What follows belongs to an exercise in optimizing a design on an open flow for small area; a production flow would make more cautious choices.
Function was checked by simulation only, so behaviour that the tests miss may differ from the original.
The series may have gaps, and a smaller design here may also do less where the tests do not look.

==> design/flow/design.v <==
module debounce #(
	parameter [31:0] DELAY = 500000
) (
	input wire clk_i,
	input wire rstn_i,
	input wire key_i,
	output wire debkey_o
);
	parameter [2:0] state1 = 0, state2 = 1, state3 = 2, state4 = 3, state5 = 4;
	reg [2:0] state; wire [2:0] nextstate;
	reg intclock;
	reg [23:0] clockdiv;
	always @(posedge clk_i, negedge rstn_i) begin
		if (rstn_i == 1'b0) begin
			state <= state1;
		end else begin
			case(state)
			state1 : begin
				if (intclock == 1'b0) begin
					if (key_i == 1'b1) begin
						state <= state2;
					end
				end
			end
			state2 : begin
				if (intclock == 1'b1) begin
					if (key_i == 1'b1) begin
						state <= state3;
					end
					else begin
						state <= state1;
					end
				end
			end
			state3 : begin
				if (intclock == 1'b0) begin
					if (key_i == 1'b0) begin
						state <= state4;
					end
				end
			end
			state4 : begin
				if (intclock == 1'b1) begin
					if (key_i == 1'b0) begin
						state <= state5;
					end
					else begin
						state <= state3;
					end
				end
			end
			state5 : begin
				state <= state1;
			end
			endcase
		end
	end
	always @(posedge clk_i, negedge rstn_i) begin
		if (rstn_i == 1'b0) begin
			clockdiv <= {24{1'b0}};
			intclock <= 1'b0;
		end else begin
			if (clockdiv <= DELAY) begin
				clockdiv <= clockdiv + 1;
			end
			else begin
				clockdiv <= {24{1'b0}};
				intclock <= ~intclock;
			end
		end
	end
	assign debkey_o = state == state3 ? 1'b1 : 1'b0;
endmodule
module clock_divisor(
    input wire clk_100MHz_i,
    input wire reset_i,
    output reg seconds_pulse_o
);
    reg [27:0] counter; 
    always @(posedge clk_100MHz_i) begin
        if (reset_i) begin
            counter <= 0;
            seconds_pulse_o <= 0;
        end else begin
            if (counter == 32768 - 1) begin
                counter <= 0;
                seconds_pulse_o <= 1;
            end else begin
                counter <= counter + 1;
                seconds_pulse_o <= 0;
            end
        end
    end
endmodule
module counter (
    input  wire clk_100MHz_i,
    input  wire reset_i,           
    input  wire seconds_pulse_i,
    input  wire count_enable_i,          
    input  wire [5:0] load_seconds_i,  
    input  wire [5:0] load_minutes_i,
    input  wire [4:0] load_hours_i,   
    input  wire load_time_i,
    output reg [5:0] seconds_o,    
    output reg [5:0] minutes_o,    
    output reg [4:0] hours_o       
);
    always @(posedge clk_100MHz_i) begin
        if (reset_i) begin
            seconds_o <= 0;
            minutes_o <= 0;
            hours_o   <= 0;
        end else begin            
            if (load_time_i) begin
                seconds_o <= load_seconds_i;
                minutes_o <= load_minutes_i;
                hours_o   <= load_hours_i;
            end
            else if (count_enable_i && seconds_pulse_i) begin
                if (seconds_o == 59) begin
                    seconds_o <= 0;
                    if (minutes_o == 59) begin
                        minutes_o <= 0;
                        if (hours_o == 23)
                            hours_o <= 0;
                        else
                            hours_o <= hours_o + 1;
                    end else begin
                        minutes_o <= minutes_o + 1;
                    end
                end else begin
                    seconds_o <= seconds_o + 1;
                end
            end
        end
    end
endmodule
module watch (
    input  wire clk_100MHz_i,
    input  wire reset_i,
    input  wire [5:0] seconds_i,
    input  wire [5:0] minutes_i,
    input  wire [4:0] hours_i,
    input  wire btn_config_i,  
    input  wire btn_inc_i,         
    input  wire btn_dec_i,           
    output wire count_enable_o,
    output wire [5:0] load_seconds_o,
    output wire [5:0] load_minutes_o,
    output wire [4:0] load_hours_o,
    output wire load_time_o,
    output wire [5:0] d1, d2, d3, d4, d5, d6, d7, d8
);
    reg [25:0] blink_counter;
    reg blink_signal;
    always @(posedge clk_100MHz_i) begin
        if (reset_i) begin
            blink_counter <= 26'b0;
            blink_signal <= 1'b0;
        end else begin
            blink_counter <= blink_counter + 1;
            if (blink_counter == 26'd16384) begin  
                blink_counter <= 26'b0;
                blink_signal <= ~blink_signal;
            end
        end
    end
    reg btn_config_prev, btn_inc_prev, btn_dec_prev;
    wire btn_config_edge, btn_inc_edge, btn_dec_edge;
    always @(posedge clk_100MHz_i) begin
        if (reset_i) begin
            btn_config_prev <= 0;
            btn_inc_prev <= 0;
            btn_dec_prev <= 0;
        end else begin
            btn_config_prev <= btn_config_i;
            btn_inc_prev <= btn_inc_i;
            btn_dec_prev <= btn_dec_i;
        end
    end
    assign btn_config_edge = btn_config_i && !btn_config_prev;
    assign btn_inc_edge = btn_inc_i && !btn_inc_prev;
    assign btn_dec_edge = btn_dec_i && !btn_dec_prev;
    typedef enum reg [2:0] {
        RUN = 3'b000,
        EDIT_HOURS = 3'b001,
        EDIT_MIN = 3'b010,
        EDIT_SEC = 3'b011
    } state_t;
    state_t current_state, next_state;
    reg [5:0] edit_seconds;
    reg [5:0] edit_minutes;
    reg [4:0] edit_hours;
    always @(posedge clk_100MHz_i) begin
        if (reset_i) begin
            current_state <= RUN;
            edit_seconds <= 0;
            edit_minutes <= 0;
            edit_hours <= 0;
        end else begin
            current_state <= next_state;
            case (current_state)
                RUN: begin
                    edit_seconds <= seconds_i;
                    edit_minutes <= minutes_i;
                    edit_hours <= hours_i;
                end
                EDIT_HOURS: begin
                    if (btn_inc_edge) begin 
                        if (edit_hours == 23)
                            edit_hours <= 0;
                        else
                            edit_hours <= edit_hours + 1;
                    end else if (btn_dec_edge) begin
                        if (edit_hours == 0)
                            edit_hours <= 23;
                        else
                            edit_hours <= edit_hours - 1;
                    end
                end
                EDIT_MIN: begin
                    if (btn_inc_edge) begin
                        if (edit_minutes == 59)
                            edit_minutes <= 0;
                        else
                            edit_minutes <= edit_minutes + 1;
                    end else if (btn_dec_edge) begin
                        if (edit_minutes == 0)
                            edit_minutes <= 59;
                        else
                            edit_minutes <= edit_minutes - 1;
                    end
                end
                EDIT_SEC: begin
                    if (btn_inc_edge) begin
                        if (edit_seconds == 59)
                            edit_seconds <= 0;
                        else
                            edit_seconds <= edit_seconds + 1;
                    end else if (btn_dec_edge) begin
                        if (edit_seconds == 0)
                            edit_seconds <= 59;
                        else
                            edit_seconds <= edit_seconds - 1;
                    end
                end
            endcase
        end
    end
    always @(*) begin
        next_state = current_state;
        if (btn_config_edge) begin
            case (current_state)
                RUN:        next_state = EDIT_HOURS;
                EDIT_HOURS: next_state = EDIT_MIN;
                EDIT_MIN:   next_state = EDIT_SEC;
                EDIT_SEC:   next_state = RUN;
                default:    next_state = RUN;
            endcase
        end
    end
    assign count_enable_o = (current_state == RUN);
    assign load_seconds_o = edit_seconds;
    assign load_minutes_o = edit_minutes;
    assign load_hours_o = edit_hours;
    assign load_time_o = (current_state == EDIT_SEC && btn_config_edge);
    reg [5:0] display_seconds, display_minutes;
    reg [4:0] display_hours;
    always @(*) begin
        case (current_state)
            RUN: begin
                display_seconds = seconds_i;
                display_minutes = minutes_i;
                display_hours = hours_i;
            end
            default: begin
                display_seconds = edit_seconds;
                display_minutes = edit_minutes;
                display_hours = edit_hours;
            end
        endcase
    end
    wire [3:0] hours_tens, hours_units;
    wire [3:0] minutes_tens, minutes_units;
    wire [3:0] seconds_tens, seconds_units;
    assign hours_tens = display_hours / 10;
    assign hours_units = display_hours % 10;
    assign minutes_tens = display_minutes / 10;
    assign minutes_units = display_minutes % 10;
    assign seconds_tens = display_seconds / 10;
    assign seconds_units = display_seconds % 10;
    wire hours_enable, minutes_enable, seconds_enable;
    assign hours_enable = (current_state == EDIT_HOURS) ? blink_signal : 1'b1; 
    assign minutes_enable = (current_state == EDIT_MIN) ? blink_signal : 1'b1;
    assign seconds_enable = (current_state == EDIT_SEC) ? blink_signal : 1'b1;
    assign d8 = {hours_enable, hours_tens, 1'b1};       
    assign d7 = {hours_enable, hours_units, 1'b1};      
    assign d6 = {1'b0, 4'b0000, 1'b1};                  
    assign d5 = {minutes_enable, minutes_tens, 1'b1};   
    assign d4 = {minutes_enable, minutes_units, 1'b1};  
    assign d3 = {1'b0, 4'b0000, 1'b1};                  
    assign d2 = {seconds_enable, seconds_tens, 1'b1};   
    assign d1 = {seconds_enable, seconds_units, 1'b1};  
endmodule
module dspl_drv_8dig
(
	input wire clock,
	input wire reset,
	input wire [5:0] d8,
	input wire [5:0] d7,
	input wire [5:0] d6,
	input wire [5:0] d5,
	input wire [5:0] d4,
	input wire [5:0] d3,
	input wire [5:0] d2,
	input wire [5:0] d1,
	output reg [7:0] an,
	output reg [7:0] dec_ddp
);
	parameter [31:0] HALF_MS_COUNT=16;
	reg ck_1KHz;
	reg [2:0] dig_selection;
	reg [4:0] selected_dig;
	reg [31:0] count_50K;
	wire [31:0] count_next;
	wire ck_toggle;
	wire ck_rise;
	assign count_next = count_50K + 1;
	assign ck_toggle = (count_next == (HALF_MS_COUNT - 1));
	assign ck_rise = ck_toggle & ~ck_1KHz;
	always @(posedge clock, posedge reset) begin : P1
		if (reset == 1'b1) begin
			count_50K <= 0;
			ck_1KHz <= 1'b0;
		end else begin
			if (ck_toggle) begin
				count_50K <= 0;
				ck_1KHz <=  ~ck_1KHz;
			end else begin
				count_50K <= count_next;
			end
		end
	end
	always @(posedge clock, posedge reset) begin
		if (reset == 1'b1) begin
			dig_selection <= {3{1'b0}};
			selected_dig <= {5{1'b0}};
			an <= {8{1'b1}};
		end else if (ck_rise) begin
			if (dig_selection == 3'b111) begin
				dig_selection <= {3{1'b0}};
			end
			else begin
				dig_selection <= dig_selection + 1;
			end
			if (dig_selection == 3'b000) begin
				selected_dig <= d1[4:0];
				an <= {7'b1111111, ~d1[5]};
			end
			else if (dig_selection == 3'b001) begin
				selected_dig <= d2[4:0];
				an <= {6'b111111, ~d2[5],1'b1};
			end
			else if (dig_selection == 3'b010) begin
				selected_dig <= d3[4:0];
				an <= {5'b11111, ~d3[5],2'b11};
			end
			else if (dig_selection == 3'b011) begin
				selected_dig <= d4[4:0];
				an <= {4'b1111, ~d4[5],3'b111};
			end
			else if (dig_selection == 3'b100) begin
				selected_dig <= d5[4:0];
				an <= {3'b111, ~d5[5],4'b1111};
			end
			else if (dig_selection == 3'b101) begin
				selected_dig <= d6[4:0];
				an <= {2'b11, ~d6[5],5'b11111};
			end
			else if (dig_selection == 3'b110) begin
				selected_dig <= d7[4:0];
				an <= {1'b1, ~d7[5],6'b111111};
			end
			else begin
				selected_dig <= d8[4:0];
				an <= { ~d8[5],7'b1111111};
			end
		end
	end
	always @(*) begin
		case (selected_dig[4:1])
		4'b0000 : dec_ddp[7:1] <= 7'b0000001;  
		4'b0001 : dec_ddp[7:1] <= 7'b1001111;  
		4'b0010 : dec_ddp[7:1] <= 7'b0010010;  
		4'b0011 : dec_ddp[7:1] <= 7'b0000110;  
		4'b0100 : dec_ddp[7:1] <= 7'b1001100;  
		4'b0101 : dec_ddp[7:1] <= 7'b0100100;  
		4'b0110 : dec_ddp[7:1] <= 7'b0100000;  
		4'b0111 : dec_ddp[7:1] <= 7'b0001111;  
		4'b1000 : dec_ddp[7:1] <= 7'b0000000;  
		4'b1001 : dec_ddp[7:1] <= 7'b0000100;  
		4'b1010 : dec_ddp[7:1] <= 7'b0001000;  
		4'b1011 : dec_ddp[7:1] <= 7'b1100000;  
		4'b1100 : dec_ddp[7:1] <= 7'b0110001;  
		4'b1101 : dec_ddp[7:1] <= 7'b1000010;  
		4'b1110 : dec_ddp[7:1] <= 7'b0110000;  
		default : dec_ddp[7:1] <= 7'b0111000;  
		endcase
		dec_ddp[0] <= selected_dig[0];
	end
endmodule
module clock_top(
    input wire clock,
    input wire reset_i,        
    input wire config_i,       
    input wire increment_i,    
    input wire decrement_i,    
    output wire [15:0] LED,    
    output wire [7:0] an,      
    output wire [7:0] dec_ddp  
);
    wire reset;           
    wire reset_n;         
    wire display_reset;   
    wire seconds_pulse;
    wire count_enable;
    wire [5:0] seconds, load_seconds;
    wire [5:0] minutes, load_minutes;
    wire [4:0] hours, load_hours;
    wire load_time;       
    wire [5:0] d1, d2, d3, d4, d5, d6, d7, d8;
    wire btn_config_db, btn_inc_db, btn_dec_db;
    reg [2:0] reset_sync;
    always @(posedge clock or negedge reset_i) begin
        if (!reset_i) begin
            reset_sync <= 3'b000;
        end else begin
            reset_sync <= {reset_sync[1:0], 1'b1};
        end
    end
    assign reset = ~reset_sync[2];   
    assign reset_n = reset_sync[2];  
    reg [3:0] display_reset_counter;
    always @(posedge clock or negedge reset_i) begin
        if (!reset_i) begin
            display_reset_counter <= 4'h0;
        end else if (display_reset_counter < 4'hF) begin
            display_reset_counter <= display_reset_counter + 1;
        end
    end
    assign display_reset = (display_reset_counter < 4'h4);   
    assign LED = {10'b0, seconds};
    debounce #(.DELAY(163)) deb_config (
        .clk_i(clock),
        .rstn_i(reset_n),
        .key_i(config_i),
        .debkey_o(btn_config_db)
    );
    debounce #(.DELAY(163)) deb_inc (
        .clk_i(clock),
        .rstn_i(reset_n),
        .key_i(increment_i),
        .debkey_o(btn_inc_db)
    );
    debounce #(.DELAY(163)) deb_dec (
        .clk_i(clock),
        .rstn_i(reset_n),
        .key_i(decrement_i),
        .debkey_o(btn_dec_db)
    );
    clock_divisor clk_div (
        .clk_100MHz_i(clock),
        .reset_i(reset),
        .seconds_pulse_o(seconds_pulse)
    );
    counter time_counter (
        .clk_100MHz_i(clock),
        .reset_i(reset),
        .seconds_pulse_i(seconds_pulse),
        .count_enable_i(count_enable),
        .load_seconds_i(load_seconds),
        .load_minutes_i(load_minutes),
        .load_hours_i(load_hours),
        .load_time_i(load_time),
        .seconds_o(seconds),
        .minutes_o(minutes),
        .hours_o(hours)
    );
    watch main_watch (
        .clk_100MHz_i(clock),
        .reset_i(reset),
        .seconds_i(seconds),
        .minutes_i(minutes),
        .hours_i(hours),
        .btn_config_i(btn_config_db),    
        .btn_inc_i(btn_inc_db),          
        .btn_dec_i(btn_dec_db),  
        .count_enable_o(count_enable),
        .load_seconds_o(load_seconds),
        .load_minutes_o(load_minutes),
        .load_hours_o(load_hours),
        .load_time_o(load_time),
        .d1(d1), .d2(d2), .d3(d3), .d4(d4),
        .d5(d5), .d6(d6), .d7(d7), .d8(d8)
    );
    dspl_drv_8dig display_driver (
        .clock(clock),
        .reset(display_reset),
        .d1(d1), .d2(d2), .d3(d3), .d4(d4),
        .d5(d5), .d6(d6), .d7(d7), .d8(d8),
        .an(an),
        .dec_ddp(dec_ddp)
    );
endmodule
==> design/flow/run.sh <==
#!/bin/bash
# synth_recipe.tcl (not shown) runs the flow's synth.tcl, then flattens the netlist and writes it again
# the make line also repeats each setting of config.mk as NAME=value (left out here)
make -C /OpenROAD-flow-scripts/flow DESIGN_CONFIG=/design/flow/config.mk WORK_HOME=/design/flow/orfs CLKGATE_MAP_FILE= SYNTH_SCRIPT=/design/flow/synth_recipe.tcl finish
==> design/flow/config.mk <==
export PLATFORM = sky130hd
export DESIGN_NAME = clock_top
export DESIGN_NICKNAME = clock_top
export VERILOG_FILES = /design/flow/design.v
export SDC_FILE = /design/flow/constraint.sdc
export NUM_CORES = 4
export LEC_CHECK = 0
export CAP_MARGIN = 20
export CORE_MARGIN = 2
export CORE_UTILIZATION = 40
export SLEW_MARGIN = 20
==> design/flow/constraint.sdc <==
create_clock -name core_clock -period 10.0 [get_ports {clock}]
set_input_delay 2.0000 -clock core_clock [delete_from_list [all_inputs] [get_ports {clock}]]
set_output_delay 2.0000 -clock core_clock [all_outputs]
set_load 0.01 [all_outputs]
Run 1, close-up of the layout:
Window x 21 to 71, y 21 to 71 um. Cells in gray, sequential cells in the stronger gray; small squares are vias.
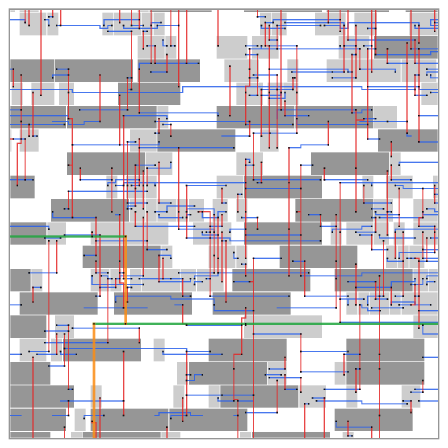
[red] met2
[blue] met1
[orange] met4
[green] met3
most frequent: dfrtp_1 (33), nor2_1 (18), conb_1 (11)
netlist names of flops here include: deb_dec.clockdiv (13), deb_inc.clockdiv (13), reset_sync (3)
cells with their middle in the window: 130
sequential cells in the window: 36

Run 1, wires at chosen ports, followed through buffers:
Scale: 2 px per um.
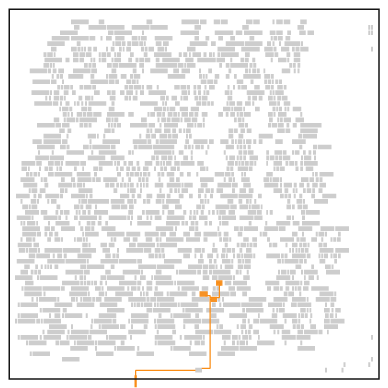
[orange] config_i | bits: 1 | direction: input | edge: south | end cells: 3 | buffers: 1 | wire: 91.5 um

==> flow_metrics.tcl, run 1 <==
set metrics [dict create \
    r2r_setup_slack_ns 5.52 \
    portBuffers 24 \
    dp.cells 1869 \
    clock.fmax_mhz 223 \
    synth_compound_area_share_pct 15.2 \
    min_to "reset_sync[1]" \
    drive_gt1_share_pct 7.44 \
    met1_length_mm 13.3 \
    worst_pin_slew_ns 0.891 \
    ys.flop_type "dfrtp_1" \
    num_vias 10400 \
    layout_worst_path_cycle_share_pct 44.8 \
    synth_largest_area_cell "dfrtp_1" \
    clk_pin_slew_ns 0.06 \
    num_antenna_cells 0 \
    route.detailed.drc 0 \
    largest_register_ffs 32 \
    rr_startpoint "main_watch.current_state[0]" \
    rows 65 \
    min_period_ns 4.48 \
    gp_congestion 0.913 \
    max_stage_delay_ns 0.44 \
    stdcell_area_um2 14700 \
    area_delta_synth_final_pct 13.0 \
    layout_setup_ws_ns 5.52 \
    final_cell_mix "nor2_1 (151), dfrtp_1 (131), nand2_1 (108)" \
    run_status "no timing/DRC/antenna violations" \
    die_width_um 184 \
    cts_resized 0 \
    avgSynthCellArea_um2 8.96 \
    post-place-ws_ns 5.61 \
    reg2reg_depth 17 \
    ys_ff_latch 233 \
    synth.area.top_cells "dfrtp_1 (25%), dfxtp_1 (15%), ha_1 (4.7%), nor2_1 (4.4%), xor2_1 (4.1%)" \
    max_cap_viol_count 0 \
    synthMuxAreaShare_pct 3.22 \
    cts_tree "done" \
    overflow 0 \
    cts_root_buffer "clkbuf_16" \
    cts_setup_buffers 0 \
    wl_per_cell_um 14.4 \
    syn_inst 1448 \
    worst_path_max_delay_cell "a221oi_2" \
    layout.nets 1551 \
    reg2reg_to "display_driver.selected_dig[3]" \
    synth_top_family_by_area "simple AND/OR/NAND/NOR gates" \
    grt_pass1_wl_mm 47.9 \
    fin_tns_setup_ns 0 \
    hold_viol 0 \
    ys_types 86 \
    grt_pass1_vias 9751 \
    whs_ns 0.347 \
    ctsHtreeMaxLevel 1 \
    grt-busiest-layer "met2" \
    layout_commonest_cell "nor2_1" \
    clock_path_buffers 3 \
    synth_fa_ha_area_share_pct 4.72 \
]
Run 1, clock routing:
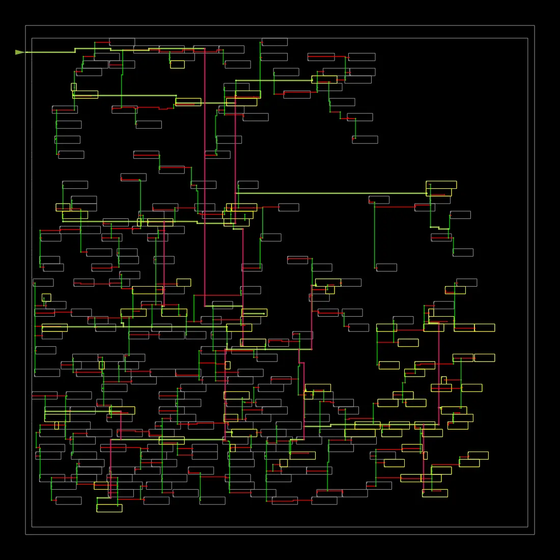
clock latency on the worst-skew pair: 0.57 ns
total CTS buffers: 28
Setup Skew: 0.0421 ns
clock buf count: 35
clock sinks: 233

Run 1, where the registers sit:
Scale: 4 px per um. Other sequential cells in the stronger gray, the rest of the logic in the fainter gray.
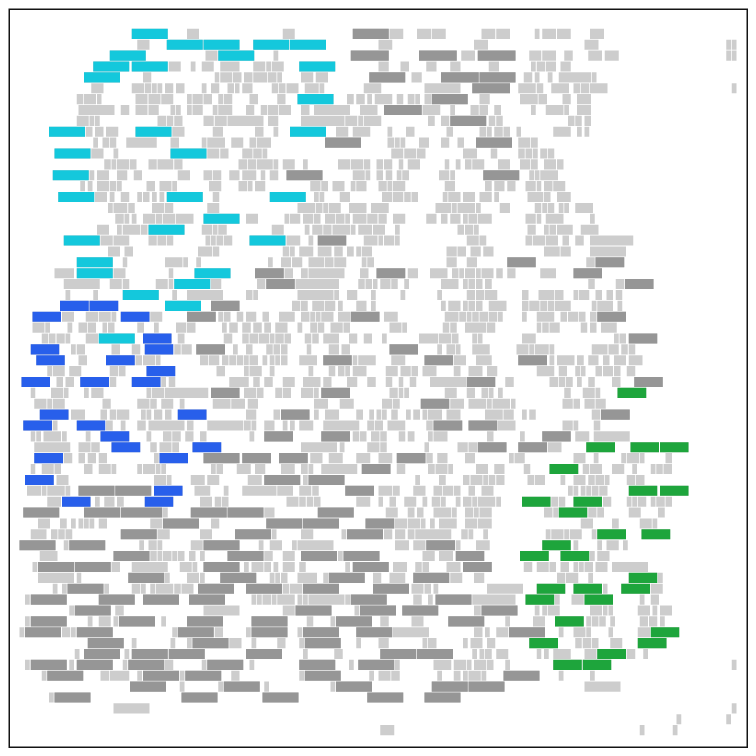
[green] clk_div.counter | placed flops: 28 | where: south-east
[cyan] display_driver.count_50K | placed flops: 32 | where: north-west
[blue] main_watch.blink_counter | placed flops: 26 | where: west
sequential share of cell area: 36.6%
Util after Layout: 46.2%

## run 1: final cells by class
class,instances,area [um2],share of cell area (%)
Multi-Input combinational cell,1136,7250,49.4
Clock inverter,17,223,1.52
Timing Repair Buffer,32,300,2.05
Tap cell,402,503,3.43
Inverter,66,248,1.69
Sequential cell,233,5370,36.6
Clock buffer,35,777,5.30
## run 1: how the worst max path moves through the flow
stage / startpoint / end / slack (ns) / depth (start not counted)
detailed placement: main_watch.current_state[1] / display_driver.selected_dig[3] / 5.61 / 17
floorplan: main_watch.current_state[0] / display_driver.selected_dig[3] / 6.11 / 17
global placement: main_watch.current_state[1] / display_driver.selected_dig[3] / 5.73 / 17
CTS: main_watch.current_state[1] / display_driver.selected_dig[3] / 5.54 / 17
finish: main_watch.current_state[0] / display_driver.selected_dig[3] / 5.52 / 17
global route: main_watch.current_state[0] / display_driver.selected_dig[3] / 5.20 / 17
==> run 2: a larger rewrite; changed files in full <==
==> design/flow/design.v <==
module clock_top(
    input wire clock,
    input wire reset_i,
    input wire config_i,
    input wire increment_i,
    input wire decrement_i,
    output wire [15:0] LED,
    output wire [7:0] an,
    output wire [7:0] dec_ddp
);
    reg [2:0] rs;
    always @(posedge clock or negedge reset_i) begin
        if (!reset_i) rs <= 3'b000;
        else          rs <= {rs[1], rs[1] | rs[0], ~rs[2]};
    end
    wire rst_n     = rs[2];
    wire rst       = ~rs[2];
    wire disp_rst  = ~rs[2] | rs[0];
    reg [14:0] sd;
    wire sd_low0 = ~|sd[13:0];
    always @(posedge clock or negedge rst_n) begin
        if (!rst_n) sd <= 15'd0;
        else        sd <= {sd[13:0], sd[14] ^ sd[13] ^ sd_low0};
    end
    wire pulse = sd_low0 & ~sd[14] & ~rs[0];
    localparam [14:0] BL_J = 15'd8486;
    localparam [14:0] BL_T = 15'd4251;
    reg [14:0] bl;
    reg blink;
    wire bl_hit = (bl[0] == BL_T[0]) & (bl[1] == BL_T[1]) & (bl[2] == BL_T[2]) &
                  (bl[3] == BL_T[3]) & (bl[5] == BL_T[5]) & (bl[6] == BL_T[6]) &
                  (bl[7] == BL_T[7]) & (bl[8] == BL_T[8]) & (bl[10] == BL_T[10]) &
                  (bl[12] == BL_T[12]) & (bl[14] == BL_T[14]);
    wire [14:0] bl_next = {bl[13:0], ~(bl[14] ^ bl[3])} ^ {10'd0, bl_hit, 4'd0};
    always @(posedge clock or negedge rst_n) begin
        if (!rst_n) bl <= BL_J;
        else        bl <= bl_next;
    end
    always @(posedge clock) begin
        if (rst)         blink <= 1'b0;
        else if (bl_hit) blink <= ~blink;
    end
    reg [3:0] c15;
    reg [3:0] kc;
    reg [3:0] c11;
    wire z = ~|c15;
    always @(posedge clock or negedge rst_n) begin
        if (!rst_n) c15 <= 4'd0;
        else        c15 <= {c15[2:0], ~(c15[3] ^ c15[2])};
    end
    always @(posedge clock) begin
        if (rst) begin
            kc  <= 4'd0;
            c11 <= 4'd0;
        end else if (z) begin
            kc  <= kc + 4'd1;
            c11 <= (c11 == 4'd10) ? 4'd0 : c11 + 4'd1;
        end
    end
    wire intclock = kc[0] ^ c11[0] ^ ((c11 == 4'd0) & ~z);
    wire dstep = z & kc[0];
    wire [2:0] q = kc[3:1];
    wire cfg_e, inc_e, dec_e;
    deb_fsm u_dc (.clock(clock), .rst(rst), .ic(intclock), .key(config_i),    .edge_o(cfg_e));
    deb_fsm u_di (.clock(clock), .rst(rst), .ic(intclock), .key(increment_i), .edge_o(inc_e));
    deb_fsm u_dd (.clock(clock), .rst(rst), .ic(intclock), .key(decrement_i), .edge_o(dec_e));
    reg [1:0] md;    
    reg [5:0] s_cnt, s_ed, mi;
    reg [4:0] hr;
    wire m_run = (md == 2'd0);
    wire m_eh  = (md == 2'd1);
    wire m_em  = (md == 2'd2);
    wire m_es  = (md == 2'd3);
    always @(posedge clock) begin
        if (rst)        md <= 2'd0;
        else if (cfg_e) md <= md + 2'd1;
    end
    wire [5:0] s_cnt_inc = (s_cnt == 6'd59) ? 6'd0 : s_cnt + 6'd1;
    wire [5:0] s_ed_inc  = (s_ed == 6'd59) ? 6'd0 : s_ed + 6'd1;
    wire [5:0] s_ed_dec  = (s_ed == 6'd0) ? 6'd59 : s_ed - 6'd1;
    wire [5:0] mi_inc    = (mi == 6'd59) ? 6'd0 : mi + 6'd1;
    wire [5:0] mi_dec    = (mi == 6'd0) ? 6'd59 : mi - 6'd1;
    wire [4:0] hr_inc    = (hr == 5'd23) ? 5'd0 : hr + 5'd1;
    wire [4:0] hr_dec    = (hr == 5'd0) ? 5'd23 : hr - 5'd1;
    wire tick   = m_run & pulse;
    wire c_min  = tick & ~cfg_e & (s_cnt == 6'd59);
    wire c_hr   = c_min & (mi == 6'd59);
    always @(posedge clock) begin
        if (rst)                s_cnt <= 6'd0;
        else if (m_es & cfg_e)  s_cnt <= s_ed;
        else if (tick)          s_cnt <= s_cnt_inc;
    end
    always @(posedge clock) begin
        if (m_run)              s_ed <= s_cnt;
        else if (m_es & inc_e)  s_ed <= s_ed_inc;
        else if (m_es & dec_e)  s_ed <= s_ed_dec;
    end
    always @(posedge clock) begin
        if (rst)                       mi <= 6'd0;
        else if (c_min | (m_em & inc_e)) mi <= mi_inc;
        else if (m_em & dec_e)         mi <= mi_dec;
    end
    always @(posedge clock) begin
        if (rst)                       hr <= 5'd0;
        else if (c_hr | (m_eh & inc_e)) hr <= hr_inc;
        else if (m_eh & dec_e)         hr <= hr_dec;
    end
    assign LED = {10'b0, s_cnt};
    wire [5:0] s_disp = m_run ? s_cnt : s_ed;
    reg  [5:0] fv;
    reg        fen;
    always @(*) begin
        case (q[2:1])
            2'd0:    begin fv = s_disp;       fen = ~m_es | blink; end
            2'd1:    begin fv = (q[0]) ? mi : s_disp; fen = q[0] ? (~m_em | blink) : 1'b0; end
            2'd2:    begin fv = mi;           fen = ~m_em | blink; end
            default: begin fv = {1'b0, hr};   fen = ~m_eh | blink; end
        endcase
    end
    wire tens  = (q == 3'd1) | (q == 3'd4) | (q == 3'd7);
    wire blank = (q == 3'd2) | (q == 3'd5);
    wire [3:0] fv_t = (fv >= 6'd50) ? 4'd5 : (fv >= 6'd40) ? 4'd4 : (fv >= 6'd30) ? 4'd3 :
                      (fv >= 6'd20) ? 4'd2 : (fv >= 6'd10) ? 4'd1 : 4'd0;
    wire [5:0] fv_u6 = fv - {fv_t, 3'b0} - {1'b0, fv_t, 1'b0};
    wire [3:0] dig = blank ? 4'd0 : tens ? fv_t : fv_u6[3:0];
    reg [3:0] sel;
    reg       sel0;
    reg       en;
    always @(posedge clock or posedge disp_rst) begin
        if (disp_rst) begin
            sel  <= 4'd0;
            sel0 <= 1'b0;
            en   <= 1'b0;
        end else if (dstep) begin
            sel  <= dig;
            sel0 <= 1'b1;
            en   <= fen;
        end
    end
    assign an[0] = ~(en & (q == 3'd1));
    assign an[1] = ~(en & (q == 3'd2));
    assign an[2] = 1'b1;   
    assign an[3] = ~(en & (q == 3'd4));
    assign an[4] = ~(en & (q == 3'd5));
    assign an[5] = 1'b1;   
    assign an[6] = ~(en & (q == 3'd7));
    assign an[7] = ~(en & (q == 3'd0));
    reg [6:0] seg;
    always @(*) begin
        case (sel)
            4'd0: seg = 7'b0000001;
            4'd1: seg = 7'b1001111;
            4'd2: seg = 7'b0010010;
            4'd3: seg = 7'b0000110;
            4'd4: seg = 7'b1001100;
            4'd5: seg = 7'b0100100;
            4'd6: seg = 7'b0100000;
            4'd7: seg = 7'b0001111;
            4'd8: seg = 7'b0000000;
            4'd9: seg = 7'b0000100;
            default: seg = 7'b0000100;
        endcase
    end
    assign dec_ddp = {seg, sel0};
endmodule
module deb_fsm (
    input wire clock,
    input wire rst,
    input wire ic,
    input wire key,
    output wire edge_o
);
    localparam [2:0] S1 = 3'd0, S2 = 3'd1, S3A = 3'd2, S3B = 3'd3, S4 = 3'd4, S5 = 3'd5;
    reg [2:0] st;
    always @(posedge clock) begin
        if (rst) st <= S1;
        else case (st)
            S1:  if (!ic && key) st <= S2;
            S2:  if (ic) st <= key ? S3A : S1;
            S3A, S3B: st <= (!ic && !key) ? S4 : S3B;
            S4:  if (ic) st <= key ? S3A : S5;
            default: st <= S1;
        endcase
    end
    assign edge_o = (st == S3A);
endmodule
Run 2, close-up of the layout:
Window x 5 to 55, y 5 to 55 um. Cells in gray, sequential cells in the stronger gray; small squares are vias.
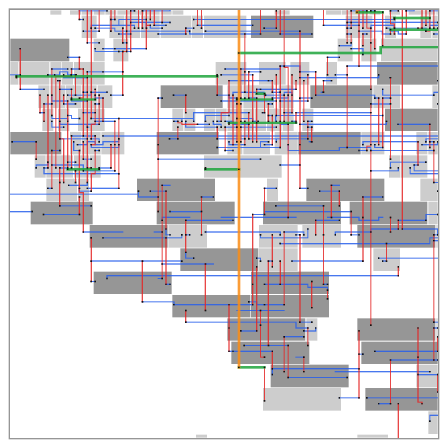
[red] met2
[orange] met4
[green] met3
[blue] met1
sequential cells in the window: 28
most frequent: dfrtp_1 (18), nor2_1 (17), a21oi_1 (11)
netlist names of flops here include: sd (15), rs (3), u_dc.st (3)
cells with their middle in the window: 102

==> flow_metrics.tcl, run 2 <==
set metrics [dict create \
    rsz0062_at_grt "no" \
    min_period_ns 4.00 \
    avgSynthCellArea_um2 8.67 \
    cp-startpoint "sel[0]" \
    path_max_fanout 4 \
    die_height_um 119 \
    dr_wl_met2_mm 4.95 \
    required_ns 8.00 \
    top_layer_used "met4" \
    synth_compound_area_share_pct 18.3 \
    clk_pin_slew_ns 0.06 \
    cts_sinks 86 \
    min_path_type "reg -> async" \
    numCtsBuffers 9 \
    ant_nets 0 \
    reg2reg_depth 13 \
    ctsHtreeMaxLevel 3 \
    hold_buffers 0 \
    yosysWarningCount 2 \
    final_cell_mix "nor2_1 (74), nand2_1 (53), o21ai_0 (41)" \
    path_cells "inv_1, ha_1, nand2b_1, a21oi_1, clkdlybuf4s50_1" \
    clock.fmax_mhz 250 \
    ys_ff_latch 86 \
    path_class "reg -> out" \
    synth.most_common_cell "nor2_1" \
    syn_inst 606 \
    clock_path_buffers 2 \
    layout_worst_path_cycle_share_pct 40.0 \
    num_antenna_cells 0 \
    ys_types 83 \
    drtIter0Drc 256 \
    cts_resized 0 \
    route.detailed.drc 0 \
    relSlewSlack_pct 41.2 \
    synthTopCellsByCount "nor2_1 (74), nand2_1 (53), o21ai_0 (41)" \
    ys.flop_type "dfrtp_1" \
    worst_path_max_delay_cell "clkdlybuf4s50_1" \
    start_util_pct 41.3 \
    stdcell_area_um2 5850 \
    synth_top_family_by_area "simple AND/OR/NAND/NOR gates" \
    synth_edf_count 6 \
    yosys.area_share.simple_pct 22.3 \
    rows 41 \
    ys_seq_area_share_pct 38.1 \
    overflow 0 \
    die_width_um 119 \
    die_area_um2 14100 \
    max_cap_viol_count 0 \
    area_delta_synth_final_pct 11.3 \
    place_area_um2 5540 \
    run_status "no timing/DRC/antenna violations" \
    synth.area.top_cells "dfrtp_1 (18%), dfxtp_1 (14%), ha_1 (6.7%), nor2_1 (5.3%), o21ai_0 (3.9%)" \
    setup_viol_count_final 0 \
    met3_length_um 398 \
    biggestRegsByFlops "bl x15, sd x15" \
    cts_tree "done" \
    portBuffers 24 \
    met2_usage_pct 25.0 \
    layout_commonest_cell "nor2_1" \
    fin_tns_setup_ns 0 \
    hpwl_mm 7.74 \
    layout_setup_ws_ns 6.00 \
    hold_viol 0 \
    synth_largest_area_cell "dfrtp_1" \
    cp.arrival_ns 2.00 \
    wl_per_cell_um 13.6 \
    cts_setup_buffers 0 \
    clk_latency_ns 0.35 \
    synthXorXnorAreaFrac_pct 3.83 \
    max_stage_delay_ns 0.55 \
    grt_max_degree 38 \
    rr_startpoint "kc[2]" \
    maxSlewViolCount 0 \
    use_met1_pct 21.9 \
    post-place-ws_ns 6.27 \
    synthMuxAreaShare_pct 3.62 \
    synth_fa_ha_area_share_pct 6.88 \
    pin_count 37 \
    grt_pass1_vias 3838 \
    worst_pin_slew_ns 0.882 \
    dr.pass1.iters 5 \
    drive_gt1_share_pct 10.3 \
    layout.nets 648 \
    cp_num_cells 5 \
    fin_worst_skew_ns 0.00523 \
    met1_length_mm 5.22 \
    gp_congestion 0.869 \
    synthArstFlopShare_pct 50.0 \
    grt-busiest-layer "met2" \
    synth_top_area_share_pct 18.1 \
    num_vias 4248 \
    vias_per_cell 5.36 \
    grt_usage_pct 16.2 \
    cts_root_buffer "clkbuf_16" \
    grt_pass1_wl_mm 18.6 \
    antenna_found_initial 0 \
]
Run 2, where the registers sit:
Scale: 6 px per um. Other sequential cells in the stronger gray, the rest of the logic in the fainter gray.
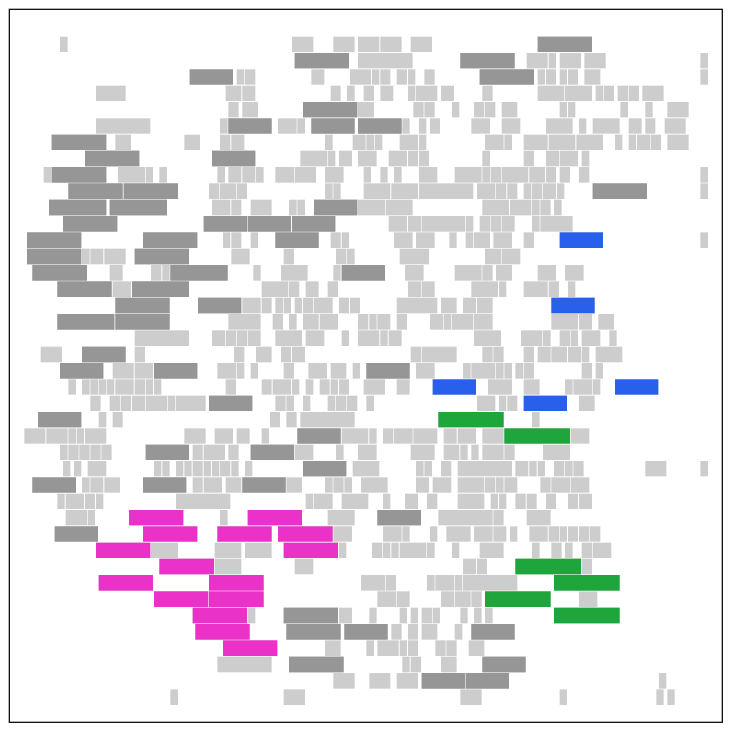
[blue] hr | placed flops: 5 | where: east
[green] s_ed | placed flops: 6 | where: south-east
[magenta] sd | placed flops: 15

## run 2: changes by cell type after synthesis, moves of 31 or more
cell,change
dfrtp_1,-94
nor2_1,-77
dfxtp_1,-58
nand2_1,-55
nand3_1,-51
xor2_1,-51
xnor2_1,-35
a21oi_1,-32
inv_1,-31
## run 2: layout make-up
| class | count | area [um2] |
|---|---|---|
| clock buffer | 13 | 282 |
| fill | 1280 | 6870 |
| timing repair buffer | 29 | 275 |
| multi-input combinational | 457 | 2930 |
| sequential | 86 | 2000 |
| clock inverter | 3 | 25.0 |
| inverter | 32 | 120 |
| tap | 172 | 215 |
## run 2: per-stage QoR
step | cells | util, % | hold WS (ns)
final | 792 | 46.0 | 0.277
after global routing | 792 | 46.0 | 0.351
after CTS | 791 | 45.9 | 0.305
after detailed placement | 775 | 43.5 | 0.305
after global placement | 775 | 43.5 | 0.285
after floorplan | 616 | - | 0.283
## run 2: worst paths after layout
kind,slack (ns),to
worst min-delay path,0.28,sd[6]
max in group asynchronous,8.03,rs[0]
worst max register to register,6.21,sel[3]
min in group core_clock,0.35,bl[5]
worst min register to register,0.28,sd[6]
worst max-delay path,6.00,dec_ddp[4]
--- run 3 (changed files replaced; the others as in run 2) ---
==> design/flow/design.v <==
module debounce (
    input wire clock,
    input wire rst,
    input wire ic,
    input wire key,
    output wire edge_o
);
    reg p, w, x;
    wire kk = key ^ p;
    always @(posedge clock) begin
        if (rst) begin
            p <= 1'b0; w <= 1'b0; x <= 1'b0;
        end else begin
            p <= p ^ (w & ic & kk);
            w <= ~ic & (w | kk) & ~(x & ~p);
            x <= w & ic & (kk | p);
        end
    end
    assign edge_o = p & x;
endmodule
module timebase (
    input  wire clock,
    input  wire rst,       
    input  wire rst_n,     
    input  wire first,     
    output wire pulse,     
    output reg  blink,     
    output wire intclock,  
    output wire dstep,     
    output wire [2:0] q    
);
    reg [14:0] sd;
    wire sd_low0 = ~|sd[13:0];
    always @(posedge clock or negedge rst_n) begin
        if (!rst_n) sd <= 15'd0;
        else        sd <= {sd[13:0], sd[14] ^ sd[13] ^ sd_low0};
    end
    assign pulse = sd_low0 & ~sd[14] & ~first;
    localparam [14:0] BL_J = 15'd8486;
    localparam [14:0] BL_T = 15'd4251;
    reg [14:0] bl;
    wire bl_hit = (bl[0] == BL_T[0]) & (bl[1] == BL_T[1]) & (bl[2] == BL_T[2]) &
                  (bl[3] == BL_T[3]) & (bl[5] == BL_T[5]) & (bl[6] == BL_T[6]) &
                  (bl[7] == BL_T[7]) & (bl[8] == BL_T[8]) & (bl[10] == BL_T[10]) &
                  (bl[12] == BL_T[12]) & (bl[14] == BL_T[14]);
    always @(posedge clock or negedge rst_n) begin
        if (!rst_n) bl <= BL_J;
        else        bl <= {bl[13:0], ~(bl[14] ^ bl[3])} ^ {10'd0, bl_hit, 4'd0};
    end
    always @(posedge clock) begin
        if (rst)         blink <= 1'b0;
        else if (bl_hit) blink <= ~blink;
    end
    reg [3:0] c15;
    reg       h;
    reg [2:0] dq;
    reg [3:0] c11;
    wire z = ~|c15;
    always @(posedge clock or negedge rst_n) begin
        if (!rst_n) c15 <= 4'd0;
        else        c15 <= {c15[2:0], ~(c15[3] ^ c15[2])};
    end
    reg [2:0] dq_next;
    always @(*) begin
        case (dq)
            3'b000:  dq_next = 3'b001;
            3'b001:  dq_next = 3'b110;
            3'b110:  dq_next = 3'b010;
            3'b010:  dq_next = 3'b011;
            3'b011:  dq_next = 3'b111;
            3'b111:  dq_next = 3'b100;
            3'b100:  dq_next = 3'b101;
            default: dq_next = 3'b000;
        endcase
    end
    always @(posedge clock) begin
        if (rst) begin
            h   <= 1'b0;
            dq  <= 3'b000;
            c11 <= 4'd0;
        end else if (z) begin
            h   <= ~h;
            if (h) dq <= dq_next;
            c11 <= (c11[3] & c11[1]) ? 4'd0 : c11 + 4'd1;
        end
    end
    assign intclock = h ^ c11[0] ^ ((c11 == 4'd0) & ~z);
    assign dstep = z & h;
    assign q = dq;
endmodule
module watch (
    input  wire clock,
    input  wire rst,
    input  wire pulse,
    input  wire cfg_e,
    input  wire inc_e,
    input  wire dec_e,
    output reg  [1:0] md,    
    output reg  [3:0] su, eu, mu, hu,
    output reg  [2:0] st, et, mt,
    output reg  [1:0] ht
);
    always @(posedge clock) begin
        if (rst)        md <= 2'd3;
        else if (cfg_e) md <= md - 2'd1;
    end
    wire m_run = (md == 2'd3);
    wire m_eh  = (md == 2'd2);
    wire m_em  = (md == 2'd1);
    wire m_es  = (md == 2'd0);
    wire tick  = m_run & pulse;
    wire dn    = dec_e & ~inc_e;
    wire eu9 = eu[3] & eu[0];
    wire eu0 = ~|eu;
    wire et5 = et[2] & et[0];
    wire et0 = ~|et;
    wire [3:0] eu_inc = eu9 ? 4'd0 : eu + 4'd1;
    wire [2:0] et_inc = eu9 ? (et5 ? 3'd0 : et + 3'd1) : et;
    wire e_up = (tick | (m_es & inc_e)) & ~cfg_e;
    wire e_dn = m_es & dn & ~cfg_e;
    always @(posedge clock) begin
        if (rst) begin
            eu <= 4'd0; et <= 3'd0;
        end else if (e_up) begin
            eu <= eu_inc; et <= et_inc;
        end else if (e_dn) begin
            eu <= eu0 ? 4'd9 : eu - 4'd1;
            if (eu0) et <= et0 ? 3'd5 : et - 3'd1;
        end
    end
    always @(posedge clock) begin
        if (rst) begin
            su <= 4'd0; st <= 3'd0;
        end else if (tick) begin
            su <= eu_inc; st <= et_inc;
        end else if (m_es & cfg_e) begin
            su <= eu; st <= et;
        end
    end
    wire c_min = tick & ~cfg_e & eu9 & et5;
    wire mu9 = mu[3] & mu[0];
    wire mu0 = ~|mu;
    wire mt5 = mt[2] & mt[0];
    wire mt0 = ~|mt;
    wire m_up = c_min | (m_em & inc_e);
    wire m_dn = m_em & dn;
    always @(posedge clock) begin
        if (rst) begin
            mu <= 4'd0; mt <= 3'd0;
        end else if (m_up) begin
            mu <= mu9 ? 4'd0 : mu + 4'd1;
            if (mu9) mt <= mt5 ? 3'd0 : mt + 3'd1;
        end else if (m_dn) begin
            mu <= mu0 ? 4'd9 : mu - 4'd1;
            if (mu0) mt <= mt0 ? 3'd5 : mt - 3'd1;
        end
    end
    wire c_hr = c_min & mu9 & mt5;
    wire h23 = ht[1] & hu[1] & hu[0];
    wire hu9 = hu[3] & hu[0];
    wire hu0 = ~|hu;
    wire ht0 = ~|ht;
    wire h_up = c_hr | (m_eh & inc_e);
    wire h_dn = m_eh & dn;
    always @(posedge clock) begin
        if (rst) begin
            hu <= 4'd0; ht <= 2'd0;
        end else if (h_up) begin
            if (h23) begin
                hu <= 4'd0; ht <= 2'd0;
            end else if (hu9) begin
                hu <= 4'd0; ht <= ht + 2'd1;
            end else
                hu <= hu + 4'd1;
        end else if (h_dn) begin
            if (ht0 & hu0) begin
                hu <= 4'd3; ht <= 2'd2;
            end else if (hu0) begin
                hu <= 4'd9; ht <= ht - 2'd1;
            end else
                hu <= hu - 4'd1;
        end
    end
endmodule
module dspl_drv (
    input  wire clock,
    input  wire disp_rst,
    input  wire dstep,
    input  wire [2:0] q,
    input  wire blink,
    input  wire [1:0] md,    
    input  wire [3:0] eu, mu, hu,
    input  wire [2:0] et, mt,
    input  wire [1:0] ht,
    output wire [7:0] an,
    output wire [7:0] dec_ddp
);
    wire [1:0] f = q[2:1];
    wire       t = q[0];
    reg  [3:0] dig;
    always @(*) begin
        case (q)
            3'b000:  dig = eu;
            3'b001:  dig = {1'b0, et};
            3'b010:  dig = mu;
            3'b011:  dig = {1'b0, mt};
            3'b100:  dig = hu;
            3'b101:  dig = {2'b00, ht};
            default: dig = 4'd0;
        endcase
    end
    wire fen = blink | (md != f);
    reg [3:0] sel;
    reg       sel0;
    reg       en;
    always @(posedge clock or posedge disp_rst) begin
        if (disp_rst) begin
            sel  <= 4'd0;
            sel0 <= 1'b0;
            en   <= 1'b0;
        end else if (dstep) begin
            sel  <= dig;
            sel0 <= 1'b1;
            en   <= fen;
        end
    end
    assign an[0] = ~(en & (q == 3'b001));
    assign an[1] = ~(en & (q == 3'b110));
    assign an[2] = 1'b1;
    assign an[3] = ~(en & (q == 3'b011));
    assign an[4] = ~(en & (q == 3'b111));
    assign an[5] = 1'b1;
    assign an[6] = ~(en & (q == 3'b101));
    assign an[7] = ~(en & (q == 3'b000));
    reg [6:0] seg;
    always @(*) begin
        case (sel)
            4'd0: seg = 7'b0000001;
            4'd1: seg = 7'b1001111;
            4'd2: seg = 7'b0010010;
            4'd3: seg = 7'b0000110;
            4'd4: seg = 7'b1001100;
            4'd5: seg = 7'b0100100;
            4'd6: seg = 7'b0100000;
            4'd7: seg = 7'b0001111;
            4'd8: seg = 7'b0000000;
            default: seg = 7'b0000100;
        endcase
    end
    assign dec_ddp = {seg, sel0};
endmodule
module clock_top(
    input wire clock,
    input wire reset_i,
    input wire config_i,
    input wire increment_i,
    input wire decrement_i,
    output wire [15:0] LED,
    output wire [7:0] an,
    output wire [7:0] dec_ddp
);
    reg [2:0] rs;
    always @(posedge clock or negedge reset_i) begin
        if (!reset_i) rs <= 3'b000;
        else          rs <= {rs[1], rs[1] | rs[0], ~rs[2]};
    end
    wire rst_n    = rs[2];
    wire rst      = ~rs[2];
    wire disp_rst = ~rs[2] | rs[0];
    wire pulse, blink, intclock, dstep;
    wire [2:0] q;
    timebase u_tb (
        .clock(clock), .rst(rst), .rst_n(rst_n), .first(rs[0]),
        .pulse(pulse), .blink(blink), .intclock(intclock), .dstep(dstep), .q(q)
    );
    wire cfg_e, inc_e, dec_e;
    debounce u_dc (.clock(clock), .rst(rst), .ic(intclock), .key(config_i),    .edge_o(cfg_e));
    debounce u_di (.clock(clock), .rst(rst), .ic(intclock), .key(increment_i), .edge_o(inc_e));
    debounce u_dd (.clock(clock), .rst(rst), .ic(intclock), .key(decrement_i), .edge_o(dec_e));
    wire [1:0] md;
    wire [3:0] su, eu, mu, hu;
    wire [2:0] st, et, mt;
    wire [1:0] ht;
    watch u_w (
        .clock(clock), .rst(rst), .pulse(pulse),
        .cfg_e(cfg_e), .inc_e(inc_e), .dec_e(dec_e),
        .md(md), .su(su), .st(st), .eu(eu), .et(et), .mu(mu), .mt(mt), .hu(hu), .ht(ht)
    );
    assign LED = {10'b0, {st, 3'b000} + {1'b0, st, 1'b0} + {2'b00, su}};
    dspl_drv u_d (
        .clock(clock), .disp_rst(disp_rst), .dstep(dstep), .q(q), .blink(blink),
        .md(md), .eu(eu), .et(et), .mu(mu), .mt(mt), .hu(hu), .ht(ht),
        .an(an), .dec_ddp(dec_ddp)
    );
endmodule
==> design/flow/config.mk <==
export PLATFORM = sky130hd
export DESIGN_NAME = clock_top
export DESIGN_NICKNAME = clock_top
export VERILOG_FILES = /design/flow/design.v
export SDC_FILE = /design/flow/constraint.sdc
export NUM_CORES = 4
export LEC_CHECK = 0
export ABC_AREA = 1
export CAP_MARGIN = 20
export CORE_MARGIN = 2
export CORE_UTILIZATION = 40
export CTS_BUF_LIST = sky130_fd_sc_hd__clkbuf_8
export SLEW_MARGIN = 20
Run 3, the metal 3 layer:
Scale: 4 px per um. Cells faint in the background.
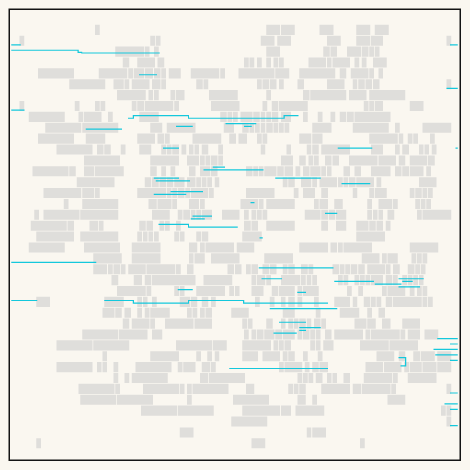
wire length on this layer: 460 um
share of all routed wire: 4.8%
nets with wire on the layer: 45
main direction: horizontal
GR met3 Demand/Resource: 5.18%
DR vias: 3826
Post-Route WL: 9.53 mm

==> flow_metrics.tcl, run 3 <==
set metrics [dict create \
    place_area_um2 5020 \
    hpwl_mm 6.96 \
    max_cap_viol_count 0 \
    use_met1_pct 20.6 \
    dr.pass1.iters 7 \
    area_delta_synth_final_pct 11.3 \
    run_status "no timing/DRC/antenna violations" \
    grt_max_degree 65 \
    synthTopCellsByCount "nand2_1 (114), inv_1 (74), nor2_1 (67)" \
    synth.area.top_cells "dfrtp_1 (20%), dfxtp_1 (20%), nand2_1 (9.1%), ha_1 (8.8%), inv_1 (5.9%)" \
    met2_usage_pct 26.0 \
    vias_per_cell 5.02 \
    layout_setup_ws_ns 5.61 \
    path_max_fanout 2 \
    path_class "reg -> out" \
    ys_seq_area_share_pct 43.0 \
    yosys.area_share.simple_pct 22.6 \
    ys.flop_type "dfxtp_1" \
    clock.fmax_mhz 228 \
    synthMuxAreaShare_pct 0.213 \
    die_width_um 112 \
    start_util_pct 41.0 \
    worst_path_max_delay_cell "clkdlybuf4s50_1" \
    cts_tree "done" \
    synth_top_area_share_pct 20.2 \
    overflow 0 \
    clock_path_buffers 2 \
    layoutNonFillerInstCount 762 \
    min_period_ns 4.39 \
    required_ns 8.00 \
    antenna_found_initial 0 \
    reg2reg_depth 12 \
    drive_gt1_share_pct 6.95 \
    min_to "u_tb.bl[12]" \
    clk_latency_ns 0.38 \
    numCtsBuffers 9 \
    hold_viol 0 \
    max_stage_delay_ns 0.55 \
    cts_resized 0 \
    synthArstFlopShare_pct 47.8 \
    rr_startpoint "u_tb.sd[13]" \
    route.detailed.drc 0 \
    final_cell_mix "nand2_1 (114), inv_1 (74), nor2_1 (67)" \
    synthXorXnorAreaFrac_pct 2.24 \
    whs_ns 0.367 \
    grt_usage_pct 16.0 \
    post-place-ws_ns 6.00 \
    path_cells "fa_1, fa_1, xor2_1, clkdlybuf4s50_1" \
    fin_util_pct 45.6 \
    rsz0062_at_grt "no" \
]
Run 3, clock routing:
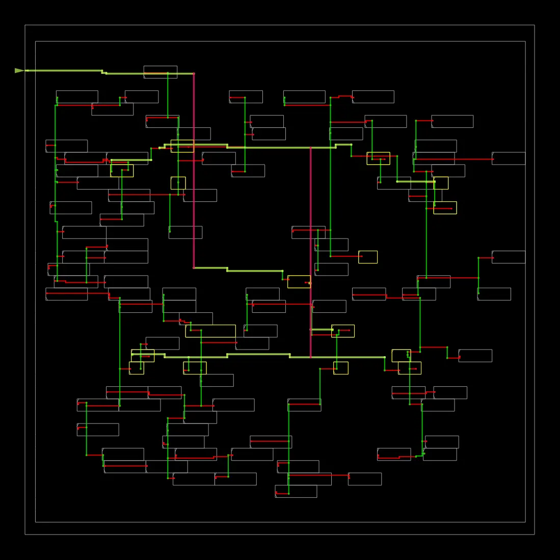
clock buf count: 9

## run 3: cell count changes after synthesis, sizes merged, moves of 9 or more
cell,previous run,this run
nand2,54,120
inv,32,77
a21oi,41,27
buf,28,18
dfxtp,37,47
nand2b,10,0
clkbuf,13,4
mux2i,10,1
nand3,19,28
## run 3: area by class of cell
| type | count | area [um2] | share of cell area, % |
|---|---|---|---|
| well taps | 143 | 179 | 3.42 |
| clock buffers | 9 | 124 | 2.37 |
| inverters | 78 | 294 | 5.62 |
| multi-input cells | 410 | 2280 | 43.5 |
| flip-flops and latches | 90 | 2020 | 38.7 |
| repair buffers | 25 | 248 | 4.73 |
| clock inverters | 7 | 87.6 | 1.67 |
## run 3: cell families after synthesis
kind of cell	after synthesis
mux	1
simple gates	245
flops	90
fa+ha+maj	35
xor+xnor	12
compound gates	105
buf+inv	100
other cells	2
Run 3, close-up of the layout:
Window x 3 to 53, y 3 to 53 um. Cells in gray, sequential cells in the stronger gray; small squares are vias.
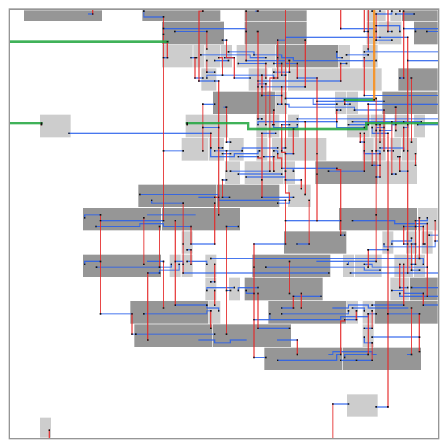

--- run 4 (diff from run 3) ---
==> design/flow/flow/run.sh (new file) <==
#!/bin/bash
# Own layout flow:
#  1. the standard synthesis (standard.sh synth), unchanged;
#  2. the combinational logic between the registers is mapped again with a
#     stronger, area-oriented ABC script; every register instance (name and
#     cell) is kept, and Yosys proves the new netlist equivalent to the
#     standard one (if it cannot, the standard netlist is used);
#  3. the standard layout (standard.sh finish) on that netlist, with the
#     port buffers made of buf_1 cells.
# Each tool writes its full output to a log file of its own here.
set -uo pipefail
W=$(pwd)
F=$W/flow
R=$W/orfs/results/$FLOW_PLATFORM/clock_top/base
LIB=$FLOW_HOME/platforms/$FLOW_PLATFORM/lib/sky130_fd_sc_hd__tt_025C_1v80.lib

bash standard.sh synth > $W/log_1_synth.log 2>&1 || exit 1
cp $R/1_2_yosys.v $W/std_netlist.v

python3 $F/gen_cells.py $LIB $W/cells_comb.v $W/cells_seq.v > $W/log_2_cells.log 2>&1

DU="-dont_use sky130_fd_sc_hd__probe_p_8 -dont_use sky130_fd_sc_hd__probec_p_8 -dont_use sky130_fd_sc_hd__lpflow_*"
cat > $W/reopt.ys <<EOF
read_liberty -lib $LIB
read_verilog $W/std_netlist.v
hierarchy -top $FLOW_TOP
techmap -map $W/cells_comb.v
opt_clean
techmap
opt -purge
abc -liberty $LIB $DU -script $F/reopt.abc
opt_clean -purge
hilomap -singleton -hicell sky130_fd_sc_hd__conb_1 HI -locell sky130_fd_sc_hd__conb_1 LO
splitnets
opt_clean -purge
stat -liberty $LIB
write_verilog -noattr -nohex -nodec $W/reopt_netlist.v
EOF
yosys -s $W/reopt.ys > $W/log_3_reopt.log 2>&1

cat > $W/equiv.ys <<EOF
read_verilog $W/cells_comb.v
read_verilog $W/cells_seq.v
read_verilog $W/std_netlist.v
rename $FLOW_TOP gold
read_verilog $W/reopt_netlist.v
rename $FLOW_TOP gate
proc
flatten gold gate
opt_clean
async2sync
equiv_make gold gate eq
equiv_simple -seq 2 eq
equiv_induct eq
equiv_status -assert eq
EOF
if [[ -s $W/reopt_netlist.v ]] && yosys -s $W/equiv.ys > $W/log_4_equiv.log 2>&1; then
  echo "re-mapped netlist proved equivalent; using it" > $W/log_4_choice.log
  cp $W/reopt_netlist.v $R/1_2_yosys.v
  rm -f $R/1_synth.odb $R/1_synth.sdc
else
  echo "re-mapped netlist not proved equivalent; using the standard one" > $W/log_4_choice.log
fi

bash standard.sh "BUFFER_PORTS_ARGS=-buffer_cell sky130_fd_sc_hd__buf_1" finish > $W/log_5_layout.log 2>&1
==> design/flow/flow/gen_cells.py (new file) <==
#!/usr/bin/env python3
"""Write Verilog models of a Liberty file's cells.
usage: gen_cells.py LIB OUT_COMB [OUT_SEQ]
OUT_COMB: combinational cells (for techmap: their logic as assigns).
OUT_SEQ:  flip-flop models (for simulation only)."""
import re, sys

def blocks(text, start=0):
    """Yield (head, body) for each top-level 'name (args) { ... }' group in text."""
    i = start
    n = len(text)
    while i < n:
        m = re.compile(r'(\w+)\s*\(([^)]*)\)\s*\{').search(text, i)
        if not m:
            return
        depth = 1
        j = m.end()
        while depth and j < n:
            c = text[j]
            if c == '{':
                depth += 1
            elif c == '}':
                depth -= 1
            j += 1
        yield m.group(1), m.group(2).strip().strip('"'), text[m.end():j - 1]
        i = j

def attr(body, name):
    m = re.search(r'\b' + name + r'\s*:\s*"?([^";]*)"?\s*;', body)
    return m.group(1).strip() if m else None

def vexpr(f):
    f = f.replace('!', '~').replace('*', '&').replace('+', '|')
    # implicit AND written as a space between operands
    f = re.sub(r'([\w)])\s+(?=[~\w(])', r'\1 & ', f)
    return f

lib = open(sys.argv[1]).read()
libbody = next(blocks(lib))[2]
comb, seq = [], []
for kind, name, body in blocks(libbody):
    if kind != 'cell':
        continue
    if attr(body, 'dont_use') == 'true':
        pass
    inner = list(blocks(body))
    kinds = {k for k, _, _ in inner}
    pins = []
    for k, pname, pbody in inner:
        if k == 'pin':
            pins.append((pname, attr(pbody, 'direction'), attr(pbody, 'function'),
                         attr(pbody, 'three_state')))
    if not pins:
        continue
    ins = [p for p, d, _, _ in pins if d == 'input']
    outs = [(p, f) for p, d, f, t in pins if d == 'output']
    if any(t for _, _, _, t in pins):
        continue
    if kinds & {'ff', 'latch', 'statetable'}:
        ffb = [b for k, _, b in inner if k == 'ff']
        if not ffb or 'clkgate' in name or 'sdf' in name or 'dfbb' in name:
            continue
        b = ffb[0]
        nxt = vexpr(attr(b, 'next_state'))
        clk = attr(b, 'clocked_on')
        clr = attr(b, 'clear')
        pre = attr(b, 'preset')
        ev = ['posedge ' + clk] if not clk.startswith('!') else ['negedge ' + clk[1:]]
        body_v = []
        cond = []
        if clr:
            c = clr.strip()
            if c.startswith('!'):
                ev.append('negedge ' + c[1:]); body_v.append(f'if (!{c[1:]}) IQ <= 1\'b0;')
            else:
                ev.append('posedge ' + c); body_v.append(f'if ({c}) IQ <= 1\'b0;')
        if pre:
            c = pre.strip()
            kw = 'else if' if body_v else 'if'
            if c.startswith('!'):
                ev.append('negedge ' + c[1:]); body_v.append(f'{kw} (!{c[1:]}) IQ <= 1\'b1;')
            else:
                ev.append('posedge ' + c); body_v.append(f'{kw} ({c}) IQ <= 1\'b1;')
        body_v.append(('else ' if body_v else '') + f'IQ <= {nxt};')
        s = f'module {name} ({", ".join(ins + [o for o, _ in outs])});\n'
        s += ''.join(f'  input {p};\n' for p in ins)
        s += ''.join(f'  output {o};\n' for o, _ in outs)
        s += '  reg IQ;\n'
        s += f'  always @({" or ".join(ev)}) begin\n    ' + '\n    '.join(body_v) + '\n  end\n'
        for o, f in outs:
            s += f'  assign {o} = {vexpr(f).replace("IQ_N", "~IQ")};\n'
        s += 'endmodule\n'
        seq.append(s)
        continue
    if not outs or any(f is None for _, f in outs):
        continue
    s = f'module {name} ({", ".join(ins + [o for o, _ in outs])});\n'
    s += ''.join(f'  input {p};\n' for p in ins)
    s += ''.join(f'  output {o};\n' for o, _ in outs)
    for o, f in outs:
        s += f'  assign {o} = {vexpr(f)};\n'
    s += 'endmodule\n'
    comb.append(s)
open(sys.argv[2], 'w').write('\n'.join(comb))
if len(sys.argv) > 3:
    open(sys.argv[3], 'w').write('\n'.join(seq))
print(len(comb), 'combinational,', len(seq), 'sequential models')
==> design/flow/flow/reopt.abc (new file) <==
&get -n
&st
&deepsyn -T 20
&nf -a
&put
==> design/flow/standard.sh (new file) <==
#!/bin/bash
# synth_recipe.tcl (not shown) runs the flow's synth.tcl, then flattens the netlist and writes it again
# the make line also repeats each setting of config.mk as NAME=value (left out here)
make -C /OpenROAD-flow-scripts/flow DESIGN_CONFIG=/design/flow/config.mk WORK_HOME=/design/flow/orfs CLKGATE_MAP_FILE= SYNTH_SCRIPT=/design/flow/synth_recipe.tcl "${@:-finish}"
removed: design/flow/run.sh
Run 4, close-up of the layout:
Window x 1 to 51, y 1 to 51 um. Cells in gray, sequential cells in the stronger gray; small squares are vias.
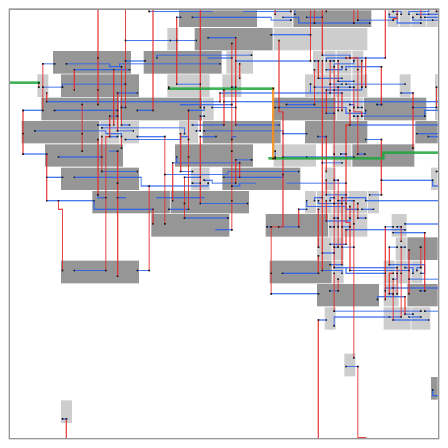

Run 4, wires at chosen ports, followed through buffers:
Scale: 4 px per um.
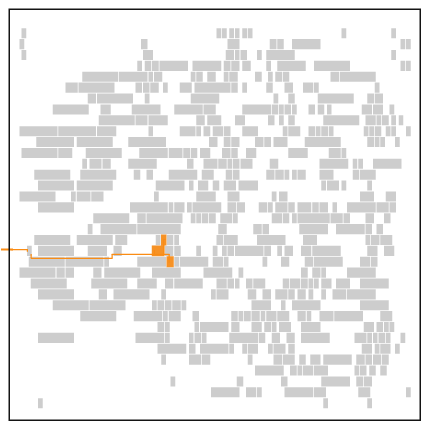
[orange] config_i | bits: 1 | direction: input | edge: west | end cells: 3 | buffers: 1 | wire: 48.2 um

==> flow_metrics.tcl, run 4 <==
set metrics [dict create \
    multi_input_gates 317 \
    met3_usage_pct 3.97 \
    final-clk-cell-share_pct 4.46 \
    route.detailed.drc 0 \
    layout_setup_ws_ns 5.87 \
    fin_util_pct 46.9 \
    min_period_ns 4.13 \
    cts_resized 0 \
    die_width_um 102 \
    num_vias 3130 \
    antenna_found_initial 0 \
    startpoint_type "flop" \
    path_cells "nand2b_1, and2_0, o21ai_0, clkinv_1, a21oi_1, o211ai_1, nand2_1, buf_1" \
    max_cap_viol_count 0 \
    clock.fmax_mhz 242 \
    place_area_um2 4180 \
    post-place-ws_ns 6.27 \
    multiInputGateArea_um2 1840 \
    required_ns 8.00 \
    final_cell_mix "dfxtp_1 (47), nor2_1 (44), dfrtp_1 (37)" \
    cts_tree "done" \
    clockBufferCount 9 \
    start_util_pct 41.5 \
    biggestCellCategory "flip-flops and latches" \
    clk_latency_ns 0.36 \
    coreArea_um2 9330 \
    buffers 26 \
    rsz0062_at_grt "no" \
    area_delta_synth_final_pct 12.9 \
    layout.nonclk_buf_share_pct 2.40 \
    holdPathStages 0 \
    reg2reg_depth 7 \
    seq_cells 90 \
    path_class "reg -> out" \
    worst_path_max_delay_cell "dfxtp_1" \
    path_max_fanout 8 \
    layout.area.seq_um2 2020 \
    whs_ns 0.355 \
    max_stage_delay_ns 0.46 \
    drive_gt1_share_pct 4.99 \
    layout.nets 461 \
    rr_startpoint "u_tb.sd[10]" \
    run_status "no timing/DRC/antenna violations" \
    clock_path_buffers 2 \
    hpwl_mm 5.74 \
    use_met1_pct 23.1 \
    wl_mm 8.21 \
    multi_input_area_share_pct 42.1 \
    numCtsBuffers 9 \
    num_tap_cells 129 \
]
-- run 4: changes by cell type in the layout (fill, tap and decap cells not counted), sizes merged, moves of 16 or more --
cell | before | now
buf | 1 | 26
clkdlybuf4s50 | 24 | 0
ha | 33 | 0
inv | 83 | 3
nand2 | 120 | 36
nand3 | 28 | 12
nor2 | 69 | 44
o21ai | 48 | 30
-- run 4: worst max path at each step --
| stage | startpoint | slack (ns) | to |
|---|---|---|---|
| global placement | u_w.st[1] | 6.38 | LED[5] |
| global route | u_w.st[1] | 5.66 | LED[5] |
| finish | u_w.st[1] | 5.87 | LED[5] |
| detailed placement | u_w.st[1] | 6.27 | LED[5] |
| floorplan | u_w.st[1] | 6.54 | LED[4] |
| CTS | u_w.st[1] | 5.87 | LED[5] |
-- run 4: metal layers --
layer	vias up	wire length, um
met4	0	116
li1	1583	-
met5	-	0
met2	56	3800
met1	1480	4000
met3	11	298
--- run 5 (changed files replaced; the others as in run 4) ---
removed: design/flow/flow/reopt.abc
==> design/flow/design.v <==
module debounce (
    input wire clock,
    input wire rst,
    input wire ic,
    input wire key,
    output wire edge_o
);
    reg p, w, x;
    wire kk = key ^ p;
    always @(posedge clock) begin
        if (rst) begin
            p <= 1'b0; w <= 1'b0; x <= 1'b0;
        end else begin
            p <= p ^ (w & ic & kk);
            w <= ~ic & (w | kk) & ~(x & ~p);
            x <= w & ic & (kk | p);
        end
    end
    assign edge_o = p & x;
endmodule
module timebase (
    input  wire clock,
    input  wire rst,       
    input  wire rst_n,     
    input  wire first,     
    output wire pulse,     
    output reg  blink,     
    output wire intclock,  
    output wire dstep,     
    output wire [2:0] q    
);
    reg [14:0] sd;
    wire sd_low0 = ~|sd[13:0];
    always @(posedge clock or negedge rst_n) begin
        if (!rst_n) sd <= 15'd0;
        else        sd <= {sd[13:0], sd[14] ^ sd[13] ^ sd_low0};
    end
    assign pulse = sd_low0 & ~sd[14] & ~first;
    localparam [14:0] BL_J = 15'd8486;
    localparam [14:0] BL_T = 15'd4251;
    reg [14:0] bl;
    wire bl_hit = (bl[0] == BL_T[0]) & (bl[1] == BL_T[1]) & (bl[2] == BL_T[2]) &
                  (bl[3] == BL_T[3]) & (bl[5] == BL_T[5]) & (bl[6] == BL_T[6]) &
                  (bl[7] == BL_T[7]) & (bl[8] == BL_T[8]) & (bl[10] == BL_T[10]) &
                  (bl[12] == BL_T[12]) & (bl[14] == BL_T[14]);
    always @(posedge clock or negedge rst_n) begin
        if (!rst_n) bl <= BL_J;
        else        bl <= {bl[13:0], ~(bl[14] ^ bl[3])} ^ {10'd0, bl_hit, 4'd0};
    end
    always @(posedge clock) begin
        if (rst)         blink <= 1'b0;
        else if (bl_hit) blink <= ~blink;
    end
    reg [3:0] c15;
    reg       h;
    reg [2:0] dq;
    reg [3:0] c11;
    wire z = ~|c15;
    always @(posedge clock or negedge rst_n) begin
        if (!rst_n) c15 <= 4'd0;
        else        c15 <= {c15[2:0], ~(c15[3] ^ c15[2])};
    end
    reg [2:0] dq_next;
    always @(*) begin
        case (dq)
            3'b000:  dq_next = 3'b001;
            3'b001:  dq_next = 3'b110;
            3'b110:  dq_next = 3'b010;
            3'b010:  dq_next = 3'b011;
            3'b011:  dq_next = 3'b111;
            3'b111:  dq_next = 3'b100;
            3'b100:  dq_next = 3'b101;
            default: dq_next = 3'b000;
        endcase
    end
    always @(posedge clock) begin
        if (rst) begin
            h   <= 1'b0;
            dq  <= 3'b000;
            c11 <= 4'd0;
        end else if (z) begin
            h   <= ~h;
            if (h) dq <= dq_next;
            c11 <= (c11[3] & c11[1]) ? 4'd0 : c11 + 4'd1;
        end
    end
    assign intclock = h ^ c11[0] ^ ((c11 == 4'd0) & ~z);
    assign dstep = z & h;
    assign q = dq;
endmodule
module watch (
    input  wire clock,
    input  wire rst,
    input  wire pulse,
    input  wire cfg_e,
    input  wire inc_e,
    input  wire dec_e,
    output reg  [1:0] md,    
    output reg  [5:0] sb,
    output reg  [5:0] es,
    output reg  [5:0] mi,
    output reg  [4:0] hr
);
    always @(posedge clock) begin
        if (rst)        md <= 2'd3;
        else if (cfg_e) md <= md - 2'd1;
    end
    wire m_run = (md == 2'd3);
    wire m_eh  = (md == 2'd2);
    wire m_em  = (md == 2'd1);
    wire m_es  = (md == 2'd0);
    wire tick  = m_run & pulse;
    wire es59  = (es == 6'd59);
    wire mi59  = (mi == 6'd59);
    wire carry = tick & ~cfg_e & es59;
    reg  [1:0] fs;       
    always @(*) begin
        if (m_run) fs = carry ? (mi59 ? 2'd2 : 2'd1) : 2'd0;
        else       fs = md;
    end
    reg  [5:0] x;
    always @(*) begin
        case (fs)
            2'd0:    x = es;
            2'd1:    x = mi;
            default: x = {1'b0, hr};
        endcase
    end
    wire [5:0] lim = fs[1] ? 6'd23 : 6'd59;
    wire up = m_run | inc_e;
    wire [5:0] y = up ? ((x == lim) ? 6'd0 : x + 6'd1)
                      : ((x == 6'd0) ? lim : x - 6'd1);
    wire ed = (inc_e | dec_e);
    always @(posedge clock) begin
        if (rst)                         es <= 6'd0;
        else if (tick & ~cfg_e)          es <= es59 ? 6'd0 : y;
        else if (m_es & ed & ~cfg_e)     es <= y;
    end
    always @(posedge clock) begin
        if (rst)                 sb <= 6'd0;
        else if (tick)           sb <= es59 ? 6'd0 : y;
        else if (m_es & cfg_e)   sb <= es;
    end
    always @(posedge clock) begin
        if (rst)                 mi <= 6'd0;
        else if (carry)          mi <= mi59 ? 6'd0 : y;
        else if (m_em & ed)      mi <= y;
    end
    always @(posedge clock) begin
        if (rst)                      hr <= 5'd0;
        else if ((carry & mi59) | (m_eh & ed)) hr <= y[4:0];
    end
endmodule
module dspl_drv (
    input  wire clock,
    input  wire disp_rst,
    input  wire dstep,
    input  wire [2:0] q,
    input  wire blink,
    input  wire [1:0] md,    
    input  wire [5:0] es, mi,
    input  wire [4:0] hr,
    output wire [7:0] an,
    output wire [7:0] dec_ddp
);
    wire [1:0] f = q[2:1];
    wire       t = q[0];
    reg  [5:0] fv;
    always @(*) begin
        case (f)
            2'b00:   fv = es;
            2'b01:   fv = mi;
            2'b10:   fv = {1'b0, hr};
            default: fv = 6'd0;
        endcase
    end
    wire [2:0] fv_t = (fv >= 6'd50) ? 3'd5 : (fv >= 6'd40) ? 3'd4 : (fv >= 6'd30) ? 3'd3 :
                      (fv >= 6'd20) ? 3'd2 : (fv >= 6'd10) ? 3'd1 : 3'd0;
    wire [5:0] fv_u = fv - {fv_t, 3'b000} - {1'b0, fv_t, 1'b0};
    wire [3:0] dig = t ? {1'b0, fv_t} : fv_u[3:0];
    wire fen = blink | (md != f);
    reg [3:0] sel;
    reg       en;
    always @(posedge clock or posedge disp_rst) begin
        if (disp_rst) begin
            sel  <= 4'd15;
            en   <= 1'b0;
        end else if (dstep) begin
            sel  <= dig;
            en   <= fen;
        end
    end
    assign an[0] = ~(en & (q == 3'b001));
    assign an[1] = ~(en & (q == 3'b110));
    assign an[2] = 1'b1;
    assign an[3] = ~(en & (q == 3'b011));
    assign an[4] = ~(en & (q == 3'b111));
    assign an[5] = 1'b1;
    assign an[6] = ~(en & (q == 3'b101));
    assign an[7] = ~(en & (q == 3'b000));
    reg [6:0] seg;
    always @(*) begin
        case (sel)
            4'd1: seg = 7'b1001111;
            4'd2: seg = 7'b0010010;
            4'd3: seg = 7'b0000110;
            4'd4: seg = 7'b1001100;
            4'd5: seg = 7'b0100100;
            4'd6: seg = 7'b0100000;
            4'd7: seg = 7'b0001111;
            4'd8: seg = 7'b0000000;
            4'd9: seg = 7'b0000100;
            default: seg = 7'b0000001;
        endcase
    end
    assign dec_ddp = {seg, ~(sel[3] & sel[2])};
endmodule
module clock_top(
    input wire clock,
    input wire reset_i,
    input wire config_i,
    input wire increment_i,
    input wire decrement_i,
    output wire [15:0] LED,
    output wire [7:0] an,
    output wire [7:0] dec_ddp
);
    reg [2:0] rs;
    always @(posedge clock or negedge reset_i) begin
        if (!reset_i) rs <= 3'b000;
        else          rs <= {rs[1], rs[1] | rs[0], ~rs[2]};
    end
    wire rst_n    = rs[2];
    wire rst      = ~rs[2];
    wire disp_rst = ~rs[2] | rs[0];
    wire pulse, blink, intclock, dstep;
    wire [2:0] q;
    timebase u_tb (
        .clock(clock), .rst(rst), .rst_n(rst_n), .first(rs[0]),
        .pulse(pulse), .blink(blink), .intclock(intclock), .dstep(dstep), .q(q)
    );
    wire cfg_e, inc_e, dec_e;
    debounce u_dc (.clock(clock), .rst(rst), .ic(intclock), .key(config_i),    .edge_o(cfg_e));
    debounce u_di (.clock(clock), .rst(rst), .ic(intclock), .key(increment_i), .edge_o(inc_e));
    debounce u_dd (.clock(clock), .rst(rst), .ic(intclock), .key(decrement_i), .edge_o(dec_e));
    wire [1:0] md;
    wire [5:0] sb, es, mi;
    wire [4:0] hr;
    watch u_w (
        .clock(clock), .rst(rst), .pulse(pulse),
        .cfg_e(cfg_e), .inc_e(inc_e), .dec_e(dec_e),
        .md(md), .sb(sb), .es(es), .mi(mi), .hr(hr)
    );
    assign LED = {10'b0, sb};
    dspl_drv u_d (
        .clock(clock), .disp_rst(disp_rst), .dstep(dstep), .q(q), .blink(blink),
        .md(md), .es(es), .mi(mi), .hr(hr),
        .an(an), .dec_ddp(dec_ddp)
    );
endmodule
==> design/flow/flow/run.sh <==
#!/bin/bash
# Own layout flow:
#  1. the standard synthesis (standard.sh synth), unchanged;
#  2. the combinational logic between the registers is mapped again with
#     several area-oriented ABC scripts (abc_scripts.txt, one per line); every
#     register instance (name and cell) is kept. The smallest result that
#     Yosys proves equivalent to the standard netlist is used (if none is
#     proved, the standard netlist is used);
#  3. the standard layout (standard.sh finish) on that netlist, with the
#     port buffers made of buf_1 cells.
# Each tool writes its full output to a log file of its own here.
set -uo pipefail
W=$(pwd)
F=$W/flow
R=$W/orfs/results/$FLOW_PLATFORM/clock_top/base
LIB=$FLOW_HOME/platforms/$FLOW_PLATFORM/lib/sky130_fd_sc_hd__tt_025C_1v80.lib

bash standard.sh synth > $W/log_1_synth.log 2>&1 || exit 1
cp $R/1_2_yosys.v $W/std_netlist.v

python3 $F/gen_cells.py $LIB $W/cells_comb.v $W/cells_seq.v > $W/log_2_cells.log 2>&1

DU="-dont_use sky130_fd_sc_hd__probe_p_8 -dont_use sky130_fd_sc_hd__probec_p_8 -dont_use sky130_fd_sc_hd__lpflow_*"
i=0
while IFS= read -r line; do
  [[ -z "$line" ]] && continue
  i=$((i+1))
  echo "$line" | tr ';' '\n' > $W/reopt_$i.abc
  cat > $W/reopt_$i.ys <<EOF
read_liberty -lib $LIB
read_verilog $W/std_netlist.v
hierarchy -top $FLOW_TOP
techmap -map $W/cells_comb.v
opt_clean
techmap
opt -purge
abc -liberty $LIB $DU -script $W/reopt_$i.abc
opt_clean -purge
hilomap -singleton -hicell sky130_fd_sc_hd__conb_1 HI -locell sky130_fd_sc_hd__conb_1 LO
splitnets
opt_clean -purge
tee -o $W/reopt_$i.stat stat -liberty $LIB
write_verilog -noattr -nohex -nodec $W/reopt_$i.v
EOF
  timeout 300 yosys -s $W/reopt_$i.ys > $W/log_3_reopt_$i.log 2>&1 &
done < $F/abc_scripts.txt
wait

# candidates, smallest first
for f in $W/reopt_*.stat; do
  a=$(awk '/Chip area/ {print $NF}' $f)
  [[ -n "$a" ]] && echo "$a ${f%.stat}.v"
done | sort -g > $W/log_4_candidates.log

choice=""
while read -r a v; do
  [[ -s $v ]] || continue
  cat > $W/equiv.ys <<EOF
read_verilog $W/cells_comb.v
read_verilog $W/cells_seq.v
read_verilog $W/std_netlist.v
rename $FLOW_TOP gold
read_verilog $v
rename $FLOW_TOP gate
proc
flatten gold gate
opt_clean
async2sync
equiv_make gold gate eq
equiv_simple -seq 2 eq
equiv_induct eq
equiv_status -assert eq
EOF
  if timeout 600 yosys -s $W/equiv.ys > $W/log_5_equiv_$(basename $v .v).log 2>&1; then
    choice=$v
    break
  fi
done < $W/log_4_candidates.log

if [[ -n "$choice" ]]; then
  echo "using $choice (proved equivalent)" > $W/log_5_choice.log
  cp $choice $R/1_2_yosys.v
  rm -f $R/1_synth.odb $R/1_synth.sdc
else
  echo "no re-mapped netlist proved equivalent; using the standard one" > $W/log_5_choice.log
fi

bash standard.sh "BUFFER_PORTS_ARGS=-buffer_cell sky130_fd_sc_hd__buf_1" SKIP_REPAIR_TIE_FANOUT=1 finish > $W/log_6_layout.log 2>&1
==> design/flow/flow/abc_scripts.txt <==
&get -n; &st; &deepsyn -T 20; &nf -a; &put
&get -n; &st; &deepsyn -T 20; &put; dch -f; amap
&get -n; &st; &deepsyn -T 20; &nf -a -R 1000; &put
&get -n; &st; &deepsyn -T 20; &put; dch -f; map -a; amap
&get -n; &st; &deepsyn -T 20 -S 1; &nf -a; &put
&get -n; &st; &deepsyn -T 20 -S 2; &put; dch -f; amap
&get -n; &st; &deepsyn -T 20 -S 3; &nf -a; &put
&get -n; &st; &deepsyn -T 20 -S 4; &put; dch -f; amap
==> design/flow/config.mk <==
export PLATFORM = sky130hd
export DESIGN_NAME = clock_top
export DESIGN_NICKNAME = clock_top
export VERILOG_FILES = /design/flow/design.v
export SDC_FILE = /design/flow/constraint.sdc
export NUM_CORES = 4
export LEC_CHECK = 0
export ABC_AREA = 1
export CAP_MARGIN = 20
export CORE_MARGIN = 2
export CORE_UTILIZATION = 40
export CTS_BUF_LIST = sky130_fd_sc_hd__clkbuf_8
export CTS_CLUSTER_DIAMETER = 100
export CTS_CLUSTER_SIZE = 20
export SLEW_MARGIN = 20
==> flow_metrics.tcl, run 5 <==
set metrics [dict create \
    end_kind "flop" \
    die_area_um2 9510 \
    cts_sinks 85 \
    fill_cells 848 \
    worst_path_max_delay_cell "o32ai_1" \
    fin_util_pct 46.2 \
    start_util_pct 40.7 \
    grt_usage_pct 18.0 \
    cp.arrival_ns 5.33 \
    startpoint_type "flop" \
    required_ns 10.24 \
    cts_resized 0 \
    r2r_setup_slack_ns 4.91 \
    cpLargestDelayFamily "simple AND/OR/NAND/NOR gates" \
    coreArea_um2 8590 \
    reg2reg_depth 21 \
    whs_ns 0.337 \
    antenna_found_initial 0 \
    min_period_ns 5.09 \
    clock.fmax_mhz 197 \
    reg2reg_to "u_w.sb[3]" \
    max_stage_delay_ns 0.72 \
    rr_startpoint "u_tb.sd[4]" \
    worst-path-buf-inv 4 \
    ctsHtreeMaxLevel 3 \
    hold_buffers 0 \
    worst_pin_slew_ns 0.798 \
    drtIter0Drc 188 \
    route.detailed.drc 0 \
    die_width_um 97.5 \
    min_path_type "reg -> async" \
    rows 34 \
    clock_path_buffers 2 \
    relSlewSlack_pct 46.6 \
    yosysWarningCount 5 \
    die_height_um 97.5 \
    cp-startpoint "u_tb.sd[4]" \
    num_vias 2948 \
    cp_num_cells 21 \
    maxSlewViolCount 0 \
    wl_mm 8.04 \
    max_cap_viol_count 0 \
    clk_pin_slew_ns 0.09 \
    path_max_fanout 8 \
    hpwl_mm 5.96 \
    ant_nets 0 \
    dr.pass1.iters 5 \
    fin_tns_setup_ns 0 \
    gp_congestion 0.918 \
    area_delta_synth_final_pct 13.4 \
    layout.nets 434 \
    vias_per_cell 5.44 \
    layoutNonFillerInstCount 542 \
    syn_area_um2 3500 \
    path_cells "nor4_1, nand2_1, nor4b_1, nand4_1, clkinv_1, nand2_1, o32ai_1, nor2_1, a222oi_1, nand2_1, nor2_1, clkinv_1, nor2_1, clkinv_1, nor2_1, clkinv_1, nor2_1, nand2_1, nand2_1, o32a_1, o221ai_1" \
    grt_pass1_wl_mm 13.8 \
    run_status "no timing/DRC/antenna violations" \
    cts_tree "done" \
    final_cell_mix "clkinv_1 (63), nor2_1 (59), dfxtp_1 (43)" \
    syn_inst 392 \
    crit_path_end "u_w.sb[3]" \
    wl_per_cell_um 14.8 \
    rsz0062_at_grt "no" \
    grt_pass1_vias 2798 \
    drive_gt1_share_pct 6.22 \
    cts_root_buffer "clkbuf_8" \
    num_antenna_cells 0 \
    dp.cells 526 \
    layout_commonest_cell "clkinv_1" \
    setup_viol_count_final 0 \
    overflow 0 \
    hold_viol 0 \
    path_class "reg -> reg" \
    biggestRegsByFlops "u_tb.bl x15, u_tb.sd x15" \
    grt_max_degree 45 \
    avgSynthCellArea_um2 8.93 \
    layout_worst_path_cycle_share_pct 50.9 \
    fin_worst_skew_ns 0.00678 \
    cts_setup_buffers 0 \
]
[run 5: cell types whose count changed in the layout (fill, tap and decap cells not counted), sizes merged, moves of 7 or more]
cell    before  now
nor3        23   11
conb        12    2
xor2        10    0
nand2       36   29
nor2        44   59
o21ai       30   19
o22ai       10   24
xnor2       10    0
nand2b      10    1
clkinv      15   65
[run 5: layout make-up]
| cell class | count | area (um2) | share of cell area (%) |
|---|---|---|---|
| well taps | 108 | 135 | 3.40 |
| flip-flops and latches | 85 | 1920 | 48.5 |
| inverters | 63 | 236 | 5.96 |
| repair buffers | 26 | 105 | 2.65 |
| clock buffers | 9 | 124 | 3.12 |
| clock inverters | 7 | 105 | 2.65 |
| multi-input cells | 244 | 1340 | 33.8 |
[run 5: per-stage QoR]
step	instance area [um2]	worst slack, ns
2_1_floorplan	3500	5.79
3_3_place_gp	3740	5.32
3_5_place_dp	3740	5.15
4_1_cts	3970	4.97
5_1_grt	3970	4.34
6_report	3970	4.91
[run 5: per-layer routing]
layer	vias to the layer above	wire [um]	global-route usage, %
li1	1482	-	-
met3	11	353	4.24
met1	1385	3920	25.2
met5	-	0	0
met2	70	3630	27.1
met4	0	131	6.84
Run 5, clock routing:
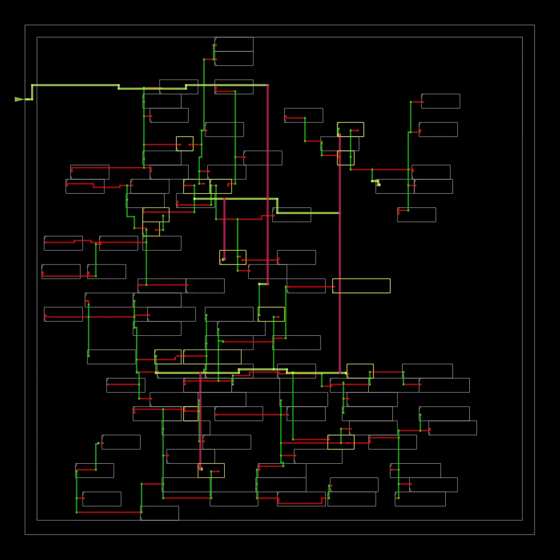
clock latency on the worst-skew pair: 0.37 ns
FFs & Latches: 85
total CTS buffers: 9

Run 5, wires at chosen ports, followed through buffers:
Scale: 4 px per um.
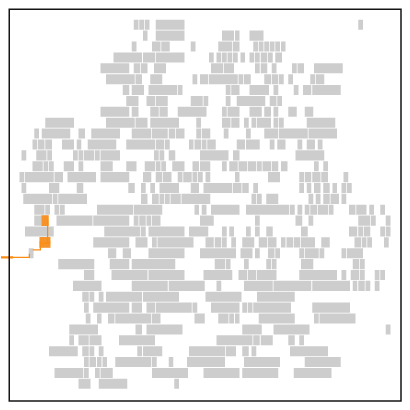
input/output buffers: 24
Ports: 37

--- run 6 (diff from run 5) ---
--- a/design/flow/flow/run.sh
+++ b/design/flow/flow/run.sh
@@ -85,4 +85,4 @@
   echo "no re-mapped netlist proved equivalent; using the standard one" > $W/log_5_choice.log
 fi
 
-bash standard.sh "BUFFER_PORTS_ARGS=-buffer_cell sky130_fd_sc_hd__buf_1" SKIP_REPAIR_TIE_FANOUT=1 finish > $W/log_6_layout.log 2>&1
+bash standard.sh "BUFFER_PORTS_ARGS=-buffer_cell sky130_fd_sc_hd__buf_1" finish > $W/log_6_layout.log 2>&1
--- a/design/flow/config.mk
+++ b/design/flow/config.mk
@@ -10,6 +10,4 @@
 export CORE_MARGIN = 2
 export CORE_UTILIZATION = 40
 export CTS_BUF_LIST = sky130_fd_sc_hd__clkbuf_8
-export CTS_CLUSTER_DIAMETER = 100
-export CTS_CLUSTER_SIZE = 20
 export SLEW_MARGIN = 20
Run 6, wires at chosen ports, followed through buffers:
Scale: 4 px per um.
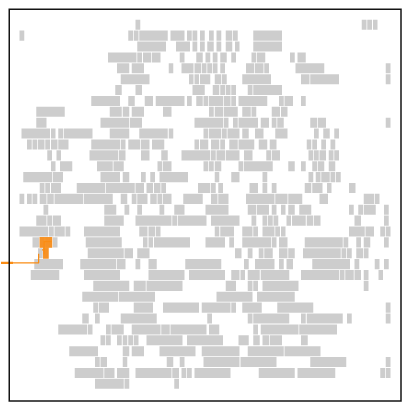
[orange] config_i | bits: 1 | direction: input | edge: west | end cells: 3 | buffers: 1 | wire: 14.2 um

==> flow_metrics.tcl, run 6 <==
set metrics [dict create \
    clk_pin_slew_ns 0.10 \
    cp.arrival_ns 5.21 \
    wl_mm 7.74 \
    layout_commonest_cell "clkinv_1" \
    maxSlewViolCount 0 \
    yosysWarningCount 5 \
    end_kind "flop" \
    die_width_um 97.5 \
    cts_sinks 85 \
    max_stage_delay_ns 0.72 \
    layout_worst_path_cycle_share_pct 49.5 \
    hold_viol 0 \
    grt_pass1_vias 2766 \
    worst-path-buf-inv 4 \
    num_vias 2941 \
    vias_per_cell 5.33 \
    grt_max_degree 45 \
    worst_pin_slew_ns 0.793 \
    clock_path_buffers 2 \
    whs_ns 0.316 \
    run_status "no timing/DRC/antenna violations" \
    clk_latency_ns 0.36 \
    ant_nets 0 \
    drive_gt1_share_pct 6.08 \
    fill_cells 848 \
    cpLargestDelayFamily "simple AND/OR/NAND/NOR gates" \
    pin_count 37 \
    min_period_ns 4.95 \
    dr.pass1.iters 5 \
    cts_resized 0 \
    multiInputGateArea_um2 1380 \
    layout.area.seq_um2 1920 \
    path_cells "nor4_1, nand2_1, nor4b_1, nand4_1, clkinv_1, nand2_1, o32ai_1, nor2_1, a222oi_1, nand2_1, nor2_1, clkinv_1, nor2_1, clkinv_1, nor2_1, clkinv_1, nor2_1, nand2_1, o21a_1, o22a_1, o32ai_1" \
    wl_per_cell_um 14.0 \
    clock.fmax_mhz 202 \
    startpoint_type "flop" \
    rows 34 \
    layout.nets 444 \
    syn_inst 392 \
    avgSynthCellArea_um2 8.93 \
    final_cell_mix "clkinv_1 (63), nor2_1 (59), dfxtp_1 (43)" \
    rsz0062_at_grt "no" \
    portBuffers 24 \
    num_antenna_cells 0 \
    hpwl_mm 5.90 \
    path_class "reg -> reg" \
    grt_usage_pct 17.1 \
    place_area_um2 3780 \
    fin_worst_skew_ns 0.00957 \
    worst_path_max_delay_cell "o32ai_1" \
    syn_area_um2 3500 \
    hold_buffers 0 \
    setup_viol_count_final 0 \
    numCtsBuffers 9 \
    stdcell_area_um2 3980 \
    antenna_found_initial 0 \
    relSlewSlack_pct 47.0 \
    die_height_um 97.5 \
    start_util_pct 40.7 \
    post-place-ws_ns 5.15 \
    drtIter0Drc 167 \
    gp_congestion 0.891 \
    path_max_fanout 8 \
    min_path_type "reg -> async" \
    max_cap_viol_count 0 \
    layout_setup_ws_ns 5.05 \
    ctsHtreeMaxLevel 3 \
    biggestRegsByFlops "u_tb.bl x15, u_tb.sd x15" \
    cts_setup_buffers 0 \
    route.detailed.drc 0 \
    cts_tree "done" \
    cts_root_buffer "clkbuf_8" \
]
Run 6, hierarchy map of the flops:
Scale: 6 px per um. Other sequential cells in the stronger gray, the rest of the logic in the fainter gray.
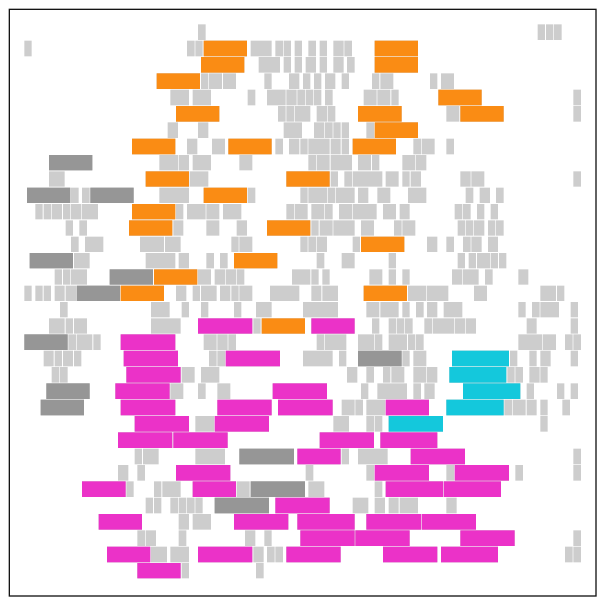
[magenta] u_tb | placed flops: 42
[orange] u_w | placed flops: 25
[cyan] u_d | placed flops: 5
not colored: 13
die area: 9510 um2
non-filler instance count after layout: 552
Util after Layout: 46.3%

run 6: cell types whose count changed in the layout (fill, tap and decap cells not counted), sizes merged:
cell | previous run | this run
conb | 2 | 12
clkinv | 65 | 66
bufinv | 2 | 0
inv | 2 | 4
clkinvlp | 1 | 0
run 6: worst paths after layout:
path | slack [ns] | depth (start not counted) | end | from
min | 0.32 | 1 | u_tb.c15[2] | rs[2]
min in group core_clock | 0.36 | 0 | u_tb.bl[12] | u_tb.bl[11]
min reg2reg | 0.32 | 1 | u_tb.c15[2] | rs[2]
max reg2reg | 5.05 | 21 | u_w.es[2] | u_tb.sd[3]
max in group asynchronous | 8.40 | 1 | rs[2] | reset_i
max | 5.05 | 21 | u_w.es[2] | u_tb.sd[3]
run 6: metal layers:
metal  vias to the layer above  GRT usage, %  share of wire (%)
met3                         9          3.45                4.5
met1                      1356          23.8                 49
met2                        81          26.8                 46
met5                         -             0                  0
met4                         0          5.88                1.0
li1                       1495             -                  -
run 6: cell type report:
cell class / count / share of cell area, %
clock buffers: 9 / 3.12
well taps: 108 / 3.40
clock inverters: 7 / 1.86
inverters: 63 / 5.95
flip-flops and latches: 85 / 48.4
multi-input cells: 254 / 34.7
repair buffers: 26 / 2.64
--- run 7 (diff from run 6) ---
--- a/design/flow/config.mk
+++ b/design/flow/config.mk
@@ -9,5 +9,7 @@
 export CAP_MARGIN = 20
 export CORE_MARGIN = 2
 export CORE_UTILIZATION = 40
-export CTS_BUF_LIST = sky130_fd_sc_hd__clkbuf_8
+export CTS_BUF_LIST = sky130_fd_sc_hd__clkbuf_16
+export CTS_CLUSTER_DIAMETER = 200
+export CTS_CLUSTER_SIZE = 40
 export SLEW_MARGIN = 20
Run 7, where the registers sit:
Scale: 6 px per um. Other sequential cells in the stronger gray, the rest of the logic in the fainter gray.
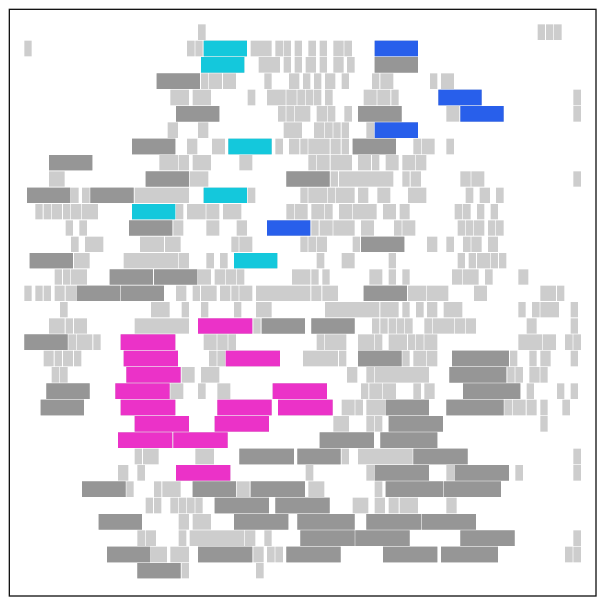
[blue] u_w.hr | placed flops: 5
[cyan] u_w.es | placed flops: 6
[magenta] u_tb.sd | placed flops: 15

==> flow_metrics.tcl, run 7 <==
set metrics [dict create \
    required_ns 10.25 \
    portBuffers 24 \
    r2r_setup_slack_ns 5.09 \
    cp_num_cells 21 \
    route.detailed.drc 0 \
    run_status "no timing/DRC/antenna violations" \
    layout.area.seq_um2 1920 \
    dr.pass1.iters 5 \
    layout_commonest_cell "clkinv_1" \
    fill_cells 828 \
    grt_pass1_vias 2778 \
    rows 34 \
    min_period_ns 4.91 \
    hold_buffers 0 \
    reg2reg_to "u_w.es[2]" \
    biggestRegsByFlops "u_tb.bl x15, u_tb.sd x15" \
    max_cap_viol_count 0 \
    cp-startpoint "u_tb.sd[3]" \
    drtIter0Drc 175 \
    fin_util_pct 47.4 \
    layout_setup_ws_ns 5.09 \
    gp_congestion 0.891 \
    post-place-ws_ns 5.15 \
    cp.arrival_ns 5.16 \
    cpLargestDelayFamily "simple AND/OR/NAND/NOR gates" \
    reg2reg_depth 21 \
    clk_pin_slew_ns 0.07 \
    clock.fmax_mhz 204 \
    num_vias 2979 \
    layout.nets 444 \
    grt_usage_pct 17.2 \
    ctsHtreeMaxLevel 3 \
    cts_tree "done" \
    path_class "reg -> reg" \
    worst_path_max_delay_cell "o32ai_1" \
    cts_resized 0 \
    layoutNonFillerInstCount 552 \
    numCtsBuffers 9 \
    start_util_pct 40.7 \
    cts_setup_buffers 0 \
    antenna_found_initial 0 \
    die_height_um 97.5 \
    final_cell_mix "clkinv_1 (63), nor2_1 (59), dfxtp_1 (43)" \
    multiInputGateArea_um2 1380 \
    avgSynthCellArea_um2 8.93 \
    startpoint_type "flop" \
    clock_path_buffers 2 \
    wl_per_cell_um 14.0 \
    worst-path-buf-inv 4 \
    path_cells "nor4_1, nand2_1, nor4b_1, nand4_1, clkinv_1, nand2_1, o32ai_1, nor2_1, a222oi_1, nand2_1, nor2_1, clkinv_1, nor2_1, clkinv_1, nor2_1, clkinv_1, nor2_1, nand2_1, o21a_1, o22a_1, o32ai_1" \
    die_area_um2 9510 \
    ant_nets 0 \
    worst_pin_slew_ns 0.766 \
    crit_path_end "u_w.es[2]" \
    max_stage_delay_ns 0.70 \
    maxSlewViolCount 0 \
    syn_inst 392 \
    pin_count 37 \
    die_width_um 97.5 \
    cts_root_buffer "clkbuf_16" \
    relSlewSlack_pct 48.8 \
    setup_viol_count_final 0 \
    path_max_fanout 8 \
    syn_area_um2 3500 \
    end_kind "flop" \
    rr_startpoint "u_tb.sd[3]" \
    hpwl_mm 5.90 \
    yosysWarningCount 5 \
    vias_per_cell 5.40 \
    min_path_type "reg -> async" \
    grt_max_degree 45 \
    hold_viol 0 \
]
Run 7, clock routing:
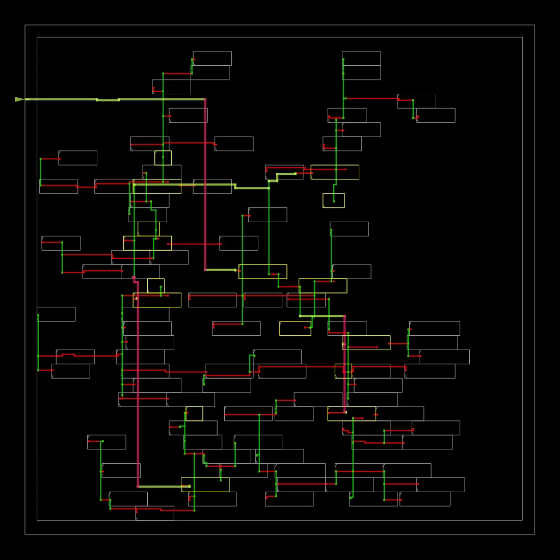
clock sinks: 85
clock latency on the worst-skew pair: 0.33 ns
Setup Skew: 0.00446 ns

[run 7: metal layers]
layer | vias up | global-route usage, % | share of wire, %
met5 | - | 0 | 0
met4 | 0 | 6.52 | 1.8
met3 | 15 | 3.24 | 5.5
met2 | 96 | 26.7 | 45
met1 | 1379 | 24.0 | 48
li1 | 1489 | - | -
[run 7: cell type report]
cell class	count	share of cell area (%)
Sequential cell	85	47.2
Timing Repair Buffer	26	2.58
Clock buffer	9	5.52
Inverter	63	5.80
Multi-Input combinational cell	254	33.8
Clock inverter	7	1.81
Tap cell	108	3.31
[run 7: worst min path at each step]
stage | cells after the start | to | slack, ns
5_1_grt | 0 | u_tb.bl[2] | 0.37
6_report | 1 | u_tb.bl[9] | 0.32
3_3_place_gp | 1 | u_d.en | 0.33
4_1_cts | 1 | u_tb.c15[2] | 0.34
2_1_floorplan | 1 | u_d.en | 0.23
3_5_place_dp | 1 | u_d.en | 0.33
[run 7: metrics by stage]
step	hold slack, ns	cell area, um2
after global routing	0.369	4080
after global placement	0.333	3780
after detailed placement	0.333	3780
final	0.325	4080
after CTS	0.345	4080
after floorplan	0.233	3540
--- run 8 (diff from run 7) ---
--- a/design/flow/flow/run.sh
+++ b/design/flow/flow/run.sh
@@ -85,4 +85,4 @@
   echo "no re-mapped netlist proved equivalent; using the standard one" > $W/log_5_choice.log
 fi
 
-bash standard.sh "BUFFER_PORTS_ARGS=-buffer_cell sky130_fd_sc_hd__buf_1" finish > $W/log_6_layout.log 2>&1
+bash standard.sh "BUFFER_PORTS_ARGS=-buffer_cell sky130_fd_sc_hd__buf_1" "CTS_ARGS=-repair_clock_nets -buf_list sky130_fd_sc_hd__clkbuf_8 -dont_use_dummy_load" finish > $W/log_6_layout.log 2>&1
--- a/design/flow/config.mk
+++ b/design/flow/config.mk
@@ -9,7 +9,5 @@
 export CAP_MARGIN = 20
 export CORE_MARGIN = 2
 export CORE_UTILIZATION = 40
-export CTS_BUF_LIST = sky130_fd_sc_hd__clkbuf_16
-export CTS_CLUSTER_DIAMETER = 200
-export CTS_CLUSTER_SIZE = 40
+export CTS_BUF_LIST = sky130_fd_sc_hd__clkbuf_8
 export SLEW_MARGIN = 20
==> flow_metrics.tcl, run 8 <==
set metrics [dict create \
    area_delta_synth_final_pct 11.5 \
    ant_nets 0 \
    reg2reg_to "u_w.es[2]" \
    yosysWarningCount 5 \
    final_cell_mix "clkinv_1 (63), nor2_1 (59), dfxtp_1 (43)" \
    gp_congestion 0.891 \
    end_kind "flop" \
    layout_commonest_cell "clkinv_1" \
    clock.fmax_mhz 204 \
    vias_per_cell 5.39 \
    die_height_um 97.5 \
    rows 34 \
    fill_cells 856 \
    rr_startpoint "u_tb.sd[3]" \
    use_met1_pct 23.7 \
    cts_setup_buffers 0 \
    grt_max_degree 45 \
    die_area_um2 9510 \
    reg2reg_depth 21 \
    met3_usage_pct 3.67 \
    num_vias 2937 \
    biggestRegsByFlops "u_tb.bl x15, u_tb.sd x15" \
    required_ns 10.25 \
    numCtsBuffers 9 \
    dr.pass1.iters 4 \
    min_path_type "reg -> async" \
    cts_resized 0 \
    run_status "no timing/DRC/antenna violations" \
    max_cap_viol_count 0 \
    layoutNonFillerInstCount 545 \
    ctsHtreeMaxLevel 3 \
    grt_usage_pct 17.0 \
    worst_pin_slew_ns 0.755 \
    die_width_um 97.5 \
    setup_viol_count_final 0 \
    fin_tns_setup_ns 0 \
    path_class "reg -> reg" \
    stdcell_area_um2 3900 \
    relSlewSlack_pct 49.5 \
    start_util_pct 40.7 \
    cp.arrival_ns 5.15 \
    grt-busiest-layer "met2" \
    syn_area_um2 3500 \
    antenna_found_initial 0 \
    min_period_ns 4.90 \
    cts_tree "done" \
    drtIter0Drc 180 \
    num_antenna_cells 0 \
    maxSlewViolCount 0 \
    hpwl_mm 5.90 \
    crit_path_end "u_w.es[2]" \
    portBuffers 24 \
    pin_count 37 \
    layout.nets 444 \
    whs_ns 0.296 \
    syn_inst 392 \
    wl_per_cell_um 14.1 \
    route.detailed.drc 0 \
    avgSynthCellArea_um2 8.93 \
    hold_buffers 0 \
    fin_util_pct 45.4 \
    startpoint_type "flop" \
    r2r_setup_slack_ns 5.10 \
    clock_path_buffers 2 \
    met2_usage_pct 26.7 \
    grt_pass1_vias 2742 \
    place_area_um2 3780 \
    cts_root_buffer "clkbuf_8" \
]
## run 8: per-layer routing
layer | up-vias | part of all wire (%)
li1 | 1485 | -
met1 | 1355 | 48
met2 | 87 | 45
met3 | 10 | 5.9
met4 | 0 | 1.2
met5 | - | 0
## run 8: stage by stage
step	setup WS, ns
after floorplan	5.79
after global placement	5.38
after detailed placement	5.15
after CTS	5.11
after global routing	4.15
final	5.10
## run 8: worst max-delay path: stages, from the launching register on
cell and delay [ns]:
dfrtp_1 0.38, nor4_1 0.28, nand2_1 0.08, nor4b_1 0.34, nand4_1 0.36, clkinv_1 0.16, nand2_1 0.10, o32ai_1 0.69
nor2_1 0.20, a222oi_1 0.48, nand2_1 0.14, nor2_1 0.17, clkinv_1 0.10, nor2_1 0.15, clkinv_1 0.10, nor2_1 0.15
clkinv_1 0.10, nor2_1 0.18, nand2_1 0.09, o21a_1 0.10, o22a_1 0.24, o32ai_1 0.22
## run 8: cell type report
type                       count  area [um2]  share of cell area [%]
clock buffer                   9         124                    3.18
tap                          108         135                    3.46
sequential                    85        1920                    49.3
inverter                      63         236                    6.06
timing repair buffer          26         105                    2.69
multi-input combinational    254        1380                    35.3
Run 8, close-up of the layout:
Window x 0 to 50, y 0 to 50 um. Cells in gray, sequential cells in the stronger gray; small squares are vias.
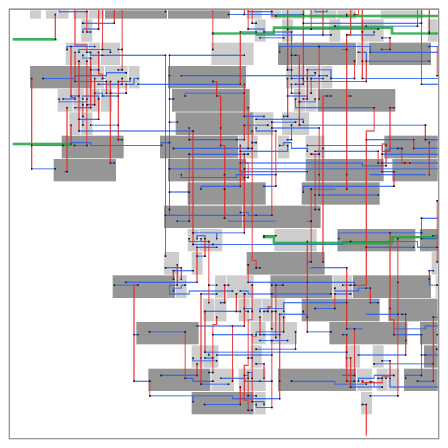
[red] met2
[blue] met1
[green] met3
netlist names of flops here include: u_tb.sd (15), u_tb.c11 (4), rs (3)
most frequent: dfrtp_1 (21), clkinv_1 (12), nor2_1 (12)
cells with their middle in the window: 89
sequential cells in the window: 30

Run 8, clock routing:
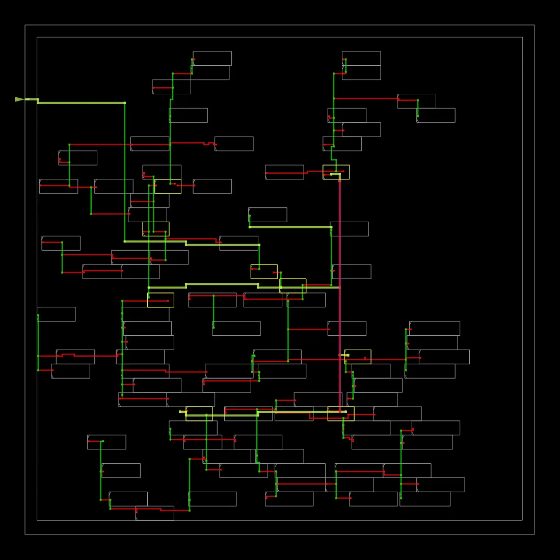
Setup Skew: 0.0364 ns
clock latency on the worst-skew pair: 0.36 ns

--- run 9 (diff from run 8) ---
--- a/design/flow/flow/run.sh
+++ b/design/flow/flow/run.sh
@@ -85,4 +85,4 @@
   echo "no re-mapped netlist proved equivalent; using the standard one" > $W/log_5_choice.log
 fi
 
-bash standard.sh "BUFFER_PORTS_ARGS=-buffer_cell sky130_fd_sc_hd__buf_1" "CTS_ARGS=-repair_clock_nets -buf_list sky130_fd_sc_hd__clkbuf_8 -dont_use_dummy_load" finish > $W/log_6_layout.log 2>&1
+bash standard.sh "BUFFER_PORTS_ARGS=-buffer_cell sky130_fd_sc_hd__buf_1" "CTS_ARGS=-sink_clustering_enable -repair_clock_nets -buf_list sky130_fd_sc_hd__clkbuf_16 -sink_clustering_size 30 -sink_clustering_max_diameter 100 -dont_use_dummy_load" finish > $W/log_6_layout.log 2>&1
Run 9, close-up of the layout:
Window x 0 to 50, y 0 to 50 um. Cells in gray, sequential cells in the stronger gray; small squares are vias.
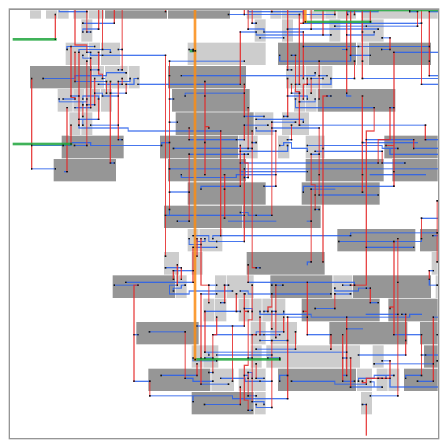
[green] met3
[red] met2
[blue] met1
[orange] met4
netlist names of flops here include: u_tb.sd (15), u_tb.c11 (4), rs (3)
cells with their middle in the window: 89
most frequent: dfrtp_1 (21), clkinv_1 (12), nor2_1 (12)
sequential cells in the window: 30

==> flow_metrics.tcl, run 9 <==
set metrics [dict create \
    max_stage_delay_ns 0.70 \
    die_width_um 97.5 \
    path_class "reg -> reg" \
    coreArea_um2 8590 \
    setup_viol_count_final 0 \
    pin_count 37 \
    cts_sinks 85 \
    num_vias 2985 \
    avgSynthCellArea_um2 8.93 \
    fin_tns_setup_ns 0 \
    cp_num_cells 21 \
    syn_inst 392 \
    cts_tree "done" \
    path_cells "nor4_1, nand2_1, nor4b_1, nand4_1, clkinv_1, nand2_1, o32ai_1, nor2_1, a222oi_1, nand2_1, nor2_1, clkinv_1, nor2_1, clkinv_1, nor2_1, clkinv_1, nor2_1, nand2_1, o21a_1, o22a_1, o32ai_1" \
    layout.nets 444 \
    route.detailed.drc 0 \
    grt_max_degree 45 \
    dr.pass1.iters 5 \
    clk_pin_slew_ns 0.07 \
    worst_pin_slew_ns 0.762 \
    ant_nets 0 \
    run_status "no timing/DRC/antenna violations" \
    max_cap_viol_count 0 \
    cts_resized 0 \
    layout_setup_ws_ns 5.09 \
    required_ns 10.24 \
    ctsHtreeMaxLevel 3 \
    worst_path_max_delay_cell "o32ai_1" \
    final_cell_mix "clkinv_1 (63), nor2_1 (59), dfxtp_1 (43)" \
    cts_root_buffer "clkbuf_16" \
    min_period_ns 4.91 \
    yosysWarningCount 5 \
    stdcell_area_um2 4000 \
    worst-path-buf-inv 4 \
    reg2reg_depth 21 \
    drive_gt1_share_pct 4.58 \
    cts_setup_buffers 0 \
    antenna_found_initial 0 \
    die_area_um2 9510 \
    hpwl_mm 5.90 \
    rsz0062_at_grt "no" \
    min_path_type "reg -> async" \
    end_kind "flop" \
    relSlewSlack_pct 49.1 \
    gp_congestion 0.891 \
    startpoint_type "flop" \
    clock_path_buffers 2 \
    dp.cells 536 \
    whs_ns 0.313 \
    grt_usage_pct 17.0 \
    vias_per_cell 5.48 \
    grt_pass1_vias 2755 \
    area_delta_synth_final_pct 14.4 \
    clock.fmax_mhz 204 \
    cp.arrival_ns 5.14 \
    syn_area_um2 3500 \
    wl_per_cell_um 14.2 \
    cp_common_cell "nor2_1" \
    die_height_um 97.5 \
    layoutNonFillerInstCount 545 \
    numCtsBuffers 9 \
    cpLargestDelayFamily "simple AND/OR/NAND/NOR gates" \
    hold_buffers 0 \
    portBuffers 24 \
    biggestRegsByFlops "u_tb.bl x15, u_tb.sd x15" \
    hold_viol 0 \
    post-place-ws_ns 5.15 \
    fin_util_pct 46.6 \
    layout_worst_path_cycle_share_pct 49.1 \
    maxSlewViolCount 0 \
    layout_commonest_cell "clkinv_1" \
    overflow 0 \
    drtIter0Drc 197 \
    num_antenna_cells 0 \
    rows 34 \
    start_util_pct 40.7 \
    wl_mm 7.75 \
    place_area_um2 3780 \
]
Run 9, clock routing:
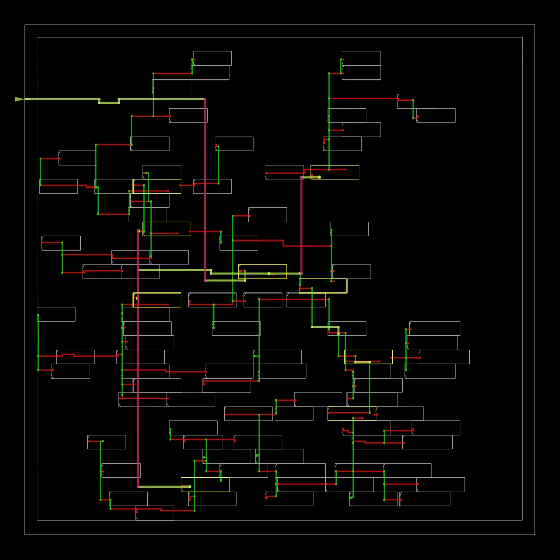
clock latency on the worst-skew pair: 0.34 ns
Setup Skew: 0.0239 ns

==> run 9: final timing paths <==
path	from	endpoint	slack [ns]
hold / removal	rs[2]	u_tb.bl[9]	0.31
setup / recovery	u_tb.sd[3]	u_w.es[2]	5.09
setup reg to reg	u_tb.sd[3]	u_w.es[2]	5.09
min in group core_clock	u_tb.bl[11]	u_tb.bl[12]	0.36
hold reg to reg	rs[2]	u_tb.bl[9]	0.31
max in group asynchronous	reset_i	rs[1]	8.36
==> run 9: layout make-up <==
type	instances	area (um2)
fillers	842	4590
flip-flops and latches	85	1920
multi-input cells	254	1380
inverters	63	236
clock buffers	9	225
well taps	108	135
repair buffers	26	105
==> run 9: per-layer routing <==
metal	vias to the layer above	track usage [%]	wire, um
li1	1486	-	-
met1	1395	23.6	3680
met2	92	26.8	3500
met3	12	2.81	437
met4	0	6.52	132
met5	-	0	0
--- run 10 (diff from run 9) ---
--- a/design/flow/flow/run.sh
+++ b/design/flow/flow/run.sh
@@ -85,4 +85,4 @@
   echo "no re-mapped netlist proved equivalent; using the standard one" > $W/log_5_choice.log
 fi
 
-bash standard.sh "BUFFER_PORTS_ARGS=-buffer_cell sky130_fd_sc_hd__buf_1" "CTS_ARGS=-sink_clustering_enable -repair_clock_nets -buf_list sky130_fd_sc_hd__clkbuf_16 -sink_clustering_size 30 -sink_clustering_max_diameter 100 -dont_use_dummy_load" finish > $W/log_6_layout.log 2>&1
+bash standard.sh "BUFFER_PORTS_ARGS=-buffer_cell sky130_fd_sc_hd__buf_1" "CTS_ARGS=-sink_clustering_enable -repair_clock_nets -buf_list sky130_fd_sc_hd__clkbuf_8 -dont_use_dummy_load" finish > $W/log_6_layout.log 2>&1
Run 10, wires at chosen ports, followed through buffers:
Scale: 4 px per um.
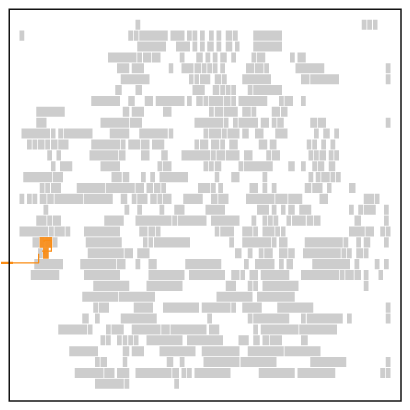
[orange] config_i | bits: 1 | direction: input | edge: west | end cells: 3 | buffers: 1 | wire: 16.8 um

==> flow_metrics.tcl, run 10 <==
set metrics [dict create \
    cp.arrival_ns 5.15 \
    antenna_found_initial 0 \
    num_vias 2937 \
    fin_worst_skew_ns 0.0364 \
    place_area_um2 3780 \
    die_width_um 97.5 \
    worst_pin_slew_ns 0.755 \
    dr_wl_met2_mm 3.44 \
    layout.area.seq_um2 1920 \
    drive_gt1_share_pct 4.58 \
    cts_setup_buffers 0 \
    worst-path-buf-inv 4 \
    cpLargestDelayFamily "simple AND/OR/NAND/NOR gates" \
    fill_cells 856 \
    use_met1_pct 23.7 \
    syn_inst 392 \
    path_class "reg -> reg" \
    seq_cells 85 \
    cts_resized 0 \
    n_all_inverters 63 \
    hold_viol 0 \
    min_path_type "reg -> async" \
    rows 34 \
    stdcell_area_um2 3900 \
    relSlewSlack_pct 49.5 \
    met2_usage_pct 26.7 \
    dr.pass1.iters 4 \
    max_stage_delay_ns 0.69 \
    vias_per_cell 5.39 \
    met3_usage_pct 3.67 \
    grt_pass1_vias 2742 \
    gp_congestion 0.891 \
    startpoint_type "flop" \
    area_delta_synth_final_pct 11.5 \
    cts_root_buffer "clkbuf_8" \
    hpwl_mm 5.90 \
    multi_input_area_share_pct 35.3 \
    coreArea_um2 8590 \
    layout_commonest_cell "clkinv_1" \
    required_ns 10.25 \
    multiInputGateArea_um2 1380 \
    num_antenna_cells 0 \
    buffers 26 \
    met1_length_mm 3.70 \
    die_height_um 97.5 \
    grt_max_degree 45 \
    route.detailed.drc 0 \
    pin_count 37 \
    maxSlewViolCount 0 \
    clock_path_buffers 2 \
    worst_path_max_delay_cell "o32ai_1" \
    clock.fmax_mhz 204 \
    wl_per_cell_um 14.1 \
    num_tap_cells 108 \
    final-clk-cell-share_pct 3.18 \
    grt_usage_pct 17.0 \
    r2r_setup_slack_ns 5.10 \
    fin_util_pct 45.4 \
    met3_length_um 457 \
    cts_tree "done" \
    cp_common_cell "nor2_1" \
    ctsHtreeMaxLevel 3 \
    die_area_um2 9510 \
    portBuffers 24 \
    start_util_pct 40.7 \
    setup_viol_count_final 0 \
    clk_latency_ns 0.36 \
    top_layer_used "met4" \
    path_cells "nor4_1, nand2_1, nor4b_1, nand4_1, clkinv_1, nand2_1, o32ai_1, nor2_1, a222oi_1, nand2_1, nor2_1, clkinv_1, nor2_1, clkinv_1, nor2_1, clkinv_1, nor2_1, nand2_1, o21a_1, o22a_1, o32ai_1" \
    run_status "no timing/DRC/antenna violations" \
    avgSynthCellArea_um2 8.93 \
    layout.nets 444 \
    end_kind "flop" \
    overflow 0 \
    multi_input_gates 254 \
    sh_seq_area_pct 49.3 \
    grt-busiest-layer "met2" \
    cts_sinks 85 \
    drtIter0Drc 180 \
    fin_tns_setup_ns 0 \
    final_cell_mix "clkinv_1 (63), nor2_1 (59), dfxtp_1 (43)" \
    wl_mm 7.69 \
    syn_area_um2 3500 \
    max_cap_viol_count 0 \
    layout.nonclk_buf_share_pct 2.69 \
    ant_nets 0 \
    clockBufferCount 9 \
    numCtsBuffers 9 \
]
Run 10, where the registers sit:
Scale: 6 px per um. Other sequential cells in the stronger gray, the rest of the logic in the fainter gray.
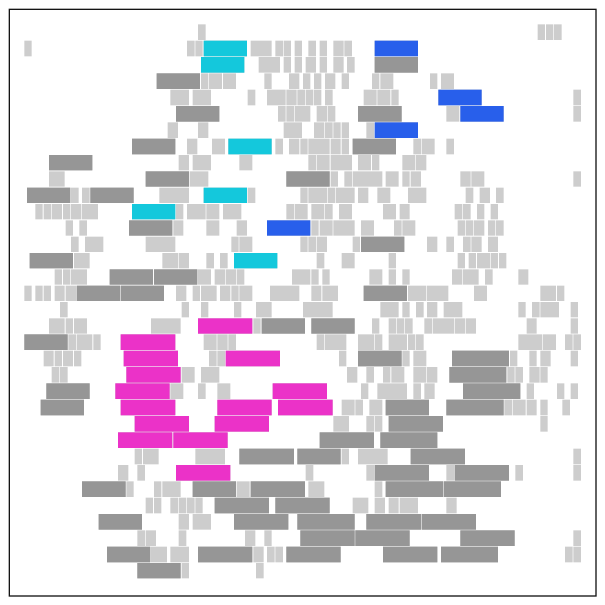
[cyan] u_w.es | placed flops: 6
[blue] u_w.hr | placed flops: 5
[magenta] u_tb.sd | placed flops: 15

## run 10: worst paths after layout
kind | start | to | cells past startpoint
setup / recovery | u_tb.sd[3] | u_w.es[2] | 21
hold / removal | rs[2] | u_tb.bl[9] | 1
setup reg to reg | u_tb.sd[3] | u_w.es[2] | 21
hold reg to reg | rs[2] | u_tb.bl[9] | 1
max in group asynchronous | reset_i | rs[2] | 1
min in group core_clock | u_tb.c15[1] | u_tb.c15[2] | 0
## run 10: per-stage QoR
step           instances  hold slack (ns)  setup slack (ns)
2_1_floorplan        402            0.233              5.79
3_3_place_gp         536            0.333              5.38
3_5_place_dp         536            0.333              5.15
4_1_cts              545            0.319              5.11
5_1_grt              545            0.346              4.15
6_report             545            0.296              5.10

==> gallery <==
Clock routing.
(a)
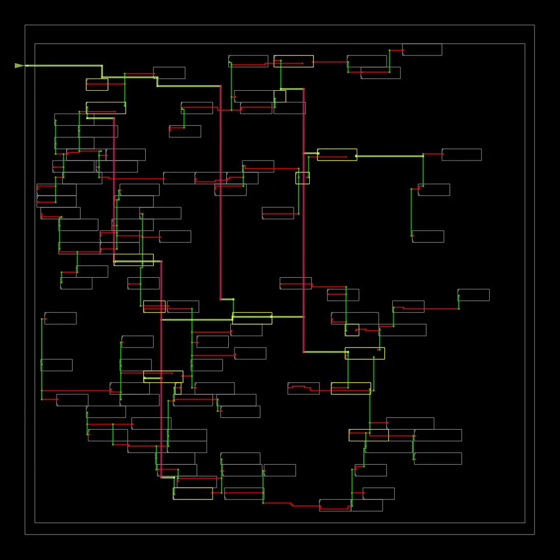
(b)
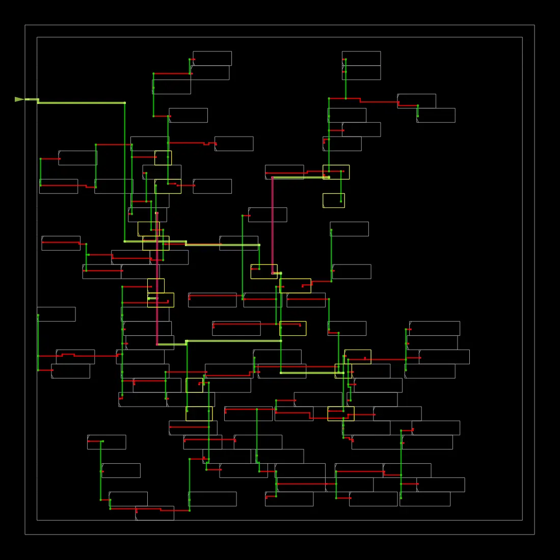
(c)
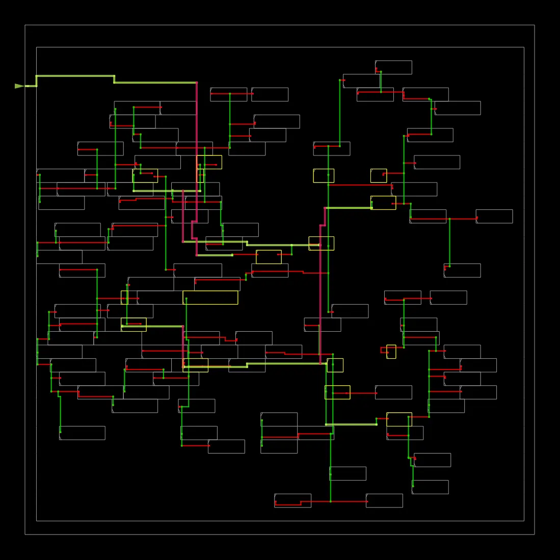
The one with the most clock buffers is (a).
Run 2 is (a).
Run 4 is (c).
Run 6 is (b).

==> static timing again, ports no longer ideal <==
The results above use ideal ports. As a check the final layouts listed here were re-extracted and re-timed, cells and wires unchanged.
Step 1 assumes that a clkbuf_16 drives the clock port and a buf_2 every other input.
Step 2 moves the port delays by t, midway between the first and last clock arrival at a register: inputs arrive t later, outputs are due t later. That takes back most of the time a late clock gives input paths.
a / b / c = ideal ports / drivers / drivers and shift; a / b = the first two.
| run | shift t [ns] | slack for setup (ns) | worst setup path at the end |
|---|---|---|---|
| run 1 | 0.597 | 5.521 / 5.521 / 5.521 | register to register |
| run 2 | 0.385 | 5.999 / 5.958 / 6.214 | register to register |
| run 3 | 0.406 | 5.606 / 5.571 / 5.977 | register to output |
| run 4 | 0.384 | 5.872 / 5.842 / 6.226 | register to output |
| run 5 | 0.399 | 4.913 / 4.913 / 4.913 | register to register |
| run 6 | 0.380 | 5.054 / 5.054 / 5.054 | register to register |
| run 7 | 0.367 | 5.089 / 5.089 / 5.089 | register to register |
| run 8 | 0.367 | 5.100 / 5.100 / 5.100 | register to register |
| run 9 | 0.363 | 5.094 / 5.094 / 5.094 | register to register |
| run 10 | 0.367 | 5.100 / 5.100 / 5.100 | register to register |
After both steps every run listed still meets setup and hold.
